Source: an optimization exercise on an open RTL-to-GDS flow (aim: small area, a short achievable clock period and few clock cycles). Production flows keep margins and buffers that such runs may drop. Only simulation tests tie the RTL to the original design; equivalence was not proved. Power and IR drop assume default switching activity.

==> flow/run.sh <==
#!/bin/bash
# synth_recipe.tcl (not shown) runs the flow's synth.tcl, then flattens the netlist and writes it again
# the make line also repeats each setting of config.mk as NAME=value (left out here)
make -C /OpenROAD-flow-scripts/flow DESIGN_CONFIG=/design/flow/config.mk WORK_HOME=/design/flow/orfs CLKGATE_MAP_FILE= SYNTH_SCRIPT=/design/flow/synth_recipe.tcl finish
==> flow/config.mk <==
export PLATFORM = sky130hd
export DESIGN_NAME = ysyx_210238
export DESIGN_NICKNAME = ysyx_210238
export VERILOG_FILES = /design/flow/design.v
export SDC_FILE = /design/flow/constraint.sdc
export NUM_CORES = 4
export LEC_CHECK = 0
export CAP_MARGIN = 30
export CORE_MARGIN = 2
export CORE_UTILIZATION = 30
export PLACE_DENSITY = 0.5
export SETUP_SLACK_MARGIN = 0.3
export SLEW_MARGIN = 30
==> flow/constraint.sdc <==
create_clock -name core_clock -period 14.0 [get_ports {clock}]
set_input_delay 2.8000 -clock core_clock [delete_from_list [all_inputs] [get_ports {clock}]]
set_output_delay 2.8000 -clock core_clock [all_outputs]
set_load 0.01 [all_outputs]
==> flow/design.v <==
/*verilator lint_off EOFNEWLINE*/
`timescale 1ns/1ns
module ysyx_210238 (
    input         clock,
    input         reset,
    /*verilator lint_off UNUSED*/
    input         io_interrupt,
    input         io_master_awready,
    output        io_master_awvalid,
    output [31:0] io_master_awaddr,
    output [3:0]  io_master_awid,
    output [7:0]  io_master_awlen,
    output [2:0]  io_master_awsize,
    output [1:0]  io_master_awburst,
    input         io_master_wready,
    output        io_master_wvalid,
    output [63:0] io_master_wdata,
    output [7:0]  io_master_wstrb,
    output        io_master_wlast,
    output        io_master_bready,
    input         io_master_bvalid,
    input  [1:0]  io_master_bresp,
    input  [3:0]  io_master_bid,
    input         io_master_arready,
    output        io_master_arvalid,
    output [31:0] io_master_araddr,
    output [3:0]  io_master_arid,
    output [7:0]  io_master_arlen,
    output [2:0]  io_master_arsize,
    output [1:0]  io_master_arburst,
    output        io_master_rready,
    input         io_master_rvalid,
    input  [1:0]  io_master_rresp,
    input  [63:0] io_master_rdata,
    input         io_master_rlast,
    input  [3:0]  io_master_rid,
    output        io_slave_awready,
    input         io_slave_awvalid,
    input  [31:0] io_slave_awaddr,
    input  [3:0]  io_slave_awid,
    input  [7:0]  io_slave_awlen,
    input  [2:0]  io_slave_awsize,
    input  [1:0]  io_slave_awburst,
    output        io_slave_wready,
    input         io_slave_wvalid,
    input  [63:0] io_slave_wdata,
    input  [7:0]  io_slave_wstrb,
    input         io_slave_wlast,
    input         io_slave_bready,
    output        io_slave_bvalid,
    output [1:0]  io_slave_bresp,
    output [3:0]  io_slave_bid,
    output        io_slave_arready,
    input         io_slave_arvalid,
    input  [31:0] io_slave_araddr,
    input  [3:0]  io_slave_arid,
    input  [7:0]  io_slave_arlen,
    input  [2:0]  io_slave_arsize,
    input  [1:0]  io_slave_arburst,
    input         io_slave_rready,
    output        io_slave_rvalid,
    output [1:0]  io_slave_rresp,
    output [63:0] io_slave_rdata,
    output        io_slave_rlast,
    output [3:0]  io_slave_rid
);  
wire clk = clock;
wire rst_n = ~reset;
assign io_slave_awready = 1'b0;
assign io_slave_wready  = 1'b0;
assign io_slave_bvalid  = 1'b0;
assign io_slave_bresp   = 2'b00;
assign io_slave_bid     = 4'b0000;
assign io_slave_arready = 1'b0;
assign io_slave_rvalid  = 1'b0;
assign io_slave_rresp   = 2'b00;
assign io_slave_rdata   = 64'd0;
assign io_slave_rlast   = 1'b0;
assign io_slave_rid     = 4'b0000;
wire axi_aw_lock_o  ;
wire [3:0] axi_aw_cache_o ;
wire [2:0] axi_aw_prot_o  ;
wire [3:0] axi_aw_qos_o   ;
wire [3:0] axi_aw_region_o;
wire axi_aw_user_o  ;
wire axi_w_user_o   ;
wire [2:0] axi_ar_prot_o  ;
wire axi_ar_user_o  ;
wire axi_ar_lock_o  ; 
wire [3:0] axi_ar_cache_o ;
wire [3:0] axi_ar_qos_o   ; 
wire [3:0] axi_ar_region_o;
ysyx_210238_rvcpu_axi u_rvcpu_axi(
    .clk             ( clk             ),
    .rst_n           ( rst_n           ),
    .axi_aw_id_o     ( io_master_awid ),
    .axi_aw_addr_o   ( io_master_awaddr ),
    .axi_aw_len_o    ( io_master_awlen ),
    .axi_aw_size_o   ( io_master_awsize ),
    .axi_aw_burst_o  ( io_master_awburst ),
    .axi_aw_lock_o   ( axi_aw_lock_o   ),
    .axi_aw_cache_o  ( axi_aw_cache_o  ),
    .axi_aw_prot_o   ( axi_aw_prot_o   ),
    .axi_aw_qos_o    ( axi_aw_qos_o    ),
    .axi_aw_region_o ( axi_aw_region_o ),
    .axi_aw_user_o   ( axi_aw_user_o   ),
    .axi_aw_valid_o  ( io_master_awvalid ),
    .axi_aw_ready_i  ( io_master_awready ),
    .axi_w_ready_i   ( io_master_wready ),
    .axi_w_valid_o   ( io_master_wvalid ),
    .axi_w_data_o    ( io_master_wdata ),
    .axi_w_strb_o    ( io_master_wstrb ),
    .axi_w_last_o    ( io_master_wlast ),
    .axi_w_user_o    ( axi_w_user_o ),
    .axi_b_ready_o   ( io_master_bready ),
    .axi_b_valid_i   ( io_master_bvalid ),
    .axi_b_resp_i    ( io_master_bresp ),
    .axi_b_id_i      ( io_master_bid ),
    .axi_b_user_i    ( 1'b0 ),
    .axi_ar_ready_i  ( io_master_arready ),
    .axi_ar_valid_o  ( io_master_arvalid ),
    .axi_ar_addr_o   ( io_master_araddr ),
    .axi_ar_prot_o   ( axi_ar_prot_o ),
    .axi_ar_id_o     ( io_master_arid ),
    .axi_ar_user_o   ( axi_ar_user_o ),
    .axi_ar_len_o    ( io_master_arlen ),
    .axi_ar_size_o   ( io_master_arsize ),
    .axi_ar_burst_o  ( io_master_arburst ),
    .axi_ar_lock_o   ( axi_ar_lock_o   ),
    .axi_ar_cache_o  ( axi_ar_cache_o  ),
    .axi_ar_qos_o    ( axi_ar_qos_o    ),
    .axi_ar_region_o ( axi_ar_region_o ),
    .axi_r_ready_o   ( io_master_rready ),
    .axi_r_valid_i   ( io_master_rvalid ),
    .axi_r_resp_i    ( io_master_rresp ),
    .axi_r_data_i    ( io_master_rdata ),
    .axi_r_last_i    ( io_master_rlast ),
    .axi_r_id_i      ( io_master_rid ),
    .axi_r_user_i    ( 1'b0 )
);
endmodule
module ysyx_210238_axi_master_if # (
    parameter RW_DATA_WIDTH     = 64,
    parameter RW_ADDR_WIDTH     = 64,
    parameter AXI_DATA_WIDTH    = 64,
    parameter AXI_ADDR_WIDTH    = 64,
    parameter AXI_ID_WIDTH      = 4,
    parameter AXI_USER_WIDTH    = 1
)(
    input                               clk,
    input                               rst_n,
    input                               rw_id_i,
    input                               rw_cen_i,
    input                               rw_wen_i,
    input  [RW_ADDR_WIDTH-1:0]          rw_addr_i,
    input  [2:0]                        rw_size_i,
    input  [RW_DATA_WIDTH-1:0]          rw_wdata_i,
    input  [7:0]                        rw_wmask_i,
    output                              rw_ready_o,
    output [RW_DATA_WIDTH-1:0]          rw_rdata_o,
    output [1:0]                        rw_resp_o,
    output [AXI_ID_WIDTH-1:0]           axi_aw_id_o,
    output [AXI_ADDR_WIDTH-1:0]         axi_aw_addr_o,
    output [7:0]                        axi_aw_len_o,
    output [2:0]                        axi_aw_size_o,
    output [1:0]                        axi_aw_burst_o,
    output                              axi_aw_lock_o,
    output [3:0]                        axi_aw_cache_o,
    output [2:0]                        axi_aw_prot_o,
    output [3:0]                        axi_aw_qos_o,
    output [3:0]                        axi_aw_region_o,
    output [AXI_USER_WIDTH-1:0]         axi_aw_user_o,
    output                              axi_aw_valid_o,
    input                               axi_aw_ready_i,
    input                               axi_w_ready_i,
    output                              axi_w_valid_o,
    output [AXI_DATA_WIDTH-1:0]         axi_w_data_o,
    output [AXI_DATA_WIDTH/8-1:0]       axi_w_strb_o,
    output                              axi_w_last_o,
    output [AXI_USER_WIDTH-1:0]         axi_w_user_o,
    output                              axi_b_ready_o,
    input                               axi_b_valid_i,
    input  [1:0]                        axi_b_resp_i,
    input  [AXI_ID_WIDTH-1:0]           axi_b_id_i,
    input  [AXI_USER_WIDTH-1:0]         axi_b_user_i,
    input                               axi_ar_ready_i,
    output                              axi_ar_valid_o,
    output [AXI_ADDR_WIDTH-1:0]         axi_ar_addr_o,
    output [2:0]                        axi_ar_prot_o,
    output [AXI_ID_WIDTH-1:0]           axi_ar_id_o,
    output [AXI_USER_WIDTH-1:0]         axi_ar_user_o,
    output [7:0]                        axi_ar_len_o,
    output [2:0]                        axi_ar_size_o,
    output [1:0]                        axi_ar_burst_o,
    output                              axi_ar_lock_o,
    output [3:0]                        axi_ar_cache_o,
    output [3:0]                        axi_ar_qos_o,
    output [3:0]                        axi_ar_region_o,
    output                              axi_r_ready_o,
    input                               axi_r_valid_i,
    input  [1:0]                        axi_r_resp_i,
    input  [AXI_DATA_WIDTH-1:0]         axi_r_data_i,
    input                               axi_r_last_i,
    input  [AXI_ID_WIDTH-1:0]           axi_r_id_i,
    input  [AXI_USER_WIDTH-1:0]         axi_r_user_i
);
assign axi_ar_region_o = 4'd0;
wire w_trans    = rw_wen_i;
wire r_trans    = ~rw_wen_i;
wire w_valid    = rw_cen_i & w_trans;
wire r_valid    = rw_cen_i & r_trans;
wire aw_hs      = axi_aw_ready_i & axi_aw_valid_o;
wire w_hs       = axi_w_ready_i  & axi_w_valid_o;
wire b_hs       = axi_b_ready_o  & axi_b_valid_i;
wire ar_hs      = axi_ar_ready_i & axi_ar_valid_o;
wire r_hs       = axi_r_ready_o  & axi_r_valid_i;
wire w_done     = w_hs & axi_w_last_o;
wire r_done     = r_hs & axi_r_last_i;
wire trans_done = w_trans ? b_hs : r_done;
localparam [2:0] W_STATE_IDLE  = 3'b000;
localparam [2:0] W_STATE_ADDR  = 3'b001;
localparam [2:0] W_STATE_WRITE = 3'b010;
localparam [2:0] W_STATE_RESP  = 3'b011;
localparam [2:0] W_STATE_DONE  = 3'b100;
localparam [1:0] R_STATE_IDLE  = 2'b00;
localparam [1:0] R_STATE_ADDR  = 2'b01;
localparam [1:0] R_STATE_READ  = 2'b10;
localparam [1:0] R_STATE_DONE  = 2'b11;
reg [2:0] w_state;
reg [1:0] r_state;
wire w_state_idle  = w_state == W_STATE_IDLE;
wire w_state_addr  = w_state == W_STATE_ADDR;
wire w_state_write = w_state == W_STATE_WRITE;
wire w_state_resp  = w_state == W_STATE_RESP;
wire w_state_done  = w_state == W_STATE_DONE;
wire r_state_idle  = r_state == R_STATE_IDLE;
wire r_state_addr  = r_state == R_STATE_ADDR;
wire r_state_read  = r_state == R_STATE_READ;
wire r_state_done  = r_state == R_STATE_DONE;
always @(posedge clk) begin
    if (~rst_n) begin
        w_state <= W_STATE_IDLE;
    end
    else begin
        if (w_valid) begin
            case (w_state)
                W_STATE_IDLE:               w_state <= W_STATE_ADDR;
                W_STATE_ADDR:  if (aw_hs)   w_state <= W_STATE_WRITE;
                W_STATE_WRITE: if (w_done)  w_state <= W_STATE_RESP;
                W_STATE_RESP:  if (b_hs)    w_state <= W_STATE_DONE;
                W_STATE_DONE:               w_state <= W_STATE_IDLE;
                default     :               w_state <= w_state;
            endcase
        end
    end
end
always @(posedge clk) begin
    if (~rst_n) begin
        r_state <= R_STATE_IDLE;
    end
    else begin
        if (r_valid) begin
            case (r_state)
                R_STATE_IDLE:               r_state <= R_STATE_ADDR;
                R_STATE_ADDR: if (ar_hs)    r_state <= R_STATE_READ;
                R_STATE_READ: if (r_done)   r_state <= R_STATE_DONE;
                R_STATE_DONE:               r_state <= R_STATE_IDLE;
                default     :               r_state <= r_state;
            endcase
        end
    end
end
wire [AXI_ID_WIDTH-1:0]   axi_id   = {AXI_ID_WIDTH{1'b0}};
wire [AXI_USER_WIDTH-1:0] axi_user = {AXI_USER_WIDTH{1'b0}};
assign axi_aw_id_o      = axi_id;
assign axi_aw_addr_o    = rw_addr_i;
assign axi_aw_len_o     = 8'd0;
assign axi_aw_size_o    = (axi_aw_addr_o <  32'h01ff_ffff) ? 3'b010 :  
                          (axi_aw_addr_o >= 32'h1000_0000 && axi_aw_addr_o <= 32'h1000_0fff) ? 3'b000 :  
                          (axi_aw_addr_o >= 32'h1000_1000 && axi_aw_addr_o <= 32'h1000_1fff) ? 3'b010 :  
                          (axi_aw_addr_o >= 32'h3000_0000 && axi_aw_addr_o <= 32'h3fff_ffff) ? 3'b010 : rw_size_i;
assign axi_aw_burst_o   = 2'b00;
assign axi_aw_lock_o    = 1'b0;
assign axi_aw_cache_o   = 4'b0010;
assign axi_aw_prot_o    = 3'b000;
assign axi_aw_qos_o     = 4'h0;
assign axi_aw_region_o  = 4'h0;
assign axi_aw_user_o    = axi_user;
assign axi_aw_valid_o   = w_state_addr;
assign axi_w_valid_o    = w_state_write;
assign axi_w_data_o     = rw_wdata_i;
assign axi_w_strb_o     = rw_wmask_i;
assign axi_w_last_o     = w_state_write;
assign axi_w_user_o     = axi_user;
assign axi_b_ready_o    = w_state_resp;
assign axi_ar_valid_o   = r_state_addr;
assign axi_ar_addr_o    = rw_addr_i;
assign axi_ar_prot_o    = 3'b000;
assign axi_ar_id_o      = axi_id;
assign axi_ar_user_o    = axi_user;
assign axi_ar_len_o     = 8'd0;
assign axi_ar_size_o    = (axi_aw_addr_o >= 32'h1000_0000 && axi_aw_addr_o <= 32'h1000_0fff) ? 3'b000 :  
                          (axi_aw_addr_o >= 32'h1000_1000 && axi_aw_addr_o <= 32'h1000_1fff) ? 3'b010 :  
                          (axi_aw_addr_o >= 32'h3000_0000 && axi_aw_addr_o <= 32'h3fff_ffff) ? 3'b010 : rw_size_i;
assign axi_ar_burst_o   = 2'b00;
assign axi_ar_lock_o    = 1'b0;
assign axi_ar_cache_o   = 4'b0010;
assign axi_ar_qos_o     = 4'h0;
assign axi_r_ready_o    = r_state_read;
assign rw_rdata_o = axi_r_data_i;
assign rw_ready_o = trans_done;
assign rw_resp_o = 2'b00;
endmodule
module ysyx_210238_clint (
    input             clk,
    input             rst_n,
    input             timer_int_i,
    input      [63:0] pc_i,
    input             jump_i,
    input      [63:0] jump_pc_i,
    input      [2:0]  expt_info_i,
    output reg [63:0] clint_int_addr_o,
    output reg        clint_int_valid_o,
    output            clint_hold_o,
    input             global_int_en_i,
    input             mtime_int_en_i,
    input             mtime_int_pend_i,
    input      [63:0] csr_mtvec_i,
    input      [63:0] csr_mepc_i,
    input      [63:0] csr_mstatus_i,
    output reg        clint_mepc_wen_o,
    output reg [63:0] clint_mepc_wdata_o,
    output reg        clint_mcause_wen_o,
    output reg [63:0] clint_mcause_wdata_o,
    output reg        clint_mstatus_wen_o,
    output reg [63:0] clint_mstatus_wdata_o
);
localparam INT_IDLE = 0;
localparam INT_EXPT = 1;
localparam INT_TIME = 2;
localparam INT_MRET = 3;
localparam CSR_IDLE    = 0;
localparam CSR_MEPC_MCAUSE_MSTATUS = 1;
localparam CSR_MRET    = 2;
localparam CSR_WRITE_MMM= 3;
reg  [1:0]  int_state;
reg  [2:0]  csr_state;
reg  [63:0] mepc_wdata;
reg  [63:0] mcause_wdata;
wire op_ecall   = expt_info_i[2];
wire op_ebreak  = expt_info_i[1];
wire op_mret    = expt_info_i[0];
always @(*) begin
    if(op_ecall || op_ebreak) begin
        int_state = INT_EXPT;  
    end
    else if (global_int_en_i &&
            timer_int_i && mtime_int_en_i
                    ) begin
        int_state = INT_TIME;  
    end
    else if (op_mret) begin
        int_state = INT_MRET;  
    end
    else begin
        int_state = INT_IDLE;
    end
end
always @(posedge clk) begin
    if(~rst_n) begin
        csr_state <= CSR_IDLE;
    end
    else begin
        case (csr_state)
            CSR_IDLE : begin
                if (int_state == INT_EXPT)
                    csr_state <= CSR_MEPC_MCAUSE_MSTATUS;
                else if (int_state == INT_TIME)
                    csr_state <= CSR_MEPC_MCAUSE_MSTATUS;
                else if (int_state == INT_MRET)
                    csr_state <= CSR_MRET;
            end
            CSR_MEPC_MCAUSE_MSTATUS :
                    csr_state <= CSR_WRITE_MMM;
            CSR_MRET :
                    csr_state <= CSR_IDLE;
            CSR_WRITE_MMM :
                    csr_state <= CSR_IDLE;
            default :
                    csr_state <= CSR_IDLE;
        endcase
    end
end
always @(posedge clk) begin
    if(~rst_n) begin
        mepc_wdata <= 0;
    end
    else if (csr_state == CSR_IDLE) begin
        if (jump_i & (int_state == INT_TIME))
            mepc_wdata <= jump_pc_i;
        else
            mepc_wdata <= pc_i;
    end
end
always @(posedge clk) begin
    if(~rst_n) begin
        mcause_wdata <= 0;
    end
    else if (csr_state == CSR_IDLE) begin
        if (int_state == INT_EXPT) begin
            if (op_ecall)
                mcause_wdata <= 64'd11;
            else if (op_ebreak)
                mcause_wdata <= 64'd3;
            else
                mcause_wdata <= 64'd10;
        end
        else if (int_state == INT_TIME) begin
            mcause_wdata <= 64'h8000_0000_0000_0007;
        end
    end
end
always @(posedge clk) begin
    if(~rst_n) begin
        clint_mepc_wen_o      <= 1'b0;
        clint_mcause_wen_o    <= 1'b0;
        clint_mstatus_wen_o   <= 1'b0;
        clint_mepc_wdata_o    <= 64'b0;
        clint_mcause_wdata_o  <= 64'b0;
        clint_mstatus_wdata_o <= 64'b0;
    end
    else begin
        case (csr_state)
            CSR_MEPC_MCAUSE_MSTATUS : begin
                clint_mepc_wen_o      <= 1'b1;
                clint_mcause_wen_o    <= 1'b1;
                clint_mstatus_wen_o   <= 1'b1;
                clint_mepc_wdata_o    <= mepc_wdata;
                clint_mcause_wdata_o  <= mcause_wdata;
                clint_mstatus_wdata_o <= {csr_mstatus_i[63:8],
                                          csr_mstatus_i[3], csr_mstatus_i[6:4],  
                                          1'b0, csr_mstatus_i[2:0] 
                                          };
            end
            CSR_MRET : begin
                clint_mstatus_wen_o   <= 1'b1;
                clint_mstatus_wdata_o <= {
                                          csr_mstatus_i[63:8],
                                          1'b1, csr_mstatus_i[6:4],  
                                          csr_mstatus_i[7], csr_mstatus_i[2:0] 
                                          };
            end
            default : begin
                clint_mepc_wen_o      <= 1'b0;
                clint_mcause_wen_o    <= 1'b0;
                clint_mstatus_wen_o   <= 1'b0;
            end
        endcase
    end
end
always @(posedge clk) begin
    if(~rst_n) begin
        clint_int_addr_o  <= 0;
        clint_int_valid_o <= 0;
    end
    else begin
        case (csr_state)
            CSR_WRITE_MMM : begin
                clint_int_addr_o  <= csr_mtvec_i;
                clint_int_valid_o <= 1;
            end
            CSR_MRET : begin
                clint_int_addr_o  <= csr_mepc_i;
                clint_int_valid_o <= 1;
            end
            default : begin
                clint_int_addr_o  <= clint_int_addr_o;
                clint_int_valid_o <= 0;
            end
        endcase
    end
end
assign clint_hold_o =  (int_state != INT_IDLE)
                    || (csr_state != CSR_IDLE);
endmodule
module ysyx_210238_csr_file (
    input             clk,
    input             rst_n,
    input             cpu_csr_wen_i,
    input      [11:0] cpu_csr_raddr_i,
    input      [11:0] cpu_csr_waddr_i,
    input      [63:0] cpu_csr_wdata_i,
    output reg [63:0] csrfile_cpu_csr_rdata_o,
    input             clint_mepc_wen_i     ,
    input [63:0]      clint_mepc_wdata_i   ,
    input             clint_mcause_wen_i   ,
    input [63:0]      clint_mcause_wdata_i ,
    input             clint_mstatus_wen_i  ,
    input [63:0]      clint_mstatus_wdata_i,
    output     [63:0] csrfile_clint_csr_mtvec_o,
    output     [63:0] csrfile_clint_csr_mepc_o,
    output     [63:0] csrfile_clint_csr_mstatus_o,
    output            csrfile_global_int_en_o,
    output            csrfile_mtime_int_en_o,
    output            csrfile_mtime_int_pend_o,
    input             timer_int_i
);
reg [63:0] mstatus;
reg [63:0] mie;
reg [63:0] mtvec;
reg [63:0] mepc;
reg [63:0] mcause;
reg [63:0] mtval;
reg [63:0] mip;
reg [63:0] mcycle;
reg [63:0] mhartid;
reg [63:0] mscratch;
always @(posedge clk) begin
    if(~rst_n) begin
        mcycle <= 0;
    end
    else begin
        mcycle <= mcycle + 1'b1;
    end
end
always @(posedge clk) begin
    if(~rst_n) begin
        mip <= 0;
    end
    else begin
        mip <= {52'b0, 1'b0, 3'b0, timer_int_i, 7'b0};
    end
end
always @(posedge clk) begin
    if(~rst_n) begin
        mstatus <= {51'b0, 13'b11000_1000_0000};
        mie     <= 0;
        mtvec   <= 0;
        mepc    <= 0;
        mcause  <= 0;
        mtval   <= 0;
        mhartid <= 0;
        mscratch<= 0;
    end
    else if (cpu_csr_wen_i) begin
        case (cpu_csr_waddr_i)
            12'h300 : mstatus <= {(cpu_csr_wdata_i[16:15]==2'b11 | cpu_csr_wdata_i[14:13]==2'b11),  
										50'b0,
										2'b11,  
										3'b0,
										cpu_csr_wdata_i[7],  
										3'b0,
										cpu_csr_wdata_i[3],  
										3'b0};
            12'h304     : mie     <= {52'b0, cpu_csr_wdata_i[11], 3'b0, cpu_csr_wdata_i[7], 3'b0, cpu_csr_wdata_i[3], 3'b0};
            12'h305   : mtvec   <= cpu_csr_wdata_i;
            12'h341    : mepc    <= cpu_csr_wdata_i;
            12'h342  : mcause  <= cpu_csr_wdata_i;
            12'h343   : mtval   <= cpu_csr_wdata_i;
            12'hf14 : mhartid <= cpu_csr_wdata_i;
            12'h340: mscratch<= cpu_csr_wdata_i;
            default : mstatus <= mstatus;
        endcase
    end
    else begin
        if (clint_mepc_wen_i) begin
            mepc <= clint_mepc_wdata_i;
        end
        if (clint_mcause_wen_i) begin
            mcause <= clint_mcause_wdata_i;
        end
        if (clint_mstatus_wen_i) begin
            mstatus <= clint_mstatus_wdata_i;
        end
        mtvec <= {mtvec[63:2], 2'b0};
    end
end
always @(*) begin
    if (cpu_csr_wen_i & (cpu_csr_raddr_i == cpu_csr_waddr_i)) begin
        csrfile_cpu_csr_rdata_o = cpu_csr_wdata_i;
    end
    else begin
        case (cpu_csr_raddr_i)
            12'h300 : csrfile_cpu_csr_rdata_o = mstatus;
            12'h304     : csrfile_cpu_csr_rdata_o = mie;
            12'h305   : csrfile_cpu_csr_rdata_o = mtvec;
            12'h341    : csrfile_cpu_csr_rdata_o = mepc;
            12'h342  : csrfile_cpu_csr_rdata_o = mcause;
            12'h343   : csrfile_cpu_csr_rdata_o = mtval;
            12'h344     : csrfile_cpu_csr_rdata_o = mip;
            12'hb00  : csrfile_cpu_csr_rdata_o = mcycle;
            12'hf14 : csrfile_cpu_csr_rdata_o = mhartid;
            default       : csrfile_cpu_csr_rdata_o = 0;
        endcase
    end
end
assign csrfile_clint_csr_mtvec_o   = mtvec;
assign csrfile_clint_csr_mepc_o    = mepc;
assign csrfile_clint_csr_mstatus_o = mstatus;
assign csrfile_global_int_en_o     = mstatus[3];
assign csrfile_mtime_int_en_o      = mie[7];
assign csrfile_mtime_int_pend_o    = mip[7];
endmodule
module ysyx_210238_exu(
    input   [63:0] imm_i,
    input   [63:0] rs1_rdata_i,
    input   [63:0] rs2_rdata_i,
    input   [63:0] csr_rdata_i,
    input   [63:0] pc_i,
    input   [12:0] alu_info_i,
    input   [5:0]  csr_info_i,
    input          op2_is_imm_i,
    input          op_is_jal_i,
    input          rd_wen_i,
    output         exu_rd_wen_o,
    input   [4:0]  rd_addr_i,
    output  [63:0] exu_rd_data_o,
    output  [4:0]  exu_rd_addr_o,
    input   [10:0] ls_info_i,
    input          mem_read_i,
    input          mem_write_i,
    output  [63:0] exu_mem_addr_o,
    output  [63:0] exu_mem_wdata_o,
    output  [10:0] exu_ls_info_o,
    output         exu_mem_read_o,
    output         exu_mem_write_o,
    input          forward_ex_rs1_i,
    input          forward_ex_rs2_i,
    input          forward_ls_rs1_i,
    input          forward_ls_rs2_i,
    input   [63:0] ex_ls_rd_data_i,
    input   [63:0] wbu_rd_wdata_i,
    input          csr_wen_i,
    input   [11:0] csr_waddr_i,
    output  [63:0] exu_csr_wdata_o,
    output         exu_csr_wen_o,
    output  [11:0] exu_csr_waddr_o
);
wire op_alu_or    = alu_info_i[12];
wire op_alu_add   = alu_info_i[11] & ~alu_info_i[0];
wire op_alu_sub   = alu_info_i[10] & ~alu_info_i[0];
wire op_alu_slt   = alu_info_i[ 9];
wire op_alu_sltu  = alu_info_i[ 8];
wire op_alu_xor   = alu_info_i[ 7];
wire op_alu_sll   = alu_info_i[ 6] & ~alu_info_i[0];
wire op_alu_srl   = alu_info_i[ 5] & ~alu_info_i[0];
wire op_alu_sra   = alu_info_i[ 4] & ~alu_info_i[0];
wire op_alu_and   = alu_info_i[ 3];
wire op_alu_lui   = alu_info_i[ 2];
wire op_alu_auipc = alu_info_i[ 1];
wire op_alu_word  = alu_info_i[ 0];
wire op_alu_addw  = alu_info_i[11] & alu_info_i[0];
wire op_alu_subw  = alu_info_i[10] & alu_info_i[0];
wire op_alu_sllw  = alu_info_i[ 6] & alu_info_i[0];
wire op_alu_srlw  = alu_info_i[ 5] & alu_info_i[0];
wire op_alu_sraw  = alu_info_i[ 4] & alu_info_i[0];
wire op_csr_csrrw = csr_info_i[5];
wire op_csr_csrrs = csr_info_i[4];
wire op_csr_csrrc = csr_info_i[3];
wire op_csr_csrrwi= csr_info_i[2];
wire op_csr_csrrsi= csr_info_i[1];
wire op_csr_csrrci= csr_info_i[0];
wire op_csr       = op_csr_csrrw
                  | op_csr_csrrs
                  | op_csr_csrrc
                  | op_csr_csrrwi
                  | op_csr_csrrsi
                  | op_csr_csrrci
                  ;
wire signed [63:0] add_rd_data;
wire signed [63:0] sub_rd_data;
wire        [63:0] slt_rd_data;
wire        [63:0] sltu_rd_data;
wire        [63:0] xor_rd_data;
wire        [63:0] sll_rd_data;
wire        [63:0] srl_rd_data;
wire signed [63:0] sra_rd_data;
wire        [63:0] and_rd_data;
wire        [63:0] or_rd_data;
wire        [63:0] lui_rd_data;
wire signed [63:0] auipc_rd_data;
wire        [63:0] addw_rd_data;
wire        [63:0] subw_rd_data;
wire        [63:0] sllw_rd_data;
wire        [63:0] srlw_rd_data;
wire        [63:0] sraw_rd_data;
wire        [63:0] jal_rd_data;
wire        [31:0] sllw_temp;
wire        [31:0] srlw_temp;
wire signed [31:0] sraw_temp;
wire        [63:0] csrrw_wdata;
wire        [63:0] csrrs_wdata;
wire        [63:0] csrrc_wdata;
wire        [63:0] csrrwi_wdata;
wire        [63:0] csrrsi_wdata;
wire        [63:0] csrrci_wdata;
reg         [63:0] op1;
reg         [63:0] op2;
wire signed [63:0] op1_signed;
wire signed [63:0] op2_signed;
wire        [31:0] op1_word;
wire signed [31:0] op1_word_signed;
wire signed [63:0] pc_signed;
wire op1_lt_op2_signed;
wire op1_lt_op2_unsigned;
wire [5:0] shift_bits;
always @(*) begin
    case ({forward_ex_rs1_i, forward_ls_rs1_i})
        2'b10   : op1 = ex_ls_rd_data_i;
        2'b01   : op1 = wbu_rd_wdata_i;
        default : op1 = rs1_rdata_i;
    endcase
end
always @(*) begin
    casez ({forward_ex_rs2_i, forward_ls_rs2_i, op2_is_imm_i})
        3'b100  : op2 = ex_ls_rd_data_i;
        3'b010  : op2 = wbu_rd_wdata_i;
        3'b??1  : op2 = imm_i;
        default : op2 = rs2_rdata_i;
    endcase
end
assign op1_signed = $signed(op1);
assign op2_signed = $signed(op2);
assign op1_word        = op1[31:0];
assign op1_word_signed = $signed(op1_word);
assign pc_signed  = $signed(pc_i);
assign shift_bits = op2[5:0];
assign add_rd_data   = op1_signed + op2_signed;
assign sub_rd_data   = op1_signed - op2_signed;
assign op1_lt_op2_signed = op1_signed < op2_signed;
assign slt_rd_data       = {{63{1'b0}}, op1_lt_op2_signed};
assign op1_lt_op2_unsigned = op1 < op2;
assign sltu_rd_data        = {{63{1'b0}}, op1_lt_op2_unsigned};
assign xor_rd_data = op1 ^ op2;
assign sll_rd_data = op1 << shift_bits;
assign srl_rd_data = op1 >> shift_bits;
assign sra_rd_data = op1_signed >>> shift_bits;
assign and_rd_data = op1 & op2;
assign or_rd_data  = op1 | op2;
assign lui_rd_data = op2;
assign auipc_rd_data = pc_signed + op2_signed;
assign addw_rd_data = {{32{add_rd_data[31]}}, add_rd_data[31:0]};
assign subw_rd_data = {{32{sub_rd_data[31]}}, sub_rd_data[31:0]};
assign sllw_temp    = op1_word << shift_bits[4:0];
assign sllw_rd_data = {{32{sllw_temp[31]}}, sllw_temp};
assign srlw_temp    = op1_word >> shift_bits[4:0];
assign srlw_rd_data = {{32{srlw_temp[31]}}, srlw_temp};
assign sraw_temp    = op1_word_signed >>> shift_bits[4:0];
assign sraw_rd_data = {{32{sraw_temp[31]}}, sraw_temp};
assign jal_rd_data  = pc_i + 4;
assign csrrw_wdata  =  rs1_rdata_i;
assign csrrs_wdata  =  rs1_rdata_i | csr_rdata_i;
assign csrrc_wdata  = ~rs1_rdata_i & csr_rdata_i;
assign csrrwi_wdata =  imm_i;
assign csrrsi_wdata =  imm_i | csr_rdata_i;
assign csrrci_wdata = ~imm_i & csr_rdata_i;
assign exu_rd_wen_o  = rd_wen_i;
assign exu_rd_addr_o = rd_addr_i;
assign exu_rd_data_o = ({64{op_alu_add}}   & add_rd_data)
                |  ({64{op_alu_sub}}   & sub_rd_data)
                |  ({64{op_alu_slt}}   & slt_rd_data)
                |  ({64{op_alu_sltu}}  & sltu_rd_data)
                |  ({64{op_alu_xor}}   & xor_rd_data)
                |  ({64{op_alu_sll}}   & sll_rd_data)
                |  ({64{op_alu_srl}}   & srl_rd_data)
                |  ({64{op_alu_sra}}   & sra_rd_data)
                |  ({64{op_alu_and}}   & and_rd_data)
                |  ({64{op_alu_or}}    & or_rd_data)
                |  ({64{op_alu_lui}}   & lui_rd_data)
                |  ({64{op_alu_auipc}} & auipc_rd_data)
                |  ({64{op_alu_addw}}  & addw_rd_data)
                |  ({64{op_alu_subw}}  & subw_rd_data)
                |  ({64{op_alu_sllw}}  & sllw_rd_data)
                |  ({64{op_alu_srlw}}  & srlw_rd_data)
                |  ({64{op_alu_sraw}}  & sraw_rd_data)
                |  ({64{op_is_jal_i}}  & jal_rd_data)
                |  ({64{op_csr}}       & csr_rdata_i)
                ;
assign exu_mem_addr_o  = add_rd_data;
assign exu_mem_wdata_o = forward_ls_rs2_i ? wbu_rd_wdata_i :
                         forward_ex_rs2_i ? ex_ls_rd_data_i : rs2_rdata_i;
assign exu_ls_info_o   = ls_info_i;
assign exu_mem_read_o  = mem_read_i;
assign exu_mem_write_o = mem_write_i;
assign exu_csr_waddr_o = csr_waddr_i;
assign exu_csr_wen_o   = csr_wen_i;
assign exu_csr_wdata_o = ({64{op_csr_csrrw }} & csrrw_wdata)
                  |  ({64{op_csr_csrrs }} & csrrs_wdata)
                  |  ({64{op_csr_csrrc }} & csrrc_wdata)
                  |  ({64{op_csr_csrrwi}} & csrrwi_wdata)
                  |  ({64{op_csr_csrrsi}} & csrrsi_wdata)
                  |  ({64{op_csr_csrrci}} & csrrci_wdata)
                  ;
endmodule
module ysyx_210238_hdu (
    input  [4:0] i_id_ex_rs1,
    input  [4:0] i_id_ex_rs2,
    input        i_id_ex_rs1_cen,
    input        i_id_ex_rs2_cen,
    input  [4:0] i_if_id_rs1,
    input  [4:0] i_if_id_rs2,
    input        i_if_id_rs1_cen,
    input        i_if_id_rs2_cen,
    input  [4:0] i_id_ex_rd,
    input  [4:0] i_ex_ls_rd,
    input  [4:0] i_ls_wb_rd,
    input        i_ex_ls_rd_wen,
    input        i_ls_wb_rd_wen,
    input        i_id_ex_mem_read,
    input        i_ls_wb_mem_read,
    output       o_forward_ex_rs1,
    output       o_forward_ex_rs2,
    output       o_forward_ls_rs1,
    output       o_forward_ls_rs2,
    output       o_load_use,
    input        i_op_is_branch,
    input        i_id_ex_rd_wen,
    input        i_ex_ls_mem_read,
    output       o_ctrl_forward_ex_rs1,
    output       o_ctrl_forward_ex_rs2,
    output       o_ctrl_forward_ls_rs1,
    output       o_ctrl_forward_ls_rs2,
    output       o_ctrl_load_use
);
assign o_forward_ex_rs1 = i_ex_ls_rd_wen
                        & (i_ex_ls_rd != 5'b0)
                        & (i_ex_ls_rd == i_id_ex_rs1)
                        ;
assign o_forward_ex_rs2 = i_ex_ls_rd_wen
                        & (i_ex_ls_rd != 5'b0)
                        & (i_ex_ls_rd == i_id_ex_rs2)
                        ;
assign o_forward_ls_rs1 = i_ls_wb_rd_wen
                        & (i_ls_wb_rd != 5'b0)
                        & (i_ls_wb_rd == i_id_ex_rs1)
                        & ((i_ex_ls_rd != i_id_ex_rs1) | i_ls_wb_mem_read)
                        ;
assign o_forward_ls_rs2 = i_ls_wb_rd_wen
                        & (i_ls_wb_rd != 5'b0)
                        & (i_ls_wb_rd == i_id_ex_rs2)
                        & ((i_ex_ls_rd != i_id_ex_rs2) | i_ls_wb_mem_read)
                        ;
assign o_load_use = i_id_ex_mem_read
                  & ( (i_if_id_rs1_cen & (i_if_id_rs1 == i_id_ex_rd))
                    | (i_if_id_rs2_cen & (i_if_id_rs2 == i_id_ex_rd)) )
                  ;
assign o_ctrl_forward_ex_rs1 = i_op_is_branch
                            &  i_id_ex_rd_wen
                            & (i_id_ex_rd != 5'b0)
                            & (i_id_ex_rd == i_if_id_rs1)
                            ;
assign o_ctrl_forward_ex_rs2 = i_op_is_branch
                            &  i_id_ex_rd_wen
                            & (i_id_ex_rd != 5'b0)
                            & (i_id_ex_rd == i_if_id_rs2)
                            ;
assign o_ctrl_forward_ls_rs1 = i_op_is_branch
                            &  i_ex_ls_rd_wen
                            & (i_ex_ls_rd != 5'b0)
                            & (i_ex_ls_rd == i_if_id_rs1)
                            & ((i_id_ex_rd != i_if_id_rs1) | i_ex_ls_mem_read)
                            ;
assign o_ctrl_forward_ls_rs2 = i_op_is_branch
                            &  i_ex_ls_rd_wen
                            & (i_ex_ls_rd != 5'b0)
                            & (i_ex_ls_rd == i_if_id_rs2)
                            & ((i_id_ex_rd != i_if_id_rs2) | i_ex_ls_mem_read)
                            ;
assign o_ctrl_load_use = i_op_is_branch
                      &  i_id_ex_mem_read
                      &  ( (i_if_id_rs1 == i_id_ex_rd)
                         | (i_if_id_rs2 == i_id_ex_rd) )
                      ;
endmodule
module ysyx_210238_idu(
    input [63:0]  pc_i,
    input [31:0]  instr_i,
    output        idu_jump_o,
    output[63:0]  idu_jump_pc_o,
    input  [63:0] rs1_rdata_i,
    input  [63:0] rs2_rdata_i,
    output [4:0]  idu_rs1_addr_o,
    output [4:0]  idu_rs2_addr_o,
    output        idu_rs1_cen_o,
    output        idu_rs2_cen_o,
    output [63:0] idu_imm_o,
    output [63:0] idu_rs1_rdata_o,
    output [63:0] idu_rs2_rdata_o,
    output [63:0] idu_pc_o,
    output [12:0] idu_alu_info_o,
    output [8:0]  idu_csr_info_o,
    output        idu_op2_is_imm_o,
    output        idu_op_is_jal_o,
    output [10:0] idu_ls_info_o,
    output        idu_mem_read_o,
    output        idu_mem_write_o,
    output        idu_rd_wen_o,
    output [4:0]  idu_rd_addr_o,
    output        idu_op_is_branch_o,
    input         forward_ex_rs1_i,
    input         forward_ex_rs2_i,
    input         forward_ls_rs1_i,
    input         forward_ls_rs2_i,
    input         ex_ls_mem_read_i,
    input [63:0]  exu_rd_data_i,
    input [63:0]  lsu_rd_data_i,
    input [63:0]  lsu_mem_rdata_i,
    input  [63:0] csr_rdata_i,
    output        idu_csr_wen_o,
    output [63:0] idu_csr_rdata_o,
    output [11:0] idu_csr_raddr_o,
    output [11:0] idu_csr_waddr_o
);
always @(*) begin
    if (instr_i==32'h7b)
        $display("Output!\n");
end
wire [6:0]  opcode = instr_i[6:0];
wire [4:0]  rd     = instr_i[11:7];
wire [4:0]  rs1    = instr_i[19:15];
wire [4:0]  rs2    = instr_i[24:20];
wire [2:0]  func3  = instr_i[14:12];
wire [6:0]  func7  = instr_i[31:25];
wire [11:0] csr    = instr_i[31:20];
wire instr_op_is_imm   = (opcode == 7'b0010011);
wire instr_op_is_alu   = (opcode == 7'b0110011);
wire instr_op_is_load  = (opcode == 7'b0000011);
wire instr_op_is_store = (opcode == 7'b0100011);
wire instr_op_is_jal   = (opcode == 7'b1101111);
wire instr_op_is_jalr  = (opcode == 7'b1100111);
wire instr_op_is_branch= (opcode == 7'b1100011);
wire instr_op_is_lui   = (opcode == 7'b0110111);
wire instr_op_is_auipc = (opcode == 7'b0010111);
wire instr_op_is_fence = (opcode == 7'b0001111);
wire instr_op_is_sys   = (opcode == 7'b1110011);
wire instr_op_is_word  = (opcode == 7'b0111011);
wire instr_op_is_wordi = (opcode == 7'b0011011);
wire func3_is_000 = (func3 == 3'b000);
wire func3_is_001 = (func3 == 3'b001);
wire func3_is_010 = (func3 == 3'b010);
wire func3_is_011 = (func3 == 3'b011);
wire func3_is_100 = (func3 == 3'b100);
wire func3_is_101 = (func3 == 3'b101);
wire func3_is_110 = (func3 == 3'b110);
wire func3_is_111 = (func3 == 3'b111);
wire func7_is_0000000 = (func7 == 7'b0000000);
wire func7_is_0100000 = (func7 == 7'b0100000);
wire func7_is_0011000 = (func7 == 7'b0011000);
wire instr_add    = instr_op_is_alu & func3_is_000 & func7_is_0000000;
wire instr_and    = instr_op_is_alu & func3_is_111 & func7_is_0000000;
wire instr_or     = instr_op_is_alu & func3_is_110 & func7_is_0000000;
wire instr_sll    = instr_op_is_alu & func3_is_001 & func7_is_0000000;
wire instr_slt    = instr_op_is_alu & func3_is_010 & func7_is_0000000;
wire instr_sltu   = instr_op_is_alu & func3_is_011 & func7_is_0000000;
wire instr_sra    = instr_op_is_alu & func3_is_101 & func7_is_0100000;
wire instr_srl    = instr_op_is_alu & func3_is_101 & func7_is_0000000;
wire instr_sub    = instr_op_is_alu & func3_is_000 & func7_is_0100000;
wire instr_xor    = instr_op_is_alu & func3_is_100 & func7_is_0000000;
wire instr_subw   = instr_op_is_word & func3_is_000 & func7_is_0100000;
wire instr_srlw   = instr_op_is_word & func3_is_101 & func7_is_0000000;
wire instr_sraw   = instr_op_is_word & func3_is_101 & func7_is_0100000;
wire instr_addw   = instr_op_is_word & func3_is_000 & func7_is_0000000;
wire instr_sllw   = instr_op_is_word & func3_is_001 & func7_is_0000000;
wire instr_tmp_0  = (instr_i[31:26] == 6'b000000);
wire instr_tmp_1  = (instr_i[31:26] == 6'b010000);
wire instr_addi   = instr_op_is_imm & func3_is_000;
wire instr_andi   = instr_op_is_imm & func3_is_111;
wire instr_ori    = instr_op_is_imm & func3_is_110;
wire instr_slli   = instr_op_is_imm & func3_is_001 & instr_tmp_0;
wire instr_slti   = instr_op_is_imm & func3_is_010;
wire instr_sltiu  = instr_op_is_imm & func3_is_011;
wire instr_srai   = instr_op_is_imm & func3_is_101 & instr_tmp_1;
wire instr_srli   = instr_op_is_imm & func3_is_101 & instr_tmp_0;
wire instr_xori   = instr_op_is_imm & func3_is_100;
wire instr_srliw  = instr_op_is_wordi & func3_is_101 & instr_tmp_0;
wire instr_sraiw  = instr_op_is_wordi & func3_is_101 & instr_tmp_1;
wire instr_addiw  = instr_op_is_wordi & func3_is_000;
wire instr_slliw  = instr_op_is_wordi & func3_is_001 & instr_tmp_0;
wire instr_lb     = instr_op_is_load & func3_is_000;
wire instr_lbu    = instr_op_is_load & func3_is_100;
wire instr_ld     = instr_op_is_load & func3_is_011;
wire instr_lh     = instr_op_is_load & func3_is_001;
wire instr_lhu    = instr_op_is_load & func3_is_101;
wire instr_lw     = instr_op_is_load & func3_is_010;
wire instr_lwu    = instr_op_is_load & func3_is_110;
wire instr_sb     = instr_op_is_store & func3_is_000;
wire instr_sd     = instr_op_is_store & func3_is_011;
wire instr_sh     = instr_op_is_store & func3_is_001;
wire instr_sw     = instr_op_is_store & func3_is_010;
wire instr_load   = instr_op_is_load;
wire instr_store  = instr_op_is_store;
wire instr_ebreak = instr_op_is_sys & func3_is_000 & func7_is_0000000 & (rs2 == 5'b1);
wire instr_ecall  = instr_op_is_sys & func3_is_000 & func7_is_0000000 & (rs2 == 5'b0);
wire instr_mret   = instr_op_is_sys & func3_is_000 & func7_is_0011000 & (rs2 == 5'b10);
wire instr_csrrw  = instr_op_is_sys & func3_is_001;
wire instr_csrrs  = instr_op_is_sys & func3_is_010;
wire instr_csrrc  = instr_op_is_sys & func3_is_011;
wire instr_csrrwi = instr_op_is_sys & func3_is_101;
wire instr_csrrsi = instr_op_is_sys & func3_is_110;
wire instr_csrrci = instr_op_is_sys & func3_is_111;
wire instr_csri    =  instr_csrrwi
                    | instr_csrrsi
                    | instr_csrrci
                    ;
wire instr_beq    = instr_op_is_branch & func3_is_000;
wire instr_bge    = instr_op_is_branch & func3_is_101;
wire instr_bgeu   = instr_op_is_branch & func3_is_111;
wire instr_blt    = instr_op_is_branch & func3_is_100;
wire instr_bltu   = instr_op_is_branch & func3_is_110;
wire instr_bne    = instr_op_is_branch & func3_is_001;
wire instr_jal    = instr_op_is_jal;
wire instr_jalr   = instr_op_is_jalr;
wire instr_type_i = instr_op_is_imm
                  | instr_op_is_jalr
                  | instr_op_is_load
                  | instr_op_is_wordi;      
wire instr_type_s = instr_op_is_store;      
wire instr_type_b = instr_op_is_branch;     
wire instr_type_u = instr_op_is_lui
                  | instr_op_is_auipc;      
wire instr_type_j = instr_op_is_jal;        
wire op_alu_add   = instr_add | instr_addi | instr_addw | instr_addiw;
wire op_alu_sub   = instr_sub | instr_subw;
wire op_alu_slt   = instr_slt | instr_slti;
wire op_alu_sltu  = instr_sltu| instr_sltiu;
wire op_alu_xor   = instr_xor | instr_xori;
wire op_alu_sll   = instr_sll | instr_slli | instr_sllw | instr_slliw;
wire op_alu_srl   = instr_srl | instr_srli | instr_srlw | instr_srliw;
wire op_alu_sra   = instr_sra | instr_srai | instr_sraw | instr_sraiw;
wire op_alu_and   = instr_and | instr_andi;
wire op_alu_or    = instr_or  | instr_ori;
wire op_alu_lui   = instr_op_is_lui;
wire op_alu_auipc = instr_op_is_auipc;
wire op_alu_word  = instr_op_is_word | instr_op_is_wordi;
wire [12:0]op_alu_info = {
                    op_alu_or,
                    op_alu_add,
                    op_alu_sub,
                    op_alu_slt,
                    op_alu_sltu,
                    op_alu_xor,
                    op_alu_sll,
                    op_alu_srl,
                    op_alu_sra,
                    op_alu_and,
                    op_alu_lui,
                    op_alu_auipc,
                    op_alu_word
                    };
wire [12:0] op_ls_info = {
                    instr_load,
                    instr_store,
                    instr_lb ,
                    instr_lbu,
                    instr_ld ,
                    instr_lh ,
                    instr_lhu,
                    instr_lw ,
                    instr_lwu,
                    instr_sb ,
                    instr_sd ,
                    instr_sh ,
                    instr_sw
                    };
wire [8:0] op_csr_info = {
                         instr_ecall,
                         instr_ebreak,
                         instr_mret,
                         instr_csrrw,
                         instr_csrrs,
                         instr_csrrc,
                         instr_csrrwi,
                         instr_csrrsi,
                         instr_csrrci
                        };
wire op2_is_imm =     instr_type_i
                    | instr_type_s
                    | instr_type_u
                    | instr_type_j;
wire [63:0] i_imm = {{52{instr_i[31]}},
                         instr_i[31:20]};
wire [63:0] s_imm = {{52{instr_i[31]}},
                         instr_i[31:25],
                         instr_i[11:7]};
wire [63:0] b_imm = {{51{instr_i[31]}},
                         instr_i[31],
                         instr_i[7],
                         instr_i[30:25],
                         instr_i[11:8],
                         1'b0};
wire [63:0] u_imm = {{32{instr_i[31]}},
                         instr_i[31:12],
                         12'b0};
wire [63:0] j_imm = {{43{instr_i[31]}},
                         instr_i[31],
                         instr_i[19:12],
                         instr_i[20],
                         instr_i[30:21],
                         1'b0};
wire [63:0] csr_imm = {59'b0, rs1};
wire [63:0] imm =
                  ({64{instr_type_i}} & i_imm)
                | ({64{instr_type_s}} & s_imm)
                | ({64{instr_type_b}} & b_imm)
                | ({64{instr_type_u}} & u_imm)
                | ({64{instr_type_j}} & j_imm)
                | ({64{instr_csri}}   & csr_imm)
                ;
wire signed [63:0] imm_signed = $signed(imm);
wire signed [63:0] pc_signed  = $signed(pc_i);
reg         [63:0] branch_op1;
reg         [63:0] branch_op2;
wire signed [63:0] branch_op1_signed = $signed(branch_op1);
wire signed [63:0] branch_op2_signed = $signed(branch_op2);
wire               forward_lsu_rs1_rd;
wire               forward_lsu_rs2_rd;
wire               forward_lsu_rs1_mem;
wire               forward_lsu_rs2_mem;
assign forward_lsu_rs1_rd = ~ex_ls_mem_read_i & forward_ls_rs1_i;
assign forward_lsu_rs2_rd = ~ex_ls_mem_read_i & forward_ls_rs2_i;
assign forward_lsu_rs1_mem = ex_ls_mem_read_i & forward_ls_rs1_i;
assign forward_lsu_rs2_mem = ex_ls_mem_read_i & forward_ls_rs2_i;
always @(*) begin
case ({forward_ex_rs1_i, forward_lsu_rs1_rd, forward_lsu_rs1_mem})
    3'b100  : branch_op1 = exu_rd_data_i;
    3'b010  : branch_op1 = lsu_rd_data_i;
    3'b001  : branch_op1 = lsu_mem_rdata_i;
    default : branch_op1 = rs1_rdata_i;
endcase
end
always @(*) begin
case ({forward_ex_rs2_i, forward_lsu_rs2_rd, forward_lsu_rs2_mem})
    3'b100  : branch_op2 = exu_rd_data_i;
    3'b010  : branch_op2 = lsu_rd_data_i;
    3'b001  : branch_op2 = lsu_mem_rdata_i;
    default : branch_op2 = rs2_rdata_i;
endcase
end
wire flag_beq = instr_beq & (branch_op1 == branch_op2);
wire flag_bne = instr_bne & (branch_op1 != branch_op2);
wire flag_blt = instr_blt & (branch_op1_signed < branch_op2_signed);
wire flag_bge = instr_bge & (branch_op1_signed >= branch_op2_signed);
wire flag_bltu = instr_bltu & (branch_op1 < branch_op2);
wire flag_bgeu = instr_bgeu & (branch_op1 >= branch_op2);
wire flag_branch = flag_beq | flag_bne | flag_blt
                  |flag_bge | flag_bltu| flag_bgeu;
wire signed[63:0] bjal_next_pc = pc_signed + imm_signed;
wire signed[63:0] temp_jalr_next_pc = branch_op1_signed + imm_signed;
wire signed[63:0] jalr_next_pc = {temp_jalr_next_pc[63:1], 1'b0};
assign idu_jump_o = flag_branch | instr_jal | instr_jalr;
assign idu_jump_pc_o = ({64{flag_branch | instr_jal}} & bjal_next_pc)
                    |  ({64{instr_jalr}}              & jalr_next_pc);
assign idu_rs1_addr_o   = rs1;
assign idu_rs2_addr_o   = rs2;
assign idu_rs1_cen_o    = ~(instr_type_u | instr_type_j);
assign idu_rs2_cen_o    = ~(instr_type_u | instr_type_j | instr_type_i);
assign idu_imm_o        = imm;
assign idu_rs1_rdata_o  = rs1_rdata_i;
assign idu_rs2_rdata_o  = rs2_rdata_i;
assign idu_pc_o         = pc_i;
assign idu_alu_info_o   = op_alu_info;
assign idu_csr_info_o   = op_csr_info;
assign idu_op2_is_imm_o = op2_is_imm;
assign idu_op_is_jal_o  = instr_jal | instr_jalr;
assign idu_ls_info_o    = op_ls_info[10:0];
assign idu_mem_read_o   = op_ls_info[12];
assign idu_mem_write_o  = op_ls_info[11];
assign idu_rd_wen_o     = (~instr_type_s) &
                      (~instr_type_b) &
                      (~instr_ebreak) &
                      (~instr_ecall ) &
                      (~instr_mret  ) &
                      (~instr_op_is_fence) &
                      ~(instr_i == 32'd0)
                    ;
assign idu_rd_addr_o    = rd;
assign idu_op_is_branch_o = instr_op_is_branch | instr_op_is_jalr;
assign idu_csr_raddr_o  = csr;
assign idu_csr_waddr_o  = csr;
assign idu_csr_rdata_o  = csr_rdata_i;
assign idu_csr_wen_o    = instr_csrrw
                        | instr_csrrs
                        | instr_csrrc;
endmodule
module ysyx_210238_ifu(
    input            clk,
    input            rst_n,
    output reg       ifu_ram_cen_o,
    output reg[63:0] ifu_ram_addr_o,
    output    [2:0]  ifu_ram_size_o,
    input     [63:0] ifu_ram_data_i,
    input            ifu_ram_valid_i,
    input            jump_i,
    input            hold_i,
    input     [63:0] jump_pc_i,
    output    [31:0] ifu_instr_o,
    output           ifu_instr_valid_o,
    output    [63:0] ifu_pc_o,
    input            int_cen_i,
    input     [63:0] int_addr_i
);
reg  [1:0]  cur_state;
reg  [1:0]  nxt_state;
localparam IDLE = 2'd0;
localparam REQ  = 2'd1;
localparam WAIT = 2'd2;
localparam INT  = 2'd3;
always @(posedge clk) begin
    if(~rst_n) begin
        cur_state <= IDLE;
    end
    else begin
        cur_state <= nxt_state;
    end
end
always @(*) begin
    case (cur_state)
        IDLE : begin
            if (~hold_i)
                nxt_state = REQ;
            else
                nxt_state = IDLE;
        end
        REQ  : begin
            if (jump_i || int_cen_i)
                nxt_state = REQ;
            else
                nxt_state = WAIT;
        end
        WAIT : begin
            if (ifu_ram_valid_i && int_cen_i)
                nxt_state = REQ;
            else if (int_cen_i)
                nxt_state = INT;
            else if (ifu_ram_valid_i)
                nxt_state = IDLE;
            else
                nxt_state = WAIT;
            end
        INT : begin
            if (ifu_ram_valid_i)
                nxt_state = REQ;
            else   
                nxt_state = INT;
        end
        default : nxt_state = IDLE;
    endcase
end
always @(posedge clk) begin
    if(~rst_n) begin
        ifu_ram_cen_o <= 1'b0;
    end
    else if (cur_state==REQ && nxt_state==REQ) begin
        ifu_ram_cen_o <= 1'b0;
    end
    else if (nxt_state==REQ) begin
        ifu_ram_cen_o <= 1'b1;
    end
    else begin
        ifu_ram_cen_o <= 1'b0;
    end
end
always @(posedge clk) begin
    if(~rst_n) begin
        ifu_ram_addr_o <= 64'h3000_0000;
    end
    else if (hold_i || cur_state==INT) begin
        ifu_ram_addr_o <= ifu_ram_addr_o;
    end
    else if (int_cen_i) begin
        ifu_ram_addr_o <= int_addr_i;
    end
    else if (jump_i) begin
        ifu_ram_addr_o <= jump_pc_i;
    end
    else if (ifu_ram_valid_i) begin
        ifu_ram_addr_o <= ifu_ram_addr_o + 64'd4;
    end
end
assign ifu_ram_size_o = 3'b011;
assign ifu_instr_o = (ifu_ram_addr_o[2:0]==3'd0) ?
                      ifu_ram_data_i[31:0] : ifu_ram_data_i[63:32];
assign ifu_instr_valid_o = ifu_ram_valid_i && (cur_state!=INT);
assign ifu_pc_o = ifu_ram_addr_o;
endmodule
module ysyx_210238_lsu(
    input            clk,
    input            rst_n,
    input     [63:0] mem_addr_i,
    input     [63:0] mem_wdata_i,
    input            mem_read_i,
    input            mem_write_i,
    input     [10:0] ls_info_i,
    output           lsu_ram_cen_o,
    output           lsu_ram_wen_o,
    output    [63:0] lsu_ram_addr_o,
    output    [2:0]  lsu_ram_size_o,
    output    [63:0] lsu_ram_wdata_o,
    input     [63:0] lsu_ram_data_i,
    input            lsu_ram_ready_i,
    input            rd_wen_i,
    input     [63:0] rd_data_i,
    input     [4:0]  rd_addr_i,
    output           lsu_rd_wen_o,
    output    [63:0] lsu_rd_data_o,
    output    [4:0]  lsu_rd_addr_o,
    output    [63:0] lsu_mem_rdata_o,
    output           lsu_mem_read_o,
    output           lsu_hold_o
);
wire op_ls_lb  = ls_info_i[10];
wire op_ls_lbu = ls_info_i[9];
wire op_ls_ld  = ls_info_i[8];
wire op_ls_lh  = ls_info_i[7];
wire op_ls_lhu = ls_info_i[6];
wire op_ls_lw  = ls_info_i[5];
wire op_ls_lwu = ls_info_i[4];
wire op_ls_sb  = ls_info_i[3];
wire op_ls_sd  = ls_info_i[2];
wire op_ls_sh  = ls_info_i[1];
wire op_ls_sw  = ls_info_i[0];
wire [63:0] lb_rdata;
wire [63:0] lh_rdata;
wire [63:0] lw_rdata;
wire [63:0] lbu_rdata;
wire [63:0] lhu_rdata;
wire [63:0] lwu_rdata;
wire [63:0] rdata;
wire [63:0] sb_wdata;
wire [63:0] sh_wdata;
wire [63:0] sw_wdata;
wire [63:0] wdata;
wire [2:0]  b_size = 3'b000;
wire [2:0]  h_size = 3'b001;
wire [2:0]  w_size = 3'b010;
wire [2:0]  d_size = 3'b011;
wire [2:0]  size;
wire        mem_req = mem_read_i | mem_write_i;
reg  [1:0]  cur_state;
reg  [1:0]  nxt_state;
localparam IDLE = 2'd0;
localparam REQ  = 2'd1;
localparam WAIT = 2'd2;
always @(posedge clk) begin
    if(~rst_n) begin
        cur_state <= IDLE;
    end
    else begin
        cur_state <= nxt_state;
    end
end
always @(*) begin
    case (cur_state)
        IDLE : begin
            if (mem_req)
                nxt_state = REQ;
            else
                nxt_state = IDLE;
        end
        REQ  : begin
            if (lsu_ram_ready_i)
                nxt_state = IDLE;
            else
                nxt_state = WAIT;
        end
        WAIT : begin
            if (lsu_ram_ready_i)
                nxt_state = IDLE;
            else
                nxt_state = WAIT;
            end
        default : nxt_state = IDLE;
    endcase
end
assign sb_wdata = {56'd0, mem_wdata_i[7:0]};
assign sh_wdata = {48'b0, mem_wdata_i[15:0]};
assign sw_wdata = {32'b0, mem_wdata_i[31:0]};
assign wdata = ({64{op_ls_sb}} & sb_wdata )
              |({64{op_ls_sh}} & sh_wdata )
              |({64{op_ls_sw}} & sw_wdata )
              |({64{op_ls_sd}} & mem_wdata_i)
            ;
assign size  = ({3{op_ls_sb | op_ls_lb | op_ls_lbu}} & b_size )
              |({3{op_ls_sh | op_ls_lh | op_ls_lhu}} & h_size )
              |({3{op_ls_sw | op_ls_lw | op_ls_lwu}} & w_size )
              |({3{op_ls_sd | op_ls_ld}}             & d_size)
            ;
assign lb_rdata  = {{56{lsu_ram_data_i[7]}}, lsu_ram_data_i[7:0]};
assign lbu_rdata = { 56'b0,               lsu_ram_data_i[7:0]};
assign lh_rdata  = {{48{lsu_ram_data_i[15]}},lsu_ram_data_i[15:0]};
assign lhu_rdata = { 48'b0,               lsu_ram_data_i[15:0]};
assign lw_rdata  = {{32{lsu_ram_data_i[31]}},lsu_ram_data_i[31:0]};
assign lwu_rdata = { 32'b0,               lsu_ram_data_i[31:0]};
assign rdata = ({64{op_ls_lb }} & lb_rdata )
            |  ({64{op_ls_lbu}} & lbu_rdata )
            |  ({64{op_ls_lh }} & lh_rdata )
            |  ({64{op_ls_lhu}} & lhu_rdata )
            |  ({64{op_ls_lw }} & lw_rdata )
            |  ({64{op_ls_lwu}} & lwu_rdata )
            |  ({64{op_ls_ld }} & lsu_ram_data_i)
                  ;
assign lsu_ram_cen_o   = (nxt_state == REQ);
assign lsu_ram_wen_o   = mem_write_i;
assign lsu_ram_addr_o  = mem_addr_i;
assign lsu_ram_wdata_o = wdata;
assign lsu_ram_size_o  = size;
assign lsu_rd_wen_o    = mem_read_i ? lsu_ram_ready_i : rd_wen_i;
assign lsu_rd_addr_o   = rd_addr_i;
assign lsu_rd_data_o   = rd_data_i;
assign lsu_mem_read_o  = mem_read_i;
assign lsu_mem_rdata_o = rdata;
assign lsu_hold_o = (nxt_state == REQ || nxt_state == WAIT);
endmodule
module ysyx_210238_pipeline_reg #(parameter N = 1)
    (
    input              clk,
    input              rst_n,
    input              clear_i,
    input              hold_i,
    input      [N-1:0] data_i,
    output reg [N-1:0] data_o
);
always @(posedge clk) begin
    if (~rst_n) begin
        data_o  <= {N{1'b0}};
    end
    else if (clear_i) begin
        data_o  <= {N{1'b0}};
    end
    else if (hold_i) begin
        data_o  <= data_o;
    end
    else begin
        data_o  <= data_i;
    end
end
endmodule
module ysyx_210238_ram_arbiter (
    input clk,
    input rst_n,
    input            ifu_cen_i,
    input     [63:0] ifu_addr_i,
    input     [2:0]  ifu_size_i,
    input            ifu_instr_valid_i,
    output           ram_ifu_valid_o,
    output    [63:0] ram_ifu_data_o,
    input            lsu_cen_i,
    input            lsu_wen_i,
    input     [63:0] lsu_addr_i,
    input     [2:0]  lsu_size_i,
    input     [63:0] lsu_wdata_i,
    output           ram_lsu_valid_o,
    output    [63:0] ram_lsu_data_o,
    output           ram_timer_cen_o,
    output           ram_timer_wen_o,
    output    [63:0] ram_timer_addr_o,
    output    [63:0] ram_timer_wdata_o,
    input     [63:0] timer_rdata_i,
    input            timer_ready_i,
    output reg       ram_rw_cen_o,
    output reg       ram_rw_wen_o,
    output reg[63:0] ram_rw_addr_o,
    output reg[63:0] ram_rw_wdata_o,
    output reg[7:0]  ram_rw_wmask_o,
    output reg[2:0]  ram_rw_size_o,
    input            ram_rw_ready_i,
    input     [63:0] ram_rw_data_i
);
localparam MASK_WIDTH  = 128;
localparam IDLE    = 4'd0;
localparam IF_REQ  = 4'd1;
localparam IF_WAIT = 4'd2;
localparam LS_HOLD = 4'd4;
localparam LS_REQ_TIMER = 4'd5;
localparam LS_REQ_0= 4'd6;
localparam LS_REQ_1= 4'd7;
localparam LS_WAIT = 4'd8;
reg  [3:0]  cur_state;
reg  [3:0]  nxt_state;
reg  [2:0]  ifu_instr_valid_reg;
reg         ifu_cen_reg;
reg  [63:0] ifu_addr_reg;
reg  [2:0]  ifu_size_reg;
wire        req_timer_valid;
reg [7:0]   lsu_req_len;
wire lsu_aligned = lsu_addr_i[2:0] == 3'b000;
wire lsu_size_b  = lsu_size_i[1:0] == 2'b00;
wire lsu_size_h  = lsu_size_i[1:0] == 2'b01;
wire lsu_size_w  = lsu_size_i[1:0] == 2'b10;
wire lsu_size_d  = lsu_size_i[1:0] == 2'b11;
wire [3:0]   lsu_addr_op1 = {1'b0, lsu_addr_i[2:0]};
wire [3:0]   lsu_addr_op2 =   ({4{lsu_size_b}} & {4'b0000})
                            | ({4{lsu_size_h}} & {4'b0001})
                            | ({4{lsu_size_w}} & {4'b0011})
                            | ({4{lsu_size_d}} & {4'b0111})
                            ;
wire [3:0]   lsu_addr_end = lsu_addr_op1 + lsu_addr_op2;
wire         lsu_crossover= lsu_addr_end[3];  
wire [7:0]   lsu_len              = lsu_aligned ? 8'd0 : {7'b0, lsu_crossover};  
wire [2:0]   lsu_size             = lsu_size_i;
wire [63:0]  lsu_addr             = lsu_addr_i;
wire [63:0]  lsu_addr_aligned     = {lsu_addr_i[63:3], 3'd0};
wire [5:0]   lsu_aligned_offset_l = {3'b0, lsu_addr_i[2:0]} << 3;
wire [5:0]   lsu_aligned_offset_h = 6'd63 + 6'd1 - lsu_aligned_offset_l;
wire [127:0] lsu_full_rmask =(({MASK_WIDTH{lsu_size_b}} & {{MASK_WIDTH-8{1'b0}},  8'hff})
                            | ({MASK_WIDTH{lsu_size_h}} & {{MASK_WIDTH-16{1'b0}}, 16'hffff})
                            | ({MASK_WIDTH{lsu_size_w}} & {{MASK_WIDTH-32{1'b0}}, 32'hffffffff})
                            | ({MASK_WIDTH{lsu_size_d}} & {{MASK_WIDTH-64{1'b0}}, 64'hffffffff_ffffffff})
                            ) << lsu_aligned_offset_l;
wire [15:0] lsu_full_wmask  = (({16{lsu_size_b}} & 16'b0000_0001)
                             | ({16{lsu_size_h}} & 16'b0000_0011)
                             | ({16{lsu_size_w}} & 16'b0000_1111)
                             | ({16{lsu_size_d}} & 16'b1111_1111)
                             ) << lsu_addr_i[2:0];
wire [63:0] lsu_rmask_l  = lsu_full_rmask[63:0];
wire [63:0] lsu_rmask_h  = lsu_full_rmask[127:64];
wire [7:0]  lsu_wmask_l  = lsu_full_wmask[7:0];
wire [7:0]  lsu_wmask_h  = lsu_full_wmask[15:8];
wire [63:0] lsu_wdata_l  = (lsu_wdata_i << lsu_aligned_offset_l) & lsu_rmask_l;
wire [63:0] lsu_wdata_h  = (lsu_wdata_i >> lsu_aligned_offset_h) & lsu_rmask_h;
always @(posedge clk) begin
    if (~rst_n) begin
        lsu_req_len <= 8'd0;
    end
    else if (nxt_state==LS_REQ_0) begin
        lsu_req_len <= 8'd0;
    end
    else if (nxt_state==LS_WAIT && ram_rw_ready_i) begin
        lsu_req_len <= lsu_req_len + 1'd1;
    end
end
always @(posedge clk) begin
    if(~rst_n) begin
        cur_state <= IDLE;
    end
    else begin
        cur_state <= nxt_state;
    end
end
always @(*) begin
    case (cur_state)
        IDLE : begin
            if (ifu_cen_i || ifu_cen_reg)
                nxt_state = IF_REQ;
            else
                nxt_state = IDLE;
        end
        IF_REQ : begin
                nxt_state = IF_WAIT;
        end
        IF_WAIT : begin
            if (ram_rw_ready_i)
                nxt_state = LS_HOLD;
            else
                nxt_state = IF_WAIT;
        end
        LS_HOLD : begin
            if (ifu_instr_valid_reg[2]
                && req_timer_valid
                && lsu_cen_i
                )
                nxt_state = LS_REQ_TIMER;
            else if (ifu_instr_valid_reg[2]
                && ~req_timer_valid
                && lsu_cen_i
                )
                nxt_state = LS_REQ_0;
            else if (| ifu_instr_valid_reg[1:0])
                nxt_state = LS_HOLD;
            else if (ifu_cen_reg)
                nxt_state = IF_REQ;
            else
                nxt_state = LS_HOLD;
        end
        LS_REQ_TIMER : begin
                nxt_state = LS_WAIT;
        end
        LS_REQ_0 : begin
                nxt_state = LS_WAIT;
        end
        LS_REQ_1 : begin
                nxt_state = LS_WAIT;
        end
        LS_WAIT : begin
            if (timer_ready_i) begin
                nxt_state = IDLE;
            end
            else if (ram_rw_ready_i ) begin
                if (lsu_req_len==lsu_len)
                    nxt_state = IDLE;
                else
                    nxt_state = LS_REQ_1;
            end
            else
                nxt_state = LS_WAIT;
        end
        default : nxt_state = IDLE;
    endcase
end
always @(posedge clk) begin
    if (~rst_n) begin
        ifu_instr_valid_reg <= 3'b0;
    end
    else begin
        ifu_instr_valid_reg[0] <= ifu_instr_valid_i;
        ifu_instr_valid_reg[1] <= ifu_instr_valid_reg[0];
        ifu_instr_valid_reg[2] <= ifu_instr_valid_reg[1];
    end
end
always @(posedge clk) begin
    if (~rst_n) begin
        ifu_cen_reg <= 1'b0;
    end
    else if (nxt_state==IF_REQ) begin
        ifu_cen_reg <= 1'b0;
    end
    else if (ifu_cen_i) begin
        ifu_cen_reg <= 1'b1;
    end
end
always @(posedge clk) begin
    if (~rst_n) begin
        ifu_addr_reg <= 64'b0;
        ifu_size_reg <= 3'b0;
    end
    else if (ifu_cen_i) begin
        ifu_addr_reg <= ifu_addr_i;
        ifu_size_reg <= ifu_size_i;
    end
end
assign ram_ifu_valid_o = (cur_state == IF_WAIT)
                        & ram_rw_ready_i;
assign ram_ifu_data_o  = ram_rw_data_i;
wire [63:0] lsu_rdata_l  = (ram_rw_data_i & lsu_rmask_l) >> lsu_aligned_offset_l;
wire [63:0] lsu_rdata_h  = (ram_rw_data_i & lsu_rmask_h) << lsu_aligned_offset_h;
reg  [63:0] lsu_rdata;
reg         lsu_rdata_valid;
always @(posedge clk) begin
    if (~rst_n) begin
        lsu_rdata <= 64'b0;
        lsu_rdata_valid <= 1'b0;
    end
    else if (req_timer_valid) begin
        lsu_rdata <= timer_rdata_i;
        lsu_rdata_valid <= timer_ready_i;
    end
    else if (cur_state==LS_WAIT && ram_rw_ready_i) begin
        if (~lsu_aligned && lsu_crossover) begin
            if (lsu_req_len==8'd1) begin
                lsu_rdata <= lsu_rdata | lsu_rdata_h;
                lsu_rdata_valid <= 1'b1;
            end
            else begin
                lsu_rdata <= lsu_rdata_l;
                lsu_rdata_valid <= 1'b0;
            end
        end
        else begin
            lsu_rdata <= lsu_rdata_l;
            lsu_rdata_valid <= 1'b1;
        end
    end
    else begin
        lsu_rdata_valid <= 1'b0;
    end
end
assign ram_lsu_data_o  = lsu_rdata;
assign ram_lsu_valid_o = lsu_rdata_valid;
assign req_timer_valid  =  (lsu_addr_i == 64'h200_bff8)
                        || (lsu_addr_i == 64'h200_4000);
assign ram_timer_cen_o   = cur_state==LS_REQ_TIMER;
assign ram_timer_wen_o   = lsu_wen_i;
assign ram_timer_addr_o  = lsu_addr_i;
assign ram_timer_wdata_o = lsu_wdata_i;
always @(posedge clk) begin
    if(~rst_n) begin
        ram_rw_addr_o  <= 0;
        ram_rw_wen_o   <= 0;
        ram_rw_cen_o   <= 0;
        ram_rw_wdata_o <= 0;
        ram_rw_size_o  <= 0;
        ram_rw_wmask_o <= 0;
    end
    else begin
        case (nxt_state)
            IF_REQ : begin
                if (ifu_cen_i) begin
                    ram_rw_cen_o   <= 1'b1;
                    ram_rw_wen_o   <= 1'b0;
                    ram_rw_addr_o  <= ifu_addr_i;
                    ram_rw_wdata_o <= 64'b0;
                    ram_rw_size_o  <= ifu_size_i;
                end
                else if (ifu_cen_reg) begin
                    ram_rw_cen_o   <= 1'b1;
                    ram_rw_wen_o   <= 1'b0;
                    ram_rw_addr_o  <= ifu_addr_reg;
                    ram_rw_wdata_o <= 64'b0;
                    ram_rw_size_o  <= ifu_size_reg;
                end
            end
            LS_REQ_0: begin
                ram_rw_cen_o   <= 1'b1;
                ram_rw_wen_o   <= lsu_wen_i;
                ram_rw_addr_o  <= lsu_addr;
                ram_rw_wdata_o <= lsu_wdata_l;
                ram_rw_size_o  <= 3'b011;
                ram_rw_wmask_o <= lsu_wmask_l;
            end
            LS_REQ_1: begin
                ram_rw_cen_o   <= 1'b1;
                ram_rw_wen_o   <= lsu_wen_i;
                ram_rw_addr_o  <= lsu_addr_aligned + 64'd8;
                ram_rw_wdata_o <= lsu_wdata_h;
                ram_rw_size_o  <= 3'b011;
                ram_rw_wmask_o <= lsu_wmask_h;
            end
            LS_WAIT, IF_WAIT  : begin
                ram_rw_cen_o   <= ram_rw_cen_o  ;
                ram_rw_wen_o   <= ram_rw_wen_o  ;
                ram_rw_addr_o  <= ram_rw_addr_o ;
                ram_rw_wdata_o <= ram_rw_wdata_o;
                ram_rw_size_o  <= ram_rw_size_o ;
                ram_rw_wmask_o <= ram_rw_wmask_o;
            end
            default : begin
                ram_rw_addr_o  <= 0;
                ram_rw_wen_o   <= 0;
                ram_rw_cen_o   <= 0;
                ram_rw_wdata_o <= 0;
                ram_rw_size_o  <= 0;
                ram_rw_wmask_o <= 0;
            end
        endcase
    end
end
endmodule
module ysyx_210238_reg_file(
    input   clk,
    input   rst_n,
    input        wen_i,
    input [4:0]  addr_i,
    input [63:0] wdata_i,
    input            rs1_cen_i,
    input            rs2_cen_i,
    input     [4:0]  rs1_addr_i,
    input     [4:0]  rs2_addr_i,
    output reg[63:0] rs1_rdata_o,
    output reg[63:0] rs2_rdata_o
);
reg [63:0] regs [0:31];
integer i;
always @(posedge clk) begin
    if(~rst_n) begin
        for (i = 0; i < 32; i=i+1) begin
            regs[i] <= 64'b0;
        end
    end
    else if(wen_i & (addr_i != 5'd0)) begin
        regs[addr_i] <= wdata_i;
    end
end
always @(*) begin
    if(rs1_addr_i == 5'b0) begin
        rs1_rdata_o = 64'b0;
    end
    else if(wen_i & (addr_i == rs1_addr_i) & rs1_cen_i) begin
        rs1_rdata_o = wdata_i;
    end
    else if(rs1_cen_i) begin
        rs1_rdata_o = regs[rs1_addr_i];
    end
    else begin
        rs1_rdata_o = 64'b0;
    end
end
always @(*) begin
    if(rs2_addr_i == 5'b0) begin
        rs2_rdata_o = 64'b0;
    end
    else if(wen_i & (addr_i == rs2_addr_i) & rs2_cen_i) begin
        rs2_rdata_o = wdata_i;
    end
    else if(rs2_cen_i) begin
        rs2_rdata_o = regs[rs2_addr_i];
    end
    else begin
        rs2_rdata_o = 64'b0;
    end
end
endmodule
module ysyx_210238_rvcpu_axi (
    input clk,
    input rst_n,
    output [3:0]    axi_aw_id_o,
    output [31:0]   axi_aw_addr_o,
    output [7:0]    axi_aw_len_o,
    output [2:0]    axi_aw_size_o,
    output [1:0]    axi_aw_burst_o,
    output          axi_aw_lock_o,
    output [3:0]    axi_aw_cache_o,
    output [2:0]    axi_aw_prot_o,
    output [3:0]    axi_aw_qos_o,
    output [3:0]    axi_aw_region_o,
    output [0:0]    axi_aw_user_o,
    output          axi_aw_valid_o,
    input           axi_aw_ready_i,
    input           axi_w_ready_i,
    output          axi_w_valid_o,
    output [63:0]   axi_w_data_o,
    output [7:0]    axi_w_strb_o,
    output          axi_w_last_o,
    output [0:0]    axi_w_user_o,
    output          axi_b_ready_o,
    input           axi_b_valid_i,
    input  [1:0]    axi_b_resp_i,
    input  [3:0]    axi_b_id_i,
    input  [0:0]    axi_b_user_i,
    input           axi_ar_ready_i,
    output          axi_ar_valid_o,
    output [31:0]   axi_ar_addr_o,
    output [2:0]    axi_ar_prot_o,
    output [3:0]    axi_ar_id_o,
    output [0:0]    axi_ar_user_o,
    output [7:0]    axi_ar_len_o,
    output [2:0]    axi_ar_size_o,
    output [1:0]    axi_ar_burst_o,
    output          axi_ar_lock_o,
    output [3:0]    axi_ar_cache_o,
    output [3:0]    axi_ar_qos_o,
    output [3:0]    axi_ar_region_o,
    output          axi_r_ready_o,
    input           axi_r_valid_i,
    input  [1:0]    axi_r_resp_i,
    input  [63:0]   axi_r_data_i,
    input           axi_r_last_i,
    input  [3:0]    axi_r_id_i,
    input  [0:0]    axi_r_user_i
);
wire         ram_rw_cen_o;
wire         ram_rw_wen_o;
wire  [63:0] ram_rw_addr_o;
wire  [63:0] ram_rw_wdata_o;
wire  [2:0]  ram_rw_size_o;
wire  [7:0]  ram_rw_wmask_o;
wire         ram_rw_ready_i;
wire  [63:0] ram_rw_data_i;
wire  [1:0]  rw_resp_o;
ysyx_210238_axi_master_if#(
    .RW_DATA_WIDTH   ( 64 ),
    .RW_ADDR_WIDTH   ( 32 ),
    .AXI_DATA_WIDTH  ( 64 ),
    .AXI_ADDR_WIDTH  ( 32 ),
    .AXI_ID_WIDTH    ( 4 ),
    .AXI_USER_WIDTH  ( 1 )
)u_axi_master_if(
    .clk             ( clk             ),
    .rst_n           ( rst_n           ),
    .rw_id_i         ( 1'b0            ),
    .rw_cen_i        ( ram_rw_cen_o    ),
    .rw_wen_i        ( ram_rw_wen_o    ),
    .rw_addr_i       ( ram_rw_addr_o[31:0] ),
    .rw_size_i       ( ram_rw_size_o   ),
    .rw_wdata_i      ( ram_rw_wdata_o  ),
    .rw_wmask_i      ( ram_rw_wmask_o  ),
    .rw_ready_o      ( ram_rw_ready_i  ),
    .rw_rdata_o      ( ram_rw_data_i   ),
    .rw_resp_o       ( rw_resp_o       ),
    .axi_aw_id_o     ( axi_aw_id_o     ),
    .axi_aw_addr_o   ( axi_aw_addr_o   ),
    .axi_aw_len_o    ( axi_aw_len_o    ),
    .axi_aw_size_o   ( axi_aw_size_o   ),
    .axi_aw_burst_o  ( axi_aw_burst_o  ),
    .axi_aw_lock_o   ( axi_aw_lock_o   ),
    .axi_aw_cache_o  ( axi_aw_cache_o  ),
    .axi_aw_prot_o   ( axi_aw_prot_o   ),
    .axi_aw_qos_o    ( axi_aw_qos_o    ),
    .axi_aw_region_o ( axi_aw_region_o ),
    .axi_aw_user_o   ( axi_aw_user_o   ),
    .axi_aw_valid_o  ( axi_aw_valid_o  ),
    .axi_aw_ready_i  ( axi_aw_ready_i  ),
    .axi_w_ready_i   ( axi_w_ready_i   ),
    .axi_w_valid_o   ( axi_w_valid_o   ),
    .axi_w_data_o    ( axi_w_data_o    ),
    .axi_w_strb_o    ( axi_w_strb_o    ),
    .axi_w_last_o    ( axi_w_last_o    ),
    .axi_w_user_o    ( axi_w_user_o    ),
    .axi_b_ready_o   ( axi_b_ready_o   ),
    .axi_b_valid_i   ( axi_b_valid_i   ),
    .axi_b_resp_i    ( axi_b_resp_i    ),
    .axi_b_id_i      ( axi_b_id_i      ),
    .axi_b_user_i    ( axi_b_user_i    ),
    .axi_ar_ready_i  ( axi_ar_ready_i  ),
    .axi_ar_valid_o  ( axi_ar_valid_o  ),
    .axi_ar_addr_o   ( axi_ar_addr_o   ),
    .axi_ar_prot_o   ( axi_ar_prot_o   ),
    .axi_ar_id_o     ( axi_ar_id_o     ),
    .axi_ar_user_o   ( axi_ar_user_o   ),
    .axi_ar_len_o    ( axi_ar_len_o    ),
    .axi_ar_size_o   ( axi_ar_size_o   ),
    .axi_ar_burst_o  ( axi_ar_burst_o  ),
    .axi_ar_lock_o   ( axi_ar_lock_o   ),
    .axi_ar_cache_o  ( axi_ar_cache_o  ),
    .axi_ar_qos_o    ( axi_ar_qos_o    ),
    .axi_ar_region_o ( axi_ar_region_o ),
    .axi_r_ready_o   ( axi_r_ready_o   ),
    .axi_r_valid_i   ( axi_r_valid_i   ),
    .axi_r_resp_i    ( axi_r_resp_i    ),
    .axi_r_data_i    ( axi_r_data_i    ),
    .axi_r_last_i    ( axi_r_last_i    ),
    .axi_r_id_i      ( axi_r_id_i      ),
    .axi_r_user_i    ( axi_r_user_i    )
);
ysyx_210238_rvcpu u_rvcpu(
    .clk            ( clk            ),
    .rst_n          ( rst_n          ),
    .ram_rw_cen_o   ( ram_rw_cen_o   ),
    .ram_rw_wen_o   ( ram_rw_wen_o   ),
    .ram_rw_addr_o  ( ram_rw_addr_o  ),
    .ram_rw_wdata_o ( ram_rw_wdata_o ),
    .ram_rw_size_o  ( ram_rw_size_o  ),
    .ram_rw_wmask_o ( ram_rw_wmask_o ),
    .ram_rw_ready_i ( ram_rw_ready_i ),
    .ram_rw_data_i  ( ram_rw_data_i  )
);
endmodule
module ysyx_210238_rvcpu (
    input clk,
    input rst_n,
    output           ram_rw_cen_o,
    output           ram_rw_wen_o,
    output    [63:0] ram_rw_addr_o,
    output    [63:0] ram_rw_wdata_o,
    output    [2:0]  ram_rw_size_o,
    output    [7:0]  ram_rw_wmask_o,
    input            ram_rw_ready_i,
    input     [63:0] ram_rw_data_i
);
wire ifu_ram_cen_o  ;
wire [63:0] ifu_ram_addr_o ;
wire [2:0 ] ifu_ram_size_o ;
wire [63:0] ram_ifu_data_o ;
wire ram_ifu_valid_o;
wire [31:0] ifu_instr_o;
wire [63:0] ifu_pc_o;
wire  ifu_instr_valid_o;
wire [95:0] if_id_data;
wire [63:0] rs1_rdata_o;
wire [63:0] rs2_rdata_o;
wire  idu_jump_o ;
wire [63:0] idu_jump_pc_o;
wire [4:0] idu_rs1_addr_o ;
wire [4:0] idu_rs2_addr_o ;
wire  idu_rs1_cen_o  ;
wire  idu_rs2_cen_o  ;
wire [63:0] idu_imm_o      ;
wire [63:0] idu_rs1_rdata_o ;
wire [63:0] idu_rs2_rdata_o ;
wire [63:0] idu_pc_o       ;
wire [12:0] idu_alu_info_o  ;
wire [8:0]  idu_csr_info_o  ;
wire  idu_op2_is_imm_o;
wire  idu_op_is_jal_o ;
wire [10:0] idu_ls_info_o    ;
wire  idu_mem_read_o   ;
wire  idu_mem_write_o ;
wire  idu_rd_wen_o    ;
wire [4:0] idu_rd_addr_o    ;
wire  idu_op_is_branch_o;
wire  idu_csr_wen_o  ;
wire [63:0] idu_csr_rdata_o;
wire [11:0] idu_csr_raddr_o;
wire [11:0] idu_csr_waddr_o;
wire [400:0] id_ex_data ;
wire  exu_rd_wen_o;
wire [63:0] exu_rd_data_o;
wire [4:0] exu_rd_addr_o;
wire [63:0] exu_mem_addr_o;
wire [63:0] exu_mem_wdata_o;
wire [10:0] exu_ls_info_o;
wire  exu_mem_read_o;
wire  exu_mem_write_o;
wire [63:0] exu_csr_wdata_o;
wire  exu_csr_wen_o;
wire [11:0] exu_csr_waddr_o;
wire [63:0] csrfile_cpu_csr_rdata_o;
wire [63:0] csrfile_clint_csr_mtvec_o;
wire [63:0] csrfile_clint_csr_mepc_o;
wire [63:0] csrfile_clint_csr_mstatus_o;
wire  csrfile_global_int_en_o;
wire  csrfile_mtime_int_en_o;
wire  csrfile_mtime_int_pend_o;
wire [63:0] clint_int_addr_o;
wire  clint_int_valid_o;
wire  clint_hold_o;
wire clint_mepc_wen_o     ;
wire [63:0] clint_mepc_wdata_o   ;
wire clint_mcause_wen_o   ;
wire [63:0] clint_mcause_wdata_o ;
wire clint_mstatus_wen_o  ;
wire [63:0] clint_mstatus_wdata_o;
wire [210:0] ex_ls_data;
wire  lsu_ram_cen_o;
wire  lsu_ram_wen_o;
wire [63:0] lsu_ram_addr_o;
wire [2:0] lsu_ram_size_o;
wire [63:0] lsu_ram_wdata_o;
wire  lsu_rd_wen_o;
wire [63:0] lsu_rd_data_o;
wire [4:0] lsu_rd_addr_o;
wire [63:0] lsu_mem_rdata_o;
wire  lsu_mem_read_o;
wire  lsu_hold_o;
wire [134:0] ls_wb_data;
wire  wbu_rd_wen_o;
wire [4:0] wbu_rd_addr_o;
wire [63:0] wbu_rd_wdata_o;
wire  o_forward_ex_rs1;
wire  o_forward_ex_rs2;
wire  o_forward_ls_rs1;
wire  o_forward_ls_rs2;
wire  o_load_use    ;
wire  o_ctrl_forward_ex_rs1;
wire  o_ctrl_forward_ex_rs2;
wire  o_ctrl_forward_ls_rs1;
wire  o_ctrl_forward_ls_rs2;
wire  o_ctrl_load_use;
wire  timer_int_o;
wire [63:0] timer_rdata_o;
wire  timer_ready_o;
wire  ram_lsu_valid_o;
wire [63:0] ram_lsu_data_o  ;
wire  ram_timer_cen_o ;
wire  ram_timer_wen_o  ;
wire [63:0] ram_timer_addr_o ;
wire [63:0] ram_timer_wdata_o;
wire [31:0] if_id_instr = if_id_data[95-:32];
wire [63:0] if_id_pc = if_id_data[63:0];
wire [4:0]  id_ex_rs1_addr = id_ex_data[400-:5];
wire [4:0]  id_ex_rs2_addr = id_ex_data[395-:5];
wire        id_ex_rs1_cen  = id_ex_data[390-:1];
wire        id_ex_rs2_cen  = id_ex_data[389-:1];
wire [63:0] id_ex_imm      = id_ex_data[388-:64];
wire [63:0] id_ex_rs1_rdata= id_ex_data[324-:64] ;
wire [63:0] id_ex_rs2_rdata= id_ex_data[260-:64] ;
wire [63:0] id_ex_pc       = id_ex_data[196-:64];
wire [12:0] id_ex_alu_info = id_ex_data[132-:13];
wire [8:0]  id_ex_csr_info = id_ex_data[119-:9];
wire        id_ex_op2_is_imm= id_ex_data[110-:1];
wire        id_ex_op_is_jal = id_ex_data[109-:1];
wire [10:0] id_ex_ls_info   = id_ex_data[108-:11];
wire        id_ex_mem_read  = id_ex_data[97-:1];
wire        id_ex_mem_write = id_ex_data[96-:1];
wire        id_ex_rd_wen    = id_ex_data[95-:1];
wire [4:0]  id_ex_rd_addr   = id_ex_data[94-:5] ;
wire        id_ex_op_is_branch = id_ex_data[89-:1];
wire        id_ex_csr_wen   = id_ex_data[88-:1];
wire [63:0] id_ex_csr_rdata = id_ex_data[87-:64];
wire [11:0] id_ex_csr_raddr = id_ex_data[23-:12];
wire [11:0] id_ex_csr_waddr = id_ex_data[11-:12];
wire        ex_ls_rd_wen    = ex_ls_data[210-:1];
wire [63:0] ex_ls_rd_data   = ex_ls_data[209-:64];
wire [4:0]  ex_ls_rd_addr   = ex_ls_data[145-:5];
wire [63:0] ex_ls_mem_addr  = ex_ls_data[140-:64];
wire [63:0] ex_ls_mem_wdata = ex_ls_data[76-:64];
wire [10:0] ex_ls_ls_info   = ex_ls_data[12-:11];
wire        ex_ls_mem_read  = ex_ls_data[1-:1];
wire        ex_ls_mem_write = ex_ls_data[0-:1];
wire        ls_wb_rd_wen    = ls_wb_data[134-:1];
wire [63:0] ls_wb_rd_data   = ls_wb_data[133-:64];
wire [4:0]  ls_wb_rd_addr   = ls_wb_data[69-:5];
wire [63:0] ls_wb_mem_rdata = ls_wb_data[64-:64];
wire        ls_wb_mem_read  = ls_wb_data[0-:1];
ysyx_210238_ifu u_ifu(
    .clk               ( clk               ),
    .rst_n             ( rst_n             ),
    .ifu_ram_cen_o     ( ifu_ram_cen_o     ),
    .ifu_ram_addr_o    ( ifu_ram_addr_o    ),
    .ifu_ram_size_o    ( ifu_ram_size_o    ),
    .ifu_ram_data_i    ( ram_ifu_data_o    ),
    .ifu_ram_valid_i   ( ram_ifu_valid_o   ),
    .jump_i            ( idu_jump_o
                     && ~o_ctrl_load_use ),
    .hold_i            ( o_load_use
                      || lsu_hold_o
                      || clint_hold_o ),
    .jump_pc_i         ( idu_jump_pc_o         ),
    .ifu_instr_o       ( ifu_instr_o       ),
    .ifu_instr_valid_o ( ifu_instr_valid_o ),
    .ifu_pc_o          ( ifu_pc_o          ),
    .int_cen_i         ( clint_int_valid_o ),
    .int_addr_i        ( clint_int_addr_o )
);
ysyx_210238_pipeline_reg#(
    .N       ( 96 )
)u_pipeline_reg_if_id(
    .clk     ( clk     ),
    .rst_n   ( rst_n   ),
    .clear_i ( (idu_jump_o && ~o_ctrl_load_use) || ~ifu_instr_valid_o),
    .hold_i  ( o_load_use || o_ctrl_load_use || lsu_hold_o || clint_hold_o ),
    .data_i  ( {ifu_instr_o,
                ifu_pc_o} ),
    .data_o  ( if_id_data  )
);
ysyx_210238_reg_file u_reg_file(
    .clk         ( clk         ),
    .rst_n       ( rst_n       ),
    .wen_i       ( wbu_rd_wen_o ),
    .addr_i      ( wbu_rd_addr_o ),
    .wdata_i     ( wbu_rd_wdata_o ),
    .rs1_cen_i   ( idu_rs1_cen_o ),
    .rs2_cen_i   ( idu_rs2_cen_o ),
    .rs1_addr_i  ( idu_rs1_addr_o ),
    .rs2_addr_i  ( idu_rs2_addr_o ),
    .rs1_rdata_o ( rs1_rdata_o ),
    .rs2_rdata_o ( rs2_rdata_o  )
);
ysyx_210238_idu u_idu(
    .pc_i               ( if_id_pc),
    .instr_i            ( if_id_instr ),
    .idu_jump_o         ( idu_jump_o         ),
    .idu_jump_pc_o      ( idu_jump_pc_o      ),
    .rs1_rdata_i        ( rs1_rdata_o ),
    .rs2_rdata_i        ( rs2_rdata_o ),
    .idu_rs1_addr_o     ( idu_rs1_addr_o     ),
    .idu_rs2_addr_o     ( idu_rs2_addr_o     ),
    .idu_rs1_cen_o      ( idu_rs1_cen_o      ),
    .idu_rs2_cen_o      ( idu_rs2_cen_o      ),
    .idu_imm_o          ( idu_imm_o          ),
    .idu_rs1_rdata_o    ( idu_rs1_rdata_o    ),
    .idu_rs2_rdata_o    ( idu_rs2_rdata_o    ),
    .idu_pc_o           ( idu_pc_o           ),
    .idu_alu_info_o     ( idu_alu_info_o     ),
    .idu_csr_info_o     ( idu_csr_info_o     ),
    .idu_op2_is_imm_o   ( idu_op2_is_imm_o   ),
    .idu_op_is_jal_o    ( idu_op_is_jal_o    ),
    .idu_ls_info_o      ( idu_ls_info_o      ),
    .idu_mem_read_o     ( idu_mem_read_o     ),
    .idu_mem_write_o    ( idu_mem_write_o    ),
    .idu_rd_wen_o       ( idu_rd_wen_o       ),
    .idu_rd_addr_o      ( idu_rd_addr_o      ),
    .idu_op_is_branch_o ( idu_op_is_branch_o ),
    .forward_ex_rs1_i   ( o_ctrl_forward_ex_rs1 ),
    .forward_ex_rs2_i   ( o_ctrl_forward_ex_rs2 ),
    .forward_ls_rs1_i   ( o_ctrl_forward_ls_rs1 ),
    .forward_ls_rs2_i   ( o_ctrl_forward_ls_rs2 ),
    .ex_ls_mem_read_i   ( ex_ls_mem_read ),
    .exu_rd_data_i      ( exu_rd_data_o  ),
    .lsu_rd_data_i      ( lsu_rd_data_o ),
    .lsu_mem_rdata_i    ( lsu_mem_rdata_o ),
    .csr_rdata_i        ( csrfile_cpu_csr_rdata_o ),
    .idu_csr_wen_o      ( idu_csr_wen_o      ),
    .idu_csr_rdata_o    ( idu_csr_rdata_o    ),
    .idu_csr_raddr_o    ( idu_csr_raddr_o    ),
    .idu_csr_waddr_o    ( idu_csr_waddr_o    )
);
ysyx_210238_pipeline_reg#(
    .N       ( 401 )
)u_pipeline_reg_id_ex(
    .clk     ( clk     ),
    .rst_n   ( rst_n   ),
    .clear_i ( 1'b0 ),
    .hold_i  ( lsu_hold_o || clint_hold_o ),
    .data_i  ( {idu_rs1_addr_o,
                idu_rs2_addr_o,
                idu_rs1_cen_o,
                idu_rs2_cen_o,
                idu_imm_o,
                idu_rs1_rdata_o,
                idu_rs2_rdata_o,
                idu_pc_o,
                idu_alu_info_o,
                idu_csr_info_o    ,
                idu_op2_is_imm_o  ,
                idu_op_is_jal_o   ,
                idu_ls_info_o     ,
                idu_mem_read_o    ,
                idu_mem_write_o   ,
                idu_rd_wen_o      ,
                idu_rd_addr_o     ,
                idu_op_is_branch_o,
                idu_csr_wen_o  ,
                idu_csr_rdata_o,
                idu_csr_raddr_o,
                idu_csr_waddr_o} ),
    .data_o  ( id_ex_data  )
);
ysyx_210238_exu u_exu(
    .imm_i            ( id_ex_imm ),
    .rs1_rdata_i      ( id_ex_rs1_rdata ),
    .rs2_rdata_i      ( id_ex_rs2_rdata ),
    .csr_rdata_i      ( id_ex_csr_rdata ),
    .pc_i             ( id_ex_pc ),
    .alu_info_i       ( id_ex_alu_info ),
    .csr_info_i       ( id_ex_csr_info[5:0] ),
    .op2_is_imm_i     ( id_ex_op2_is_imm ),
    .op_is_jal_i      ( id_ex_op_is_jal ),
    .rd_wen_i         ( id_ex_rd_wen ),
    .exu_rd_wen_o     ( exu_rd_wen_o     ),
    .rd_addr_i        ( id_ex_rd_addr ),
    .exu_rd_data_o    ( exu_rd_data_o    ),
    .exu_rd_addr_o    ( exu_rd_addr_o    ),
    .ls_info_i        ( id_ex_ls_info ),
    .mem_read_i       ( id_ex_mem_read ),
    .mem_write_i      ( id_ex_mem_write ),
    .exu_mem_addr_o   ( exu_mem_addr_o   ),
    .exu_mem_wdata_o  ( exu_mem_wdata_o  ),
    .exu_ls_info_o    ( exu_ls_info_o    ),
    .exu_mem_read_o   ( exu_mem_read_o   ),
    .exu_mem_write_o  ( exu_mem_write_o  ),
    .forward_ex_rs1_i ( o_forward_ex_rs1 ),
    .forward_ex_rs2_i ( o_forward_ex_rs2 ),
    .forward_ls_rs1_i ( o_forward_ls_rs1 ),
    .forward_ls_rs2_i ( o_forward_ls_rs2 ),
    .ex_ls_rd_data_i  ( ex_ls_rd_data ),
    .wbu_rd_wdata_i   ( wbu_rd_wdata_o ),
    .csr_wen_i        ( id_ex_csr_wen ),
    .csr_waddr_i      ( id_ex_csr_waddr ),
    .exu_csr_wdata_o  ( exu_csr_wdata_o  ),
    .exu_csr_wen_o    ( exu_csr_wen_o    ),
    .exu_csr_waddr_o  ( exu_csr_waddr_o  )
);
ysyx_210238_csr_file u_csr_file(
    .clk                         ( clk                         ),
    .rst_n                       ( rst_n                       ),
    .cpu_csr_wen_i               ( exu_csr_wen_o ),
    .cpu_csr_raddr_i             ( idu_csr_raddr_o ),
    .cpu_csr_waddr_i             ( exu_csr_waddr_o ),
    .cpu_csr_wdata_i             ( exu_csr_wdata_o ),
    .csrfile_cpu_csr_rdata_o     ( csrfile_cpu_csr_rdata_o     ),
    .clint_mepc_wen_i            ( clint_mepc_wen_o     ),
    .clint_mepc_wdata_i          ( clint_mepc_wdata_o   ),
    .clint_mcause_wen_i          ( clint_mcause_wen_o   ),
    .clint_mcause_wdata_i        ( clint_mcause_wdata_o ),
    .clint_mstatus_wen_i         ( clint_mstatus_wen_o  ),
    .clint_mstatus_wdata_i       ( clint_mstatus_wdata_o),
    .csrfile_clint_csr_mtvec_o   ( csrfile_clint_csr_mtvec_o   ),
    .csrfile_clint_csr_mepc_o    ( csrfile_clint_csr_mepc_o    ),
    .csrfile_clint_csr_mstatus_o ( csrfile_clint_csr_mstatus_o ),
    .csrfile_global_int_en_o     ( csrfile_global_int_en_o     ),
    .csrfile_mtime_int_en_o      ( csrfile_mtime_int_en_o      ),
    .csrfile_mtime_int_pend_o    ( csrfile_mtime_int_pend_o    ),
    .timer_int_i                 ( timer_int_o )
);
reg [63:0] clint_if_id_pc;
always @(posedge clk) begin
    if (~rst_n)
        clint_if_id_pc <= 0;
    else if (clint_int_valid_o)
        clint_if_id_pc <= clint_int_addr_o;
    else if (idu_jump_o)
        clint_if_id_pc <= idu_jump_pc_o;
    else if (ifu_instr_valid_o)
        clint_if_id_pc <= ifu_pc_o;
end
ysyx_210238_clint u_clint(
    .clk               ( clk   ),
    .rst_n             ( rst_n ),
    .timer_int_i       ( timer_int_o ),
    .pc_i              ( clint_if_id_pc ),
    .jump_i            ( idu_jump_o ),
    .jump_pc_i         ( idu_jump_pc_o ),
    .expt_info_i       ( idu_csr_info_o[8:6] ),
    .clint_int_addr_o  ( clint_int_addr_o  ),
    .clint_int_valid_o ( clint_int_valid_o ),
    .clint_hold_o      ( clint_hold_o      ),
    .global_int_en_i   ( csrfile_global_int_en_o ),
    .mtime_int_en_i    ( csrfile_mtime_int_en_o ),
    .mtime_int_pend_i  ( csrfile_mtime_int_pend_o ),
    .csr_mtvec_i       ( csrfile_clint_csr_mtvec_o ),
    .csr_mepc_i        ( csrfile_clint_csr_mepc_o ),
    .csr_mstatus_i     ( csrfile_clint_csr_mstatus_o ),
    .clint_mepc_wen_o     ( clint_mepc_wen_o  ),
    .clint_mepc_wdata_o   ( clint_mepc_wdata_o),
    .clint_mcause_wen_o   ( clint_mcause_wen_o  ),
    .clint_mcause_wdata_o ( clint_mcause_wdata_o),
    .clint_mstatus_wen_o  ( clint_mstatus_wen_o  ),
    .clint_mstatus_wdata_o( clint_mstatus_wdata_o)
);
ysyx_210238_pipeline_reg#(
    .N       ( 211 )
)u_pipeline_reg_ex_ls(
    .clk     ( clk     ),
    .rst_n   ( rst_n   ),
    .clear_i ( ram_lsu_valid_o ),
    .hold_i  ( lsu_hold_o ),
    .data_i  ( {exu_rd_wen_o,
                exu_rd_data_o,
                exu_rd_addr_o,
                exu_mem_addr_o,
                exu_mem_wdata_o,
                exu_ls_info_o,
                exu_mem_read_o,
                exu_mem_write_o} ),
    .data_o  ( ex_ls_data  )
);
ysyx_210238_lsu u_lsu(
    .clk             ( clk             ),
    .rst_n           ( rst_n           ),
    .mem_addr_i      ( ex_ls_mem_addr  ),
    .mem_wdata_i     ( ex_ls_mem_wdata ),
    .mem_read_i      ( ex_ls_mem_read  ),
    .mem_write_i     ( ex_ls_mem_write ),
    .ls_info_i       ( ex_ls_ls_info ),
    .lsu_ram_cen_o   ( lsu_ram_cen_o   ),
    .lsu_ram_wen_o   ( lsu_ram_wen_o   ),
    .lsu_ram_addr_o  ( lsu_ram_addr_o  ),
    .lsu_ram_size_o  ( lsu_ram_size_o  ),
    .lsu_ram_wdata_o ( lsu_ram_wdata_o ),
    .lsu_ram_data_i  ( ram_lsu_data_o ),
    .lsu_ram_ready_i ( ram_lsu_valid_o ),
    .rd_wen_i        ( ex_ls_rd_wen ),
    .rd_data_i       ( ex_ls_rd_data),
    .rd_addr_i       ( ex_ls_rd_addr ),
    .lsu_rd_wen_o    ( lsu_rd_wen_o    ),
    .lsu_rd_data_o   ( lsu_rd_data_o   ),
    .lsu_rd_addr_o   ( lsu_rd_addr_o   ),
    .lsu_mem_rdata_o ( lsu_mem_rdata_o ),
    .lsu_mem_read_o  ( lsu_mem_read_o  ),
    .lsu_hold_o      ( lsu_hold_o      )
);
ysyx_210238_pipeline_reg#(
    .N       ( 135 )
)u_pipeline_reg_ls_wb(
    .clk     ( clk     ),
    .rst_n   ( rst_n   ),
    .clear_i ( 1'b0 ),
    .hold_i  ( 1'b0 ),
    .data_i  ( {lsu_rd_wen_o   ,
                lsu_rd_data_o  ,
                lsu_rd_addr_o  ,
                lsu_mem_rdata_o,
                lsu_mem_read_o } ),
    .data_o  ( ls_wb_data  )
);
ysyx_210238_wbu u_wbu(
    .rd_data_i     ( ls_wb_rd_data ),
    .rd_addr_i     ( ls_wb_rd_addr ),
    .rd_wen_i      ( ls_wb_rd_wen ),
    .mem_read_i    ( ls_wb_mem_read ),
    .mem_rdata_i   ( ls_wb_mem_rdata ),
    .wbu_rd_wen_o  ( wbu_rd_wen_o  ),
    .wbu_rd_addr_o ( wbu_rd_addr_o ),
    .wbu_rd_wdata_o  ( wbu_rd_wdata_o  )
);
ysyx_210238_hdu u_hdu(
    .i_id_ex_rs1           ( id_ex_rs1_addr ),
    .i_id_ex_rs2           ( id_ex_rs2_addr ),
    .i_id_ex_rs1_cen       ( id_ex_rs1_cen  ),
    .i_id_ex_rs2_cen       ( id_ex_rs2_cen  ),
    .i_if_id_rs1           ( idu_rs1_addr_o ),
    .i_if_id_rs2           ( idu_rs2_addr_o ),
    .i_if_id_rs1_cen       ( idu_rs1_cen_o  ),
    .i_if_id_rs2_cen       ( idu_rs2_cen_o  ),
    .i_id_ex_rd            ( id_ex_rd_addr  ),
    .i_ex_ls_rd            ( ex_ls_rd_addr  ),
    .i_ls_wb_rd            ( ls_wb_rd_addr  ),
    .i_ex_ls_rd_wen        ( ex_ls_rd_wen   ),
    .i_ls_wb_rd_wen        ( ls_wb_rd_wen   ),
    .i_id_ex_mem_read      ( id_ex_mem_read ),
    .i_ls_wb_mem_read      ( ls_wb_mem_read ),
    .o_forward_ex_rs1      ( o_forward_ex_rs1      ),
    .o_forward_ex_rs2      ( o_forward_ex_rs2      ),
    .o_forward_ls_rs1      ( o_forward_ls_rs1      ),
    .o_forward_ls_rs2      ( o_forward_ls_rs2      ),
    .o_load_use            ( o_load_use            ),
    .i_op_is_branch        ( idu_op_is_branch_o ),
    .i_id_ex_rd_wen        ( id_ex_rd_wen ),
    .i_ex_ls_mem_read      ( ex_ls_mem_read ),
    .o_ctrl_forward_ex_rs1 ( o_ctrl_forward_ex_rs1 ),
    .o_ctrl_forward_ex_rs2 ( o_ctrl_forward_ex_rs2 ),
    .o_ctrl_forward_ls_rs1 ( o_ctrl_forward_ls_rs1 ),
    .o_ctrl_forward_ls_rs2 ( o_ctrl_forward_ls_rs2 ),
    .o_ctrl_load_use       ( o_ctrl_load_use       )
);
ysyx_210238_timer u_timer(
    .clk         ( clk         ),
    .rst_n       ( rst_n       ),
    .timer_int_o ( timer_int_o ),
    .cen_i       ( ram_timer_cen_o ),
    .wen_i       ( ram_timer_wen_o ),
    .addr_i      ( ram_timer_addr_o ),
    .wdata_i     ( ram_timer_wdata_o ),
    .timer_rdata_o  ( timer_rdata_o  ),
    .timer_ready_o  ( timer_ready_o  )
);
ysyx_210238_ram_arbiter u_ram_arbiter(
    .clk               ( clk   ),
    .rst_n             ( rst_n ),
    .ifu_cen_i         ( ifu_ram_cen_o ),
    .ifu_addr_i        ( ifu_ram_addr_o ),
    .ifu_size_i        ( ifu_ram_size_o ),
    .ifu_instr_valid_i ( ifu_instr_valid_o ),
    .ram_ifu_valid_o   ( ram_ifu_valid_o   ),
    .ram_ifu_data_o    ( ram_ifu_data_o    ),
    .lsu_cen_i         ( lsu_ram_cen_o ),
    .lsu_wen_i         ( lsu_ram_wen_o ),
    .lsu_addr_i        ( lsu_ram_addr_o ),
    .lsu_size_i        ( lsu_ram_size_o ),
    .lsu_wdata_i       ( lsu_ram_wdata_o ),
    .ram_lsu_valid_o   ( ram_lsu_valid_o   ),
    .ram_lsu_data_o    ( ram_lsu_data_o    ),
    .ram_timer_cen_o   ( ram_timer_cen_o   ),
    .ram_timer_wen_o   ( ram_timer_wen_o   ),
    .ram_timer_addr_o  ( ram_timer_addr_o  ),
    .ram_timer_wdata_o ( ram_timer_wdata_o ),
    .timer_rdata_i     ( timer_rdata_o ),
    .timer_ready_i     ( timer_ready_o ),
    .ram_rw_cen_o      ( ram_rw_cen_o      ),
    .ram_rw_wen_o      ( ram_rw_wen_o      ),
    .ram_rw_addr_o     ( ram_rw_addr_o     ),
    .ram_rw_wdata_o    ( ram_rw_wdata_o    ),
    .ram_rw_wmask_o    ( ram_rw_wmask_o    ),
    .ram_rw_size_o     ( ram_rw_size_o     ),
    .ram_rw_ready_i    ( ram_rw_ready_i ),
    .ram_rw_data_i     ( ram_rw_data_i )
);
endmodule
module ysyx_210238_timer (
    input             clk,
    input             rst_n,
    output            timer_int_o,
    input             cen_i,
    input             wen_i,
    input      [63:0] addr_i,
    input      [63:0] wdata_i,
    output reg [63:0] timer_rdata_o,
    output reg        timer_ready_o
);
reg  [63:0] mtime;
reg  [63:0] mtimecmp;
always @(posedge clk) begin
    if(~rst_n) begin
        mtime    <= 0;
        mtimecmp <= 64'hffff_ffff_ffff_ffff;
    end
    else if (wen_i & cen_i) begin
        case (addr_i)
            64'h200_bff8 :    mtime    <= wdata_i;
            64'h200_4000 : mtimecmp <= wdata_i;
        endcase
    end
    else begin
        mtime    <= mtime + 1'b1;
        mtimecmp <= mtimecmp;
    end
end
always @(*) begin
    case (addr_i)
        64'h200_bff8 :    timer_rdata_o = mtime;
        64'h200_4000 : timer_rdata_o = mtimecmp;
        default :        timer_rdata_o = 0;
    endcase
end
always @(posedge clk) begin
    if(~rst_n) begin
        timer_ready_o <= 1'b0;
    end
    else if (cen_i) begin
        timer_ready_o <= 1'b1;
    end
    else begin
        timer_ready_o <= 1'b0;
    end
end
assign timer_int_o = (mtime >= mtimecmp);
endmodule
module ysyx_210238_wbu(
    input  [63:0] rd_data_i,
    input  [4:0]  rd_addr_i,
    input         rd_wen_i,
    input         mem_read_i,
    input  [63:0] mem_rdata_i,
    output        wbu_rd_wen_o,
    output [4:0]  wbu_rd_addr_o,
    output [63:0] wbu_rd_wdata_o
);
assign wbu_rd_wen_o   = rd_wen_i;
assign wbu_rd_addr_o  = rd_addr_i;
assign wbu_rd_wdata_o = mem_read_i ? mem_rdata_i : rd_data_i;
endmodule  
/*verilator lint_off EOFNEWLINE*/
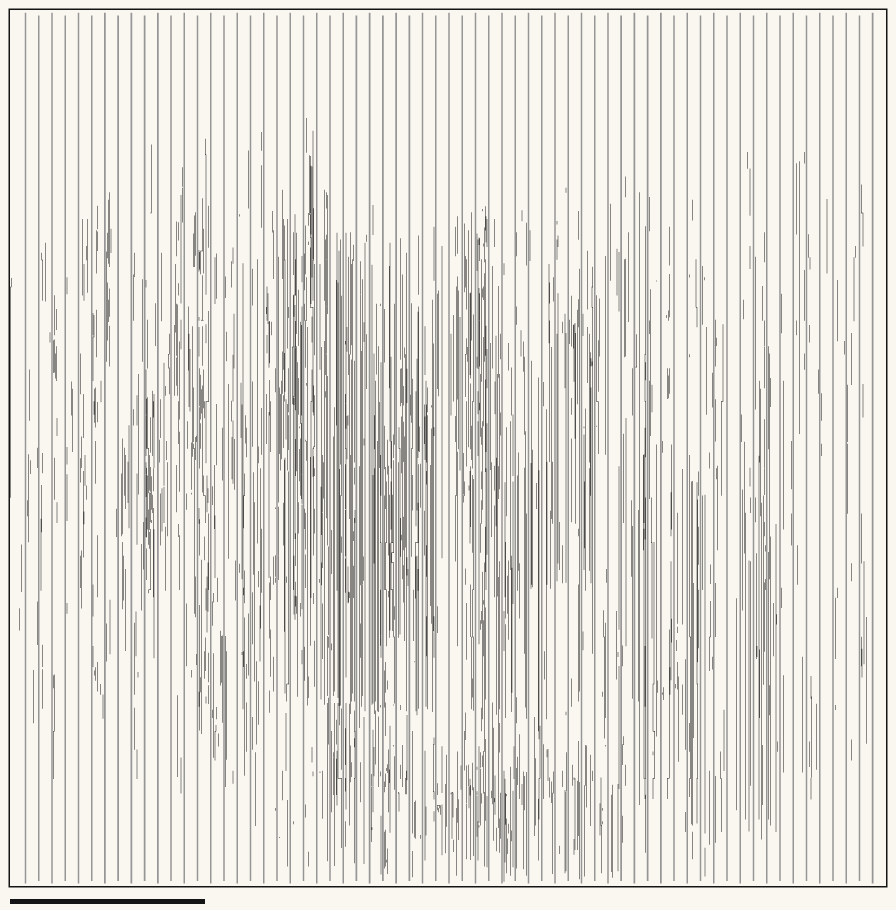
Figure 1: M4 wires.
Scale bar: 200 µm. Supply wires on this layer in gray.
705 nets have wire on it. The layer carries 85.3 mm of wire. The wires run mostly vertical. The layer holds 6.4% of the routed length. The longest straight run is 628 µm.
final wirelength: 1320000 µm
total number of vias: 220094

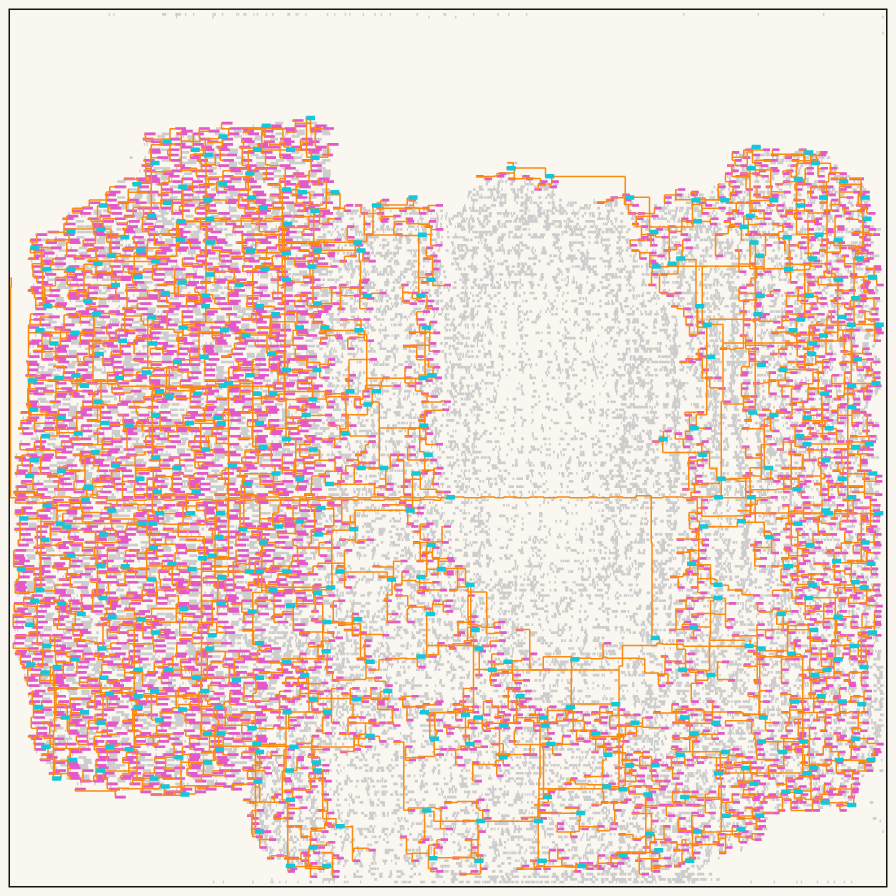
Figure 2: clock distribution.
Magenta shows flip-flops, count 4055. Orange shows clock wires, length 60.9 mm. Cyan shows clock drivers, count 452.
There are 453 routed clock nets. Position of the flops: widely spread.
clk_skew: 0.197 ns
clock group share of total power: 39.5%
P_clk: 12.4 mW

==> results.yml <==
logic_synthesis:
  yosys.area_share.simple_pct: 15.0
  synth_compound_area_share_pct: 16.9
  async_reset_ff_share_pct: 0
  synth_area_leaders: "edfxtp_1 (26%), dfxtp_1 (17%), mux4_2 (12%)"
  synthTopCellsByCount: "nor2_1 (4820), nand2_1 (2240), edfxtp_1 (2048), dfxtp_1 (2007), clkbuf_1 (1913)"
  synth_top_cell_area_share_pct: 25.6
  synth-seq-cells: 4055
  synth-xor-area-share_pct: 1.86
  synth_cell_types: 111
  synthMostInstantiatedCell: "nor2_1"
final_layout:
  nets: 25733
  numSequentialCells: 4055
  dominant_cells: "multi-input combinational cells"
  n_antenna_cell: 60
  multi_input_area_um2: 130000
  buffers: 1669
  seqCellArea_um2: 102000
  finalNonFillerCells: 35936
  n_clock_buffer: 594
  multi_input_cells: 18351
  seq_area_share_pct: 36.9
cts:
  cts_made_buffers: 452
  clock_latency_ns: 1.17
  cts_buffer_depth: 4
  post-cts-setup-buffers: 0
  hold_buffers: 0
  cts_tree: "built"
  clk_pin_slew_ns: 0.06
die:
  dieArea_um2: 806000
  rows: 328
  fp.dieW_um: 898
power_and_ir_drop:
  swShare_pct: 32.3
  ir_drop_mv: 0.157
  p_switching_mw: 10.2
  seq_power_share_pct: 41.8
  cellPowerDensity_nw_per_um2: 114
  powerComb_mw: 5.88
grt:
  met2_usage_pct: 46.1
  grt_use_met3_pct: 8.87
  grt-ovfl-total: 0
  busiest_layer: "met2"
  grt_pass1_vias: 204040
placed_design:
  dpl_worst_slack_ns: 0.592
  dpl_cell_area_um2: 261000
  place_inst: 35027
  portBuffers: 217
critical_path:
  critPathCapture: "u_rvcpu_axi.u_rvcpu.u_ifu.ifu_ram_addr_o[58]"
  start_kind: "flop"
  reg2reg_to: "u_rvcpu_axi.u_rvcpu.u_ifu.ifu_ram_addr_o[58]"
  cp_num_buf_inv: 10
timing:
  fin_crit_sh_pct: 97.5
  slew-limit-headroom_pct: 19.8
  max_freq_ghz: 0.0733
worst_hold_path:
  hold_class: "reg2reg"
run_status:
  status: "no timing/DRC/antenna violations"
drt:
  routed-wl-met3_um: 150000
  dr_wl_met2_um: 558000
  drt_iter0_drc: 33425
  routed_via_density: 6.12
  drc_errors: 0
Testbench counts, summed over its fixed seeds: cycles 225,509.
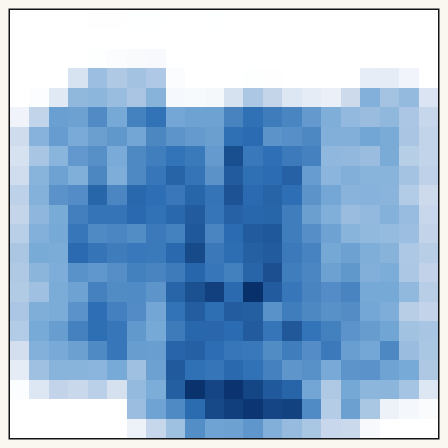
Figure 3: routed metal per tile.
The die is cut into 22 by 22 equal tiles; white is low, dark blue is high, scaled to the fullest tile. Values are wire area over tile area, all layers added.
The fullest tile reaches 0.65. The mean over all tiles is 0.28. The emptiest ninth of the die: top right.
WL/cell: 36.8 µm
GRT Util Overall: 31.3%

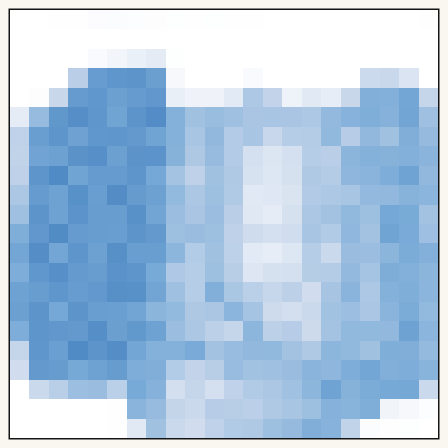
Figure 4: local utilization.
The die is cut into 22 by 22 equal tiles; white is low, dark blue is high, 0 to 100% covered.
The densest ninth of the die: left middle. The emptiest ninth of the die: top middle. The fullest tile reaches 63%. The mean over all tiles is 33%.
Core Area: 797000 µm²
utilization after layout: 34.6%
Initial Util: 30.1%

==> afterwards: timing with drivers on the ports <==
How much do the figures lean on ideal ports? The routed layout below was timed once more, with nothing changed but the port constraints. Step 1 sets driving cells, clkbuf_16 on the clock port and buf_2 on the other inputs (assumed; they add their load-dependent delay and slew). Step 2 moves the port delays by t, midway between the first and last clock arrival at a register: inputs arrive t later, outputs are due t later. That takes back most of the time a late clock gives input paths. Three values: ideal ports, drivers, drivers and shift; two values: the first two.
t, ns: 1.204
setup slack, ns: 0.357 / 0.357 / 0.357
worst setup path after step 2: register to register
worst slew at a driven data input, ns: 0.14
After both steps setup and hold are still met in this run. The setup slack of this run moves by 0.000 ns with the drivers and by 0.000 ns with both steps.
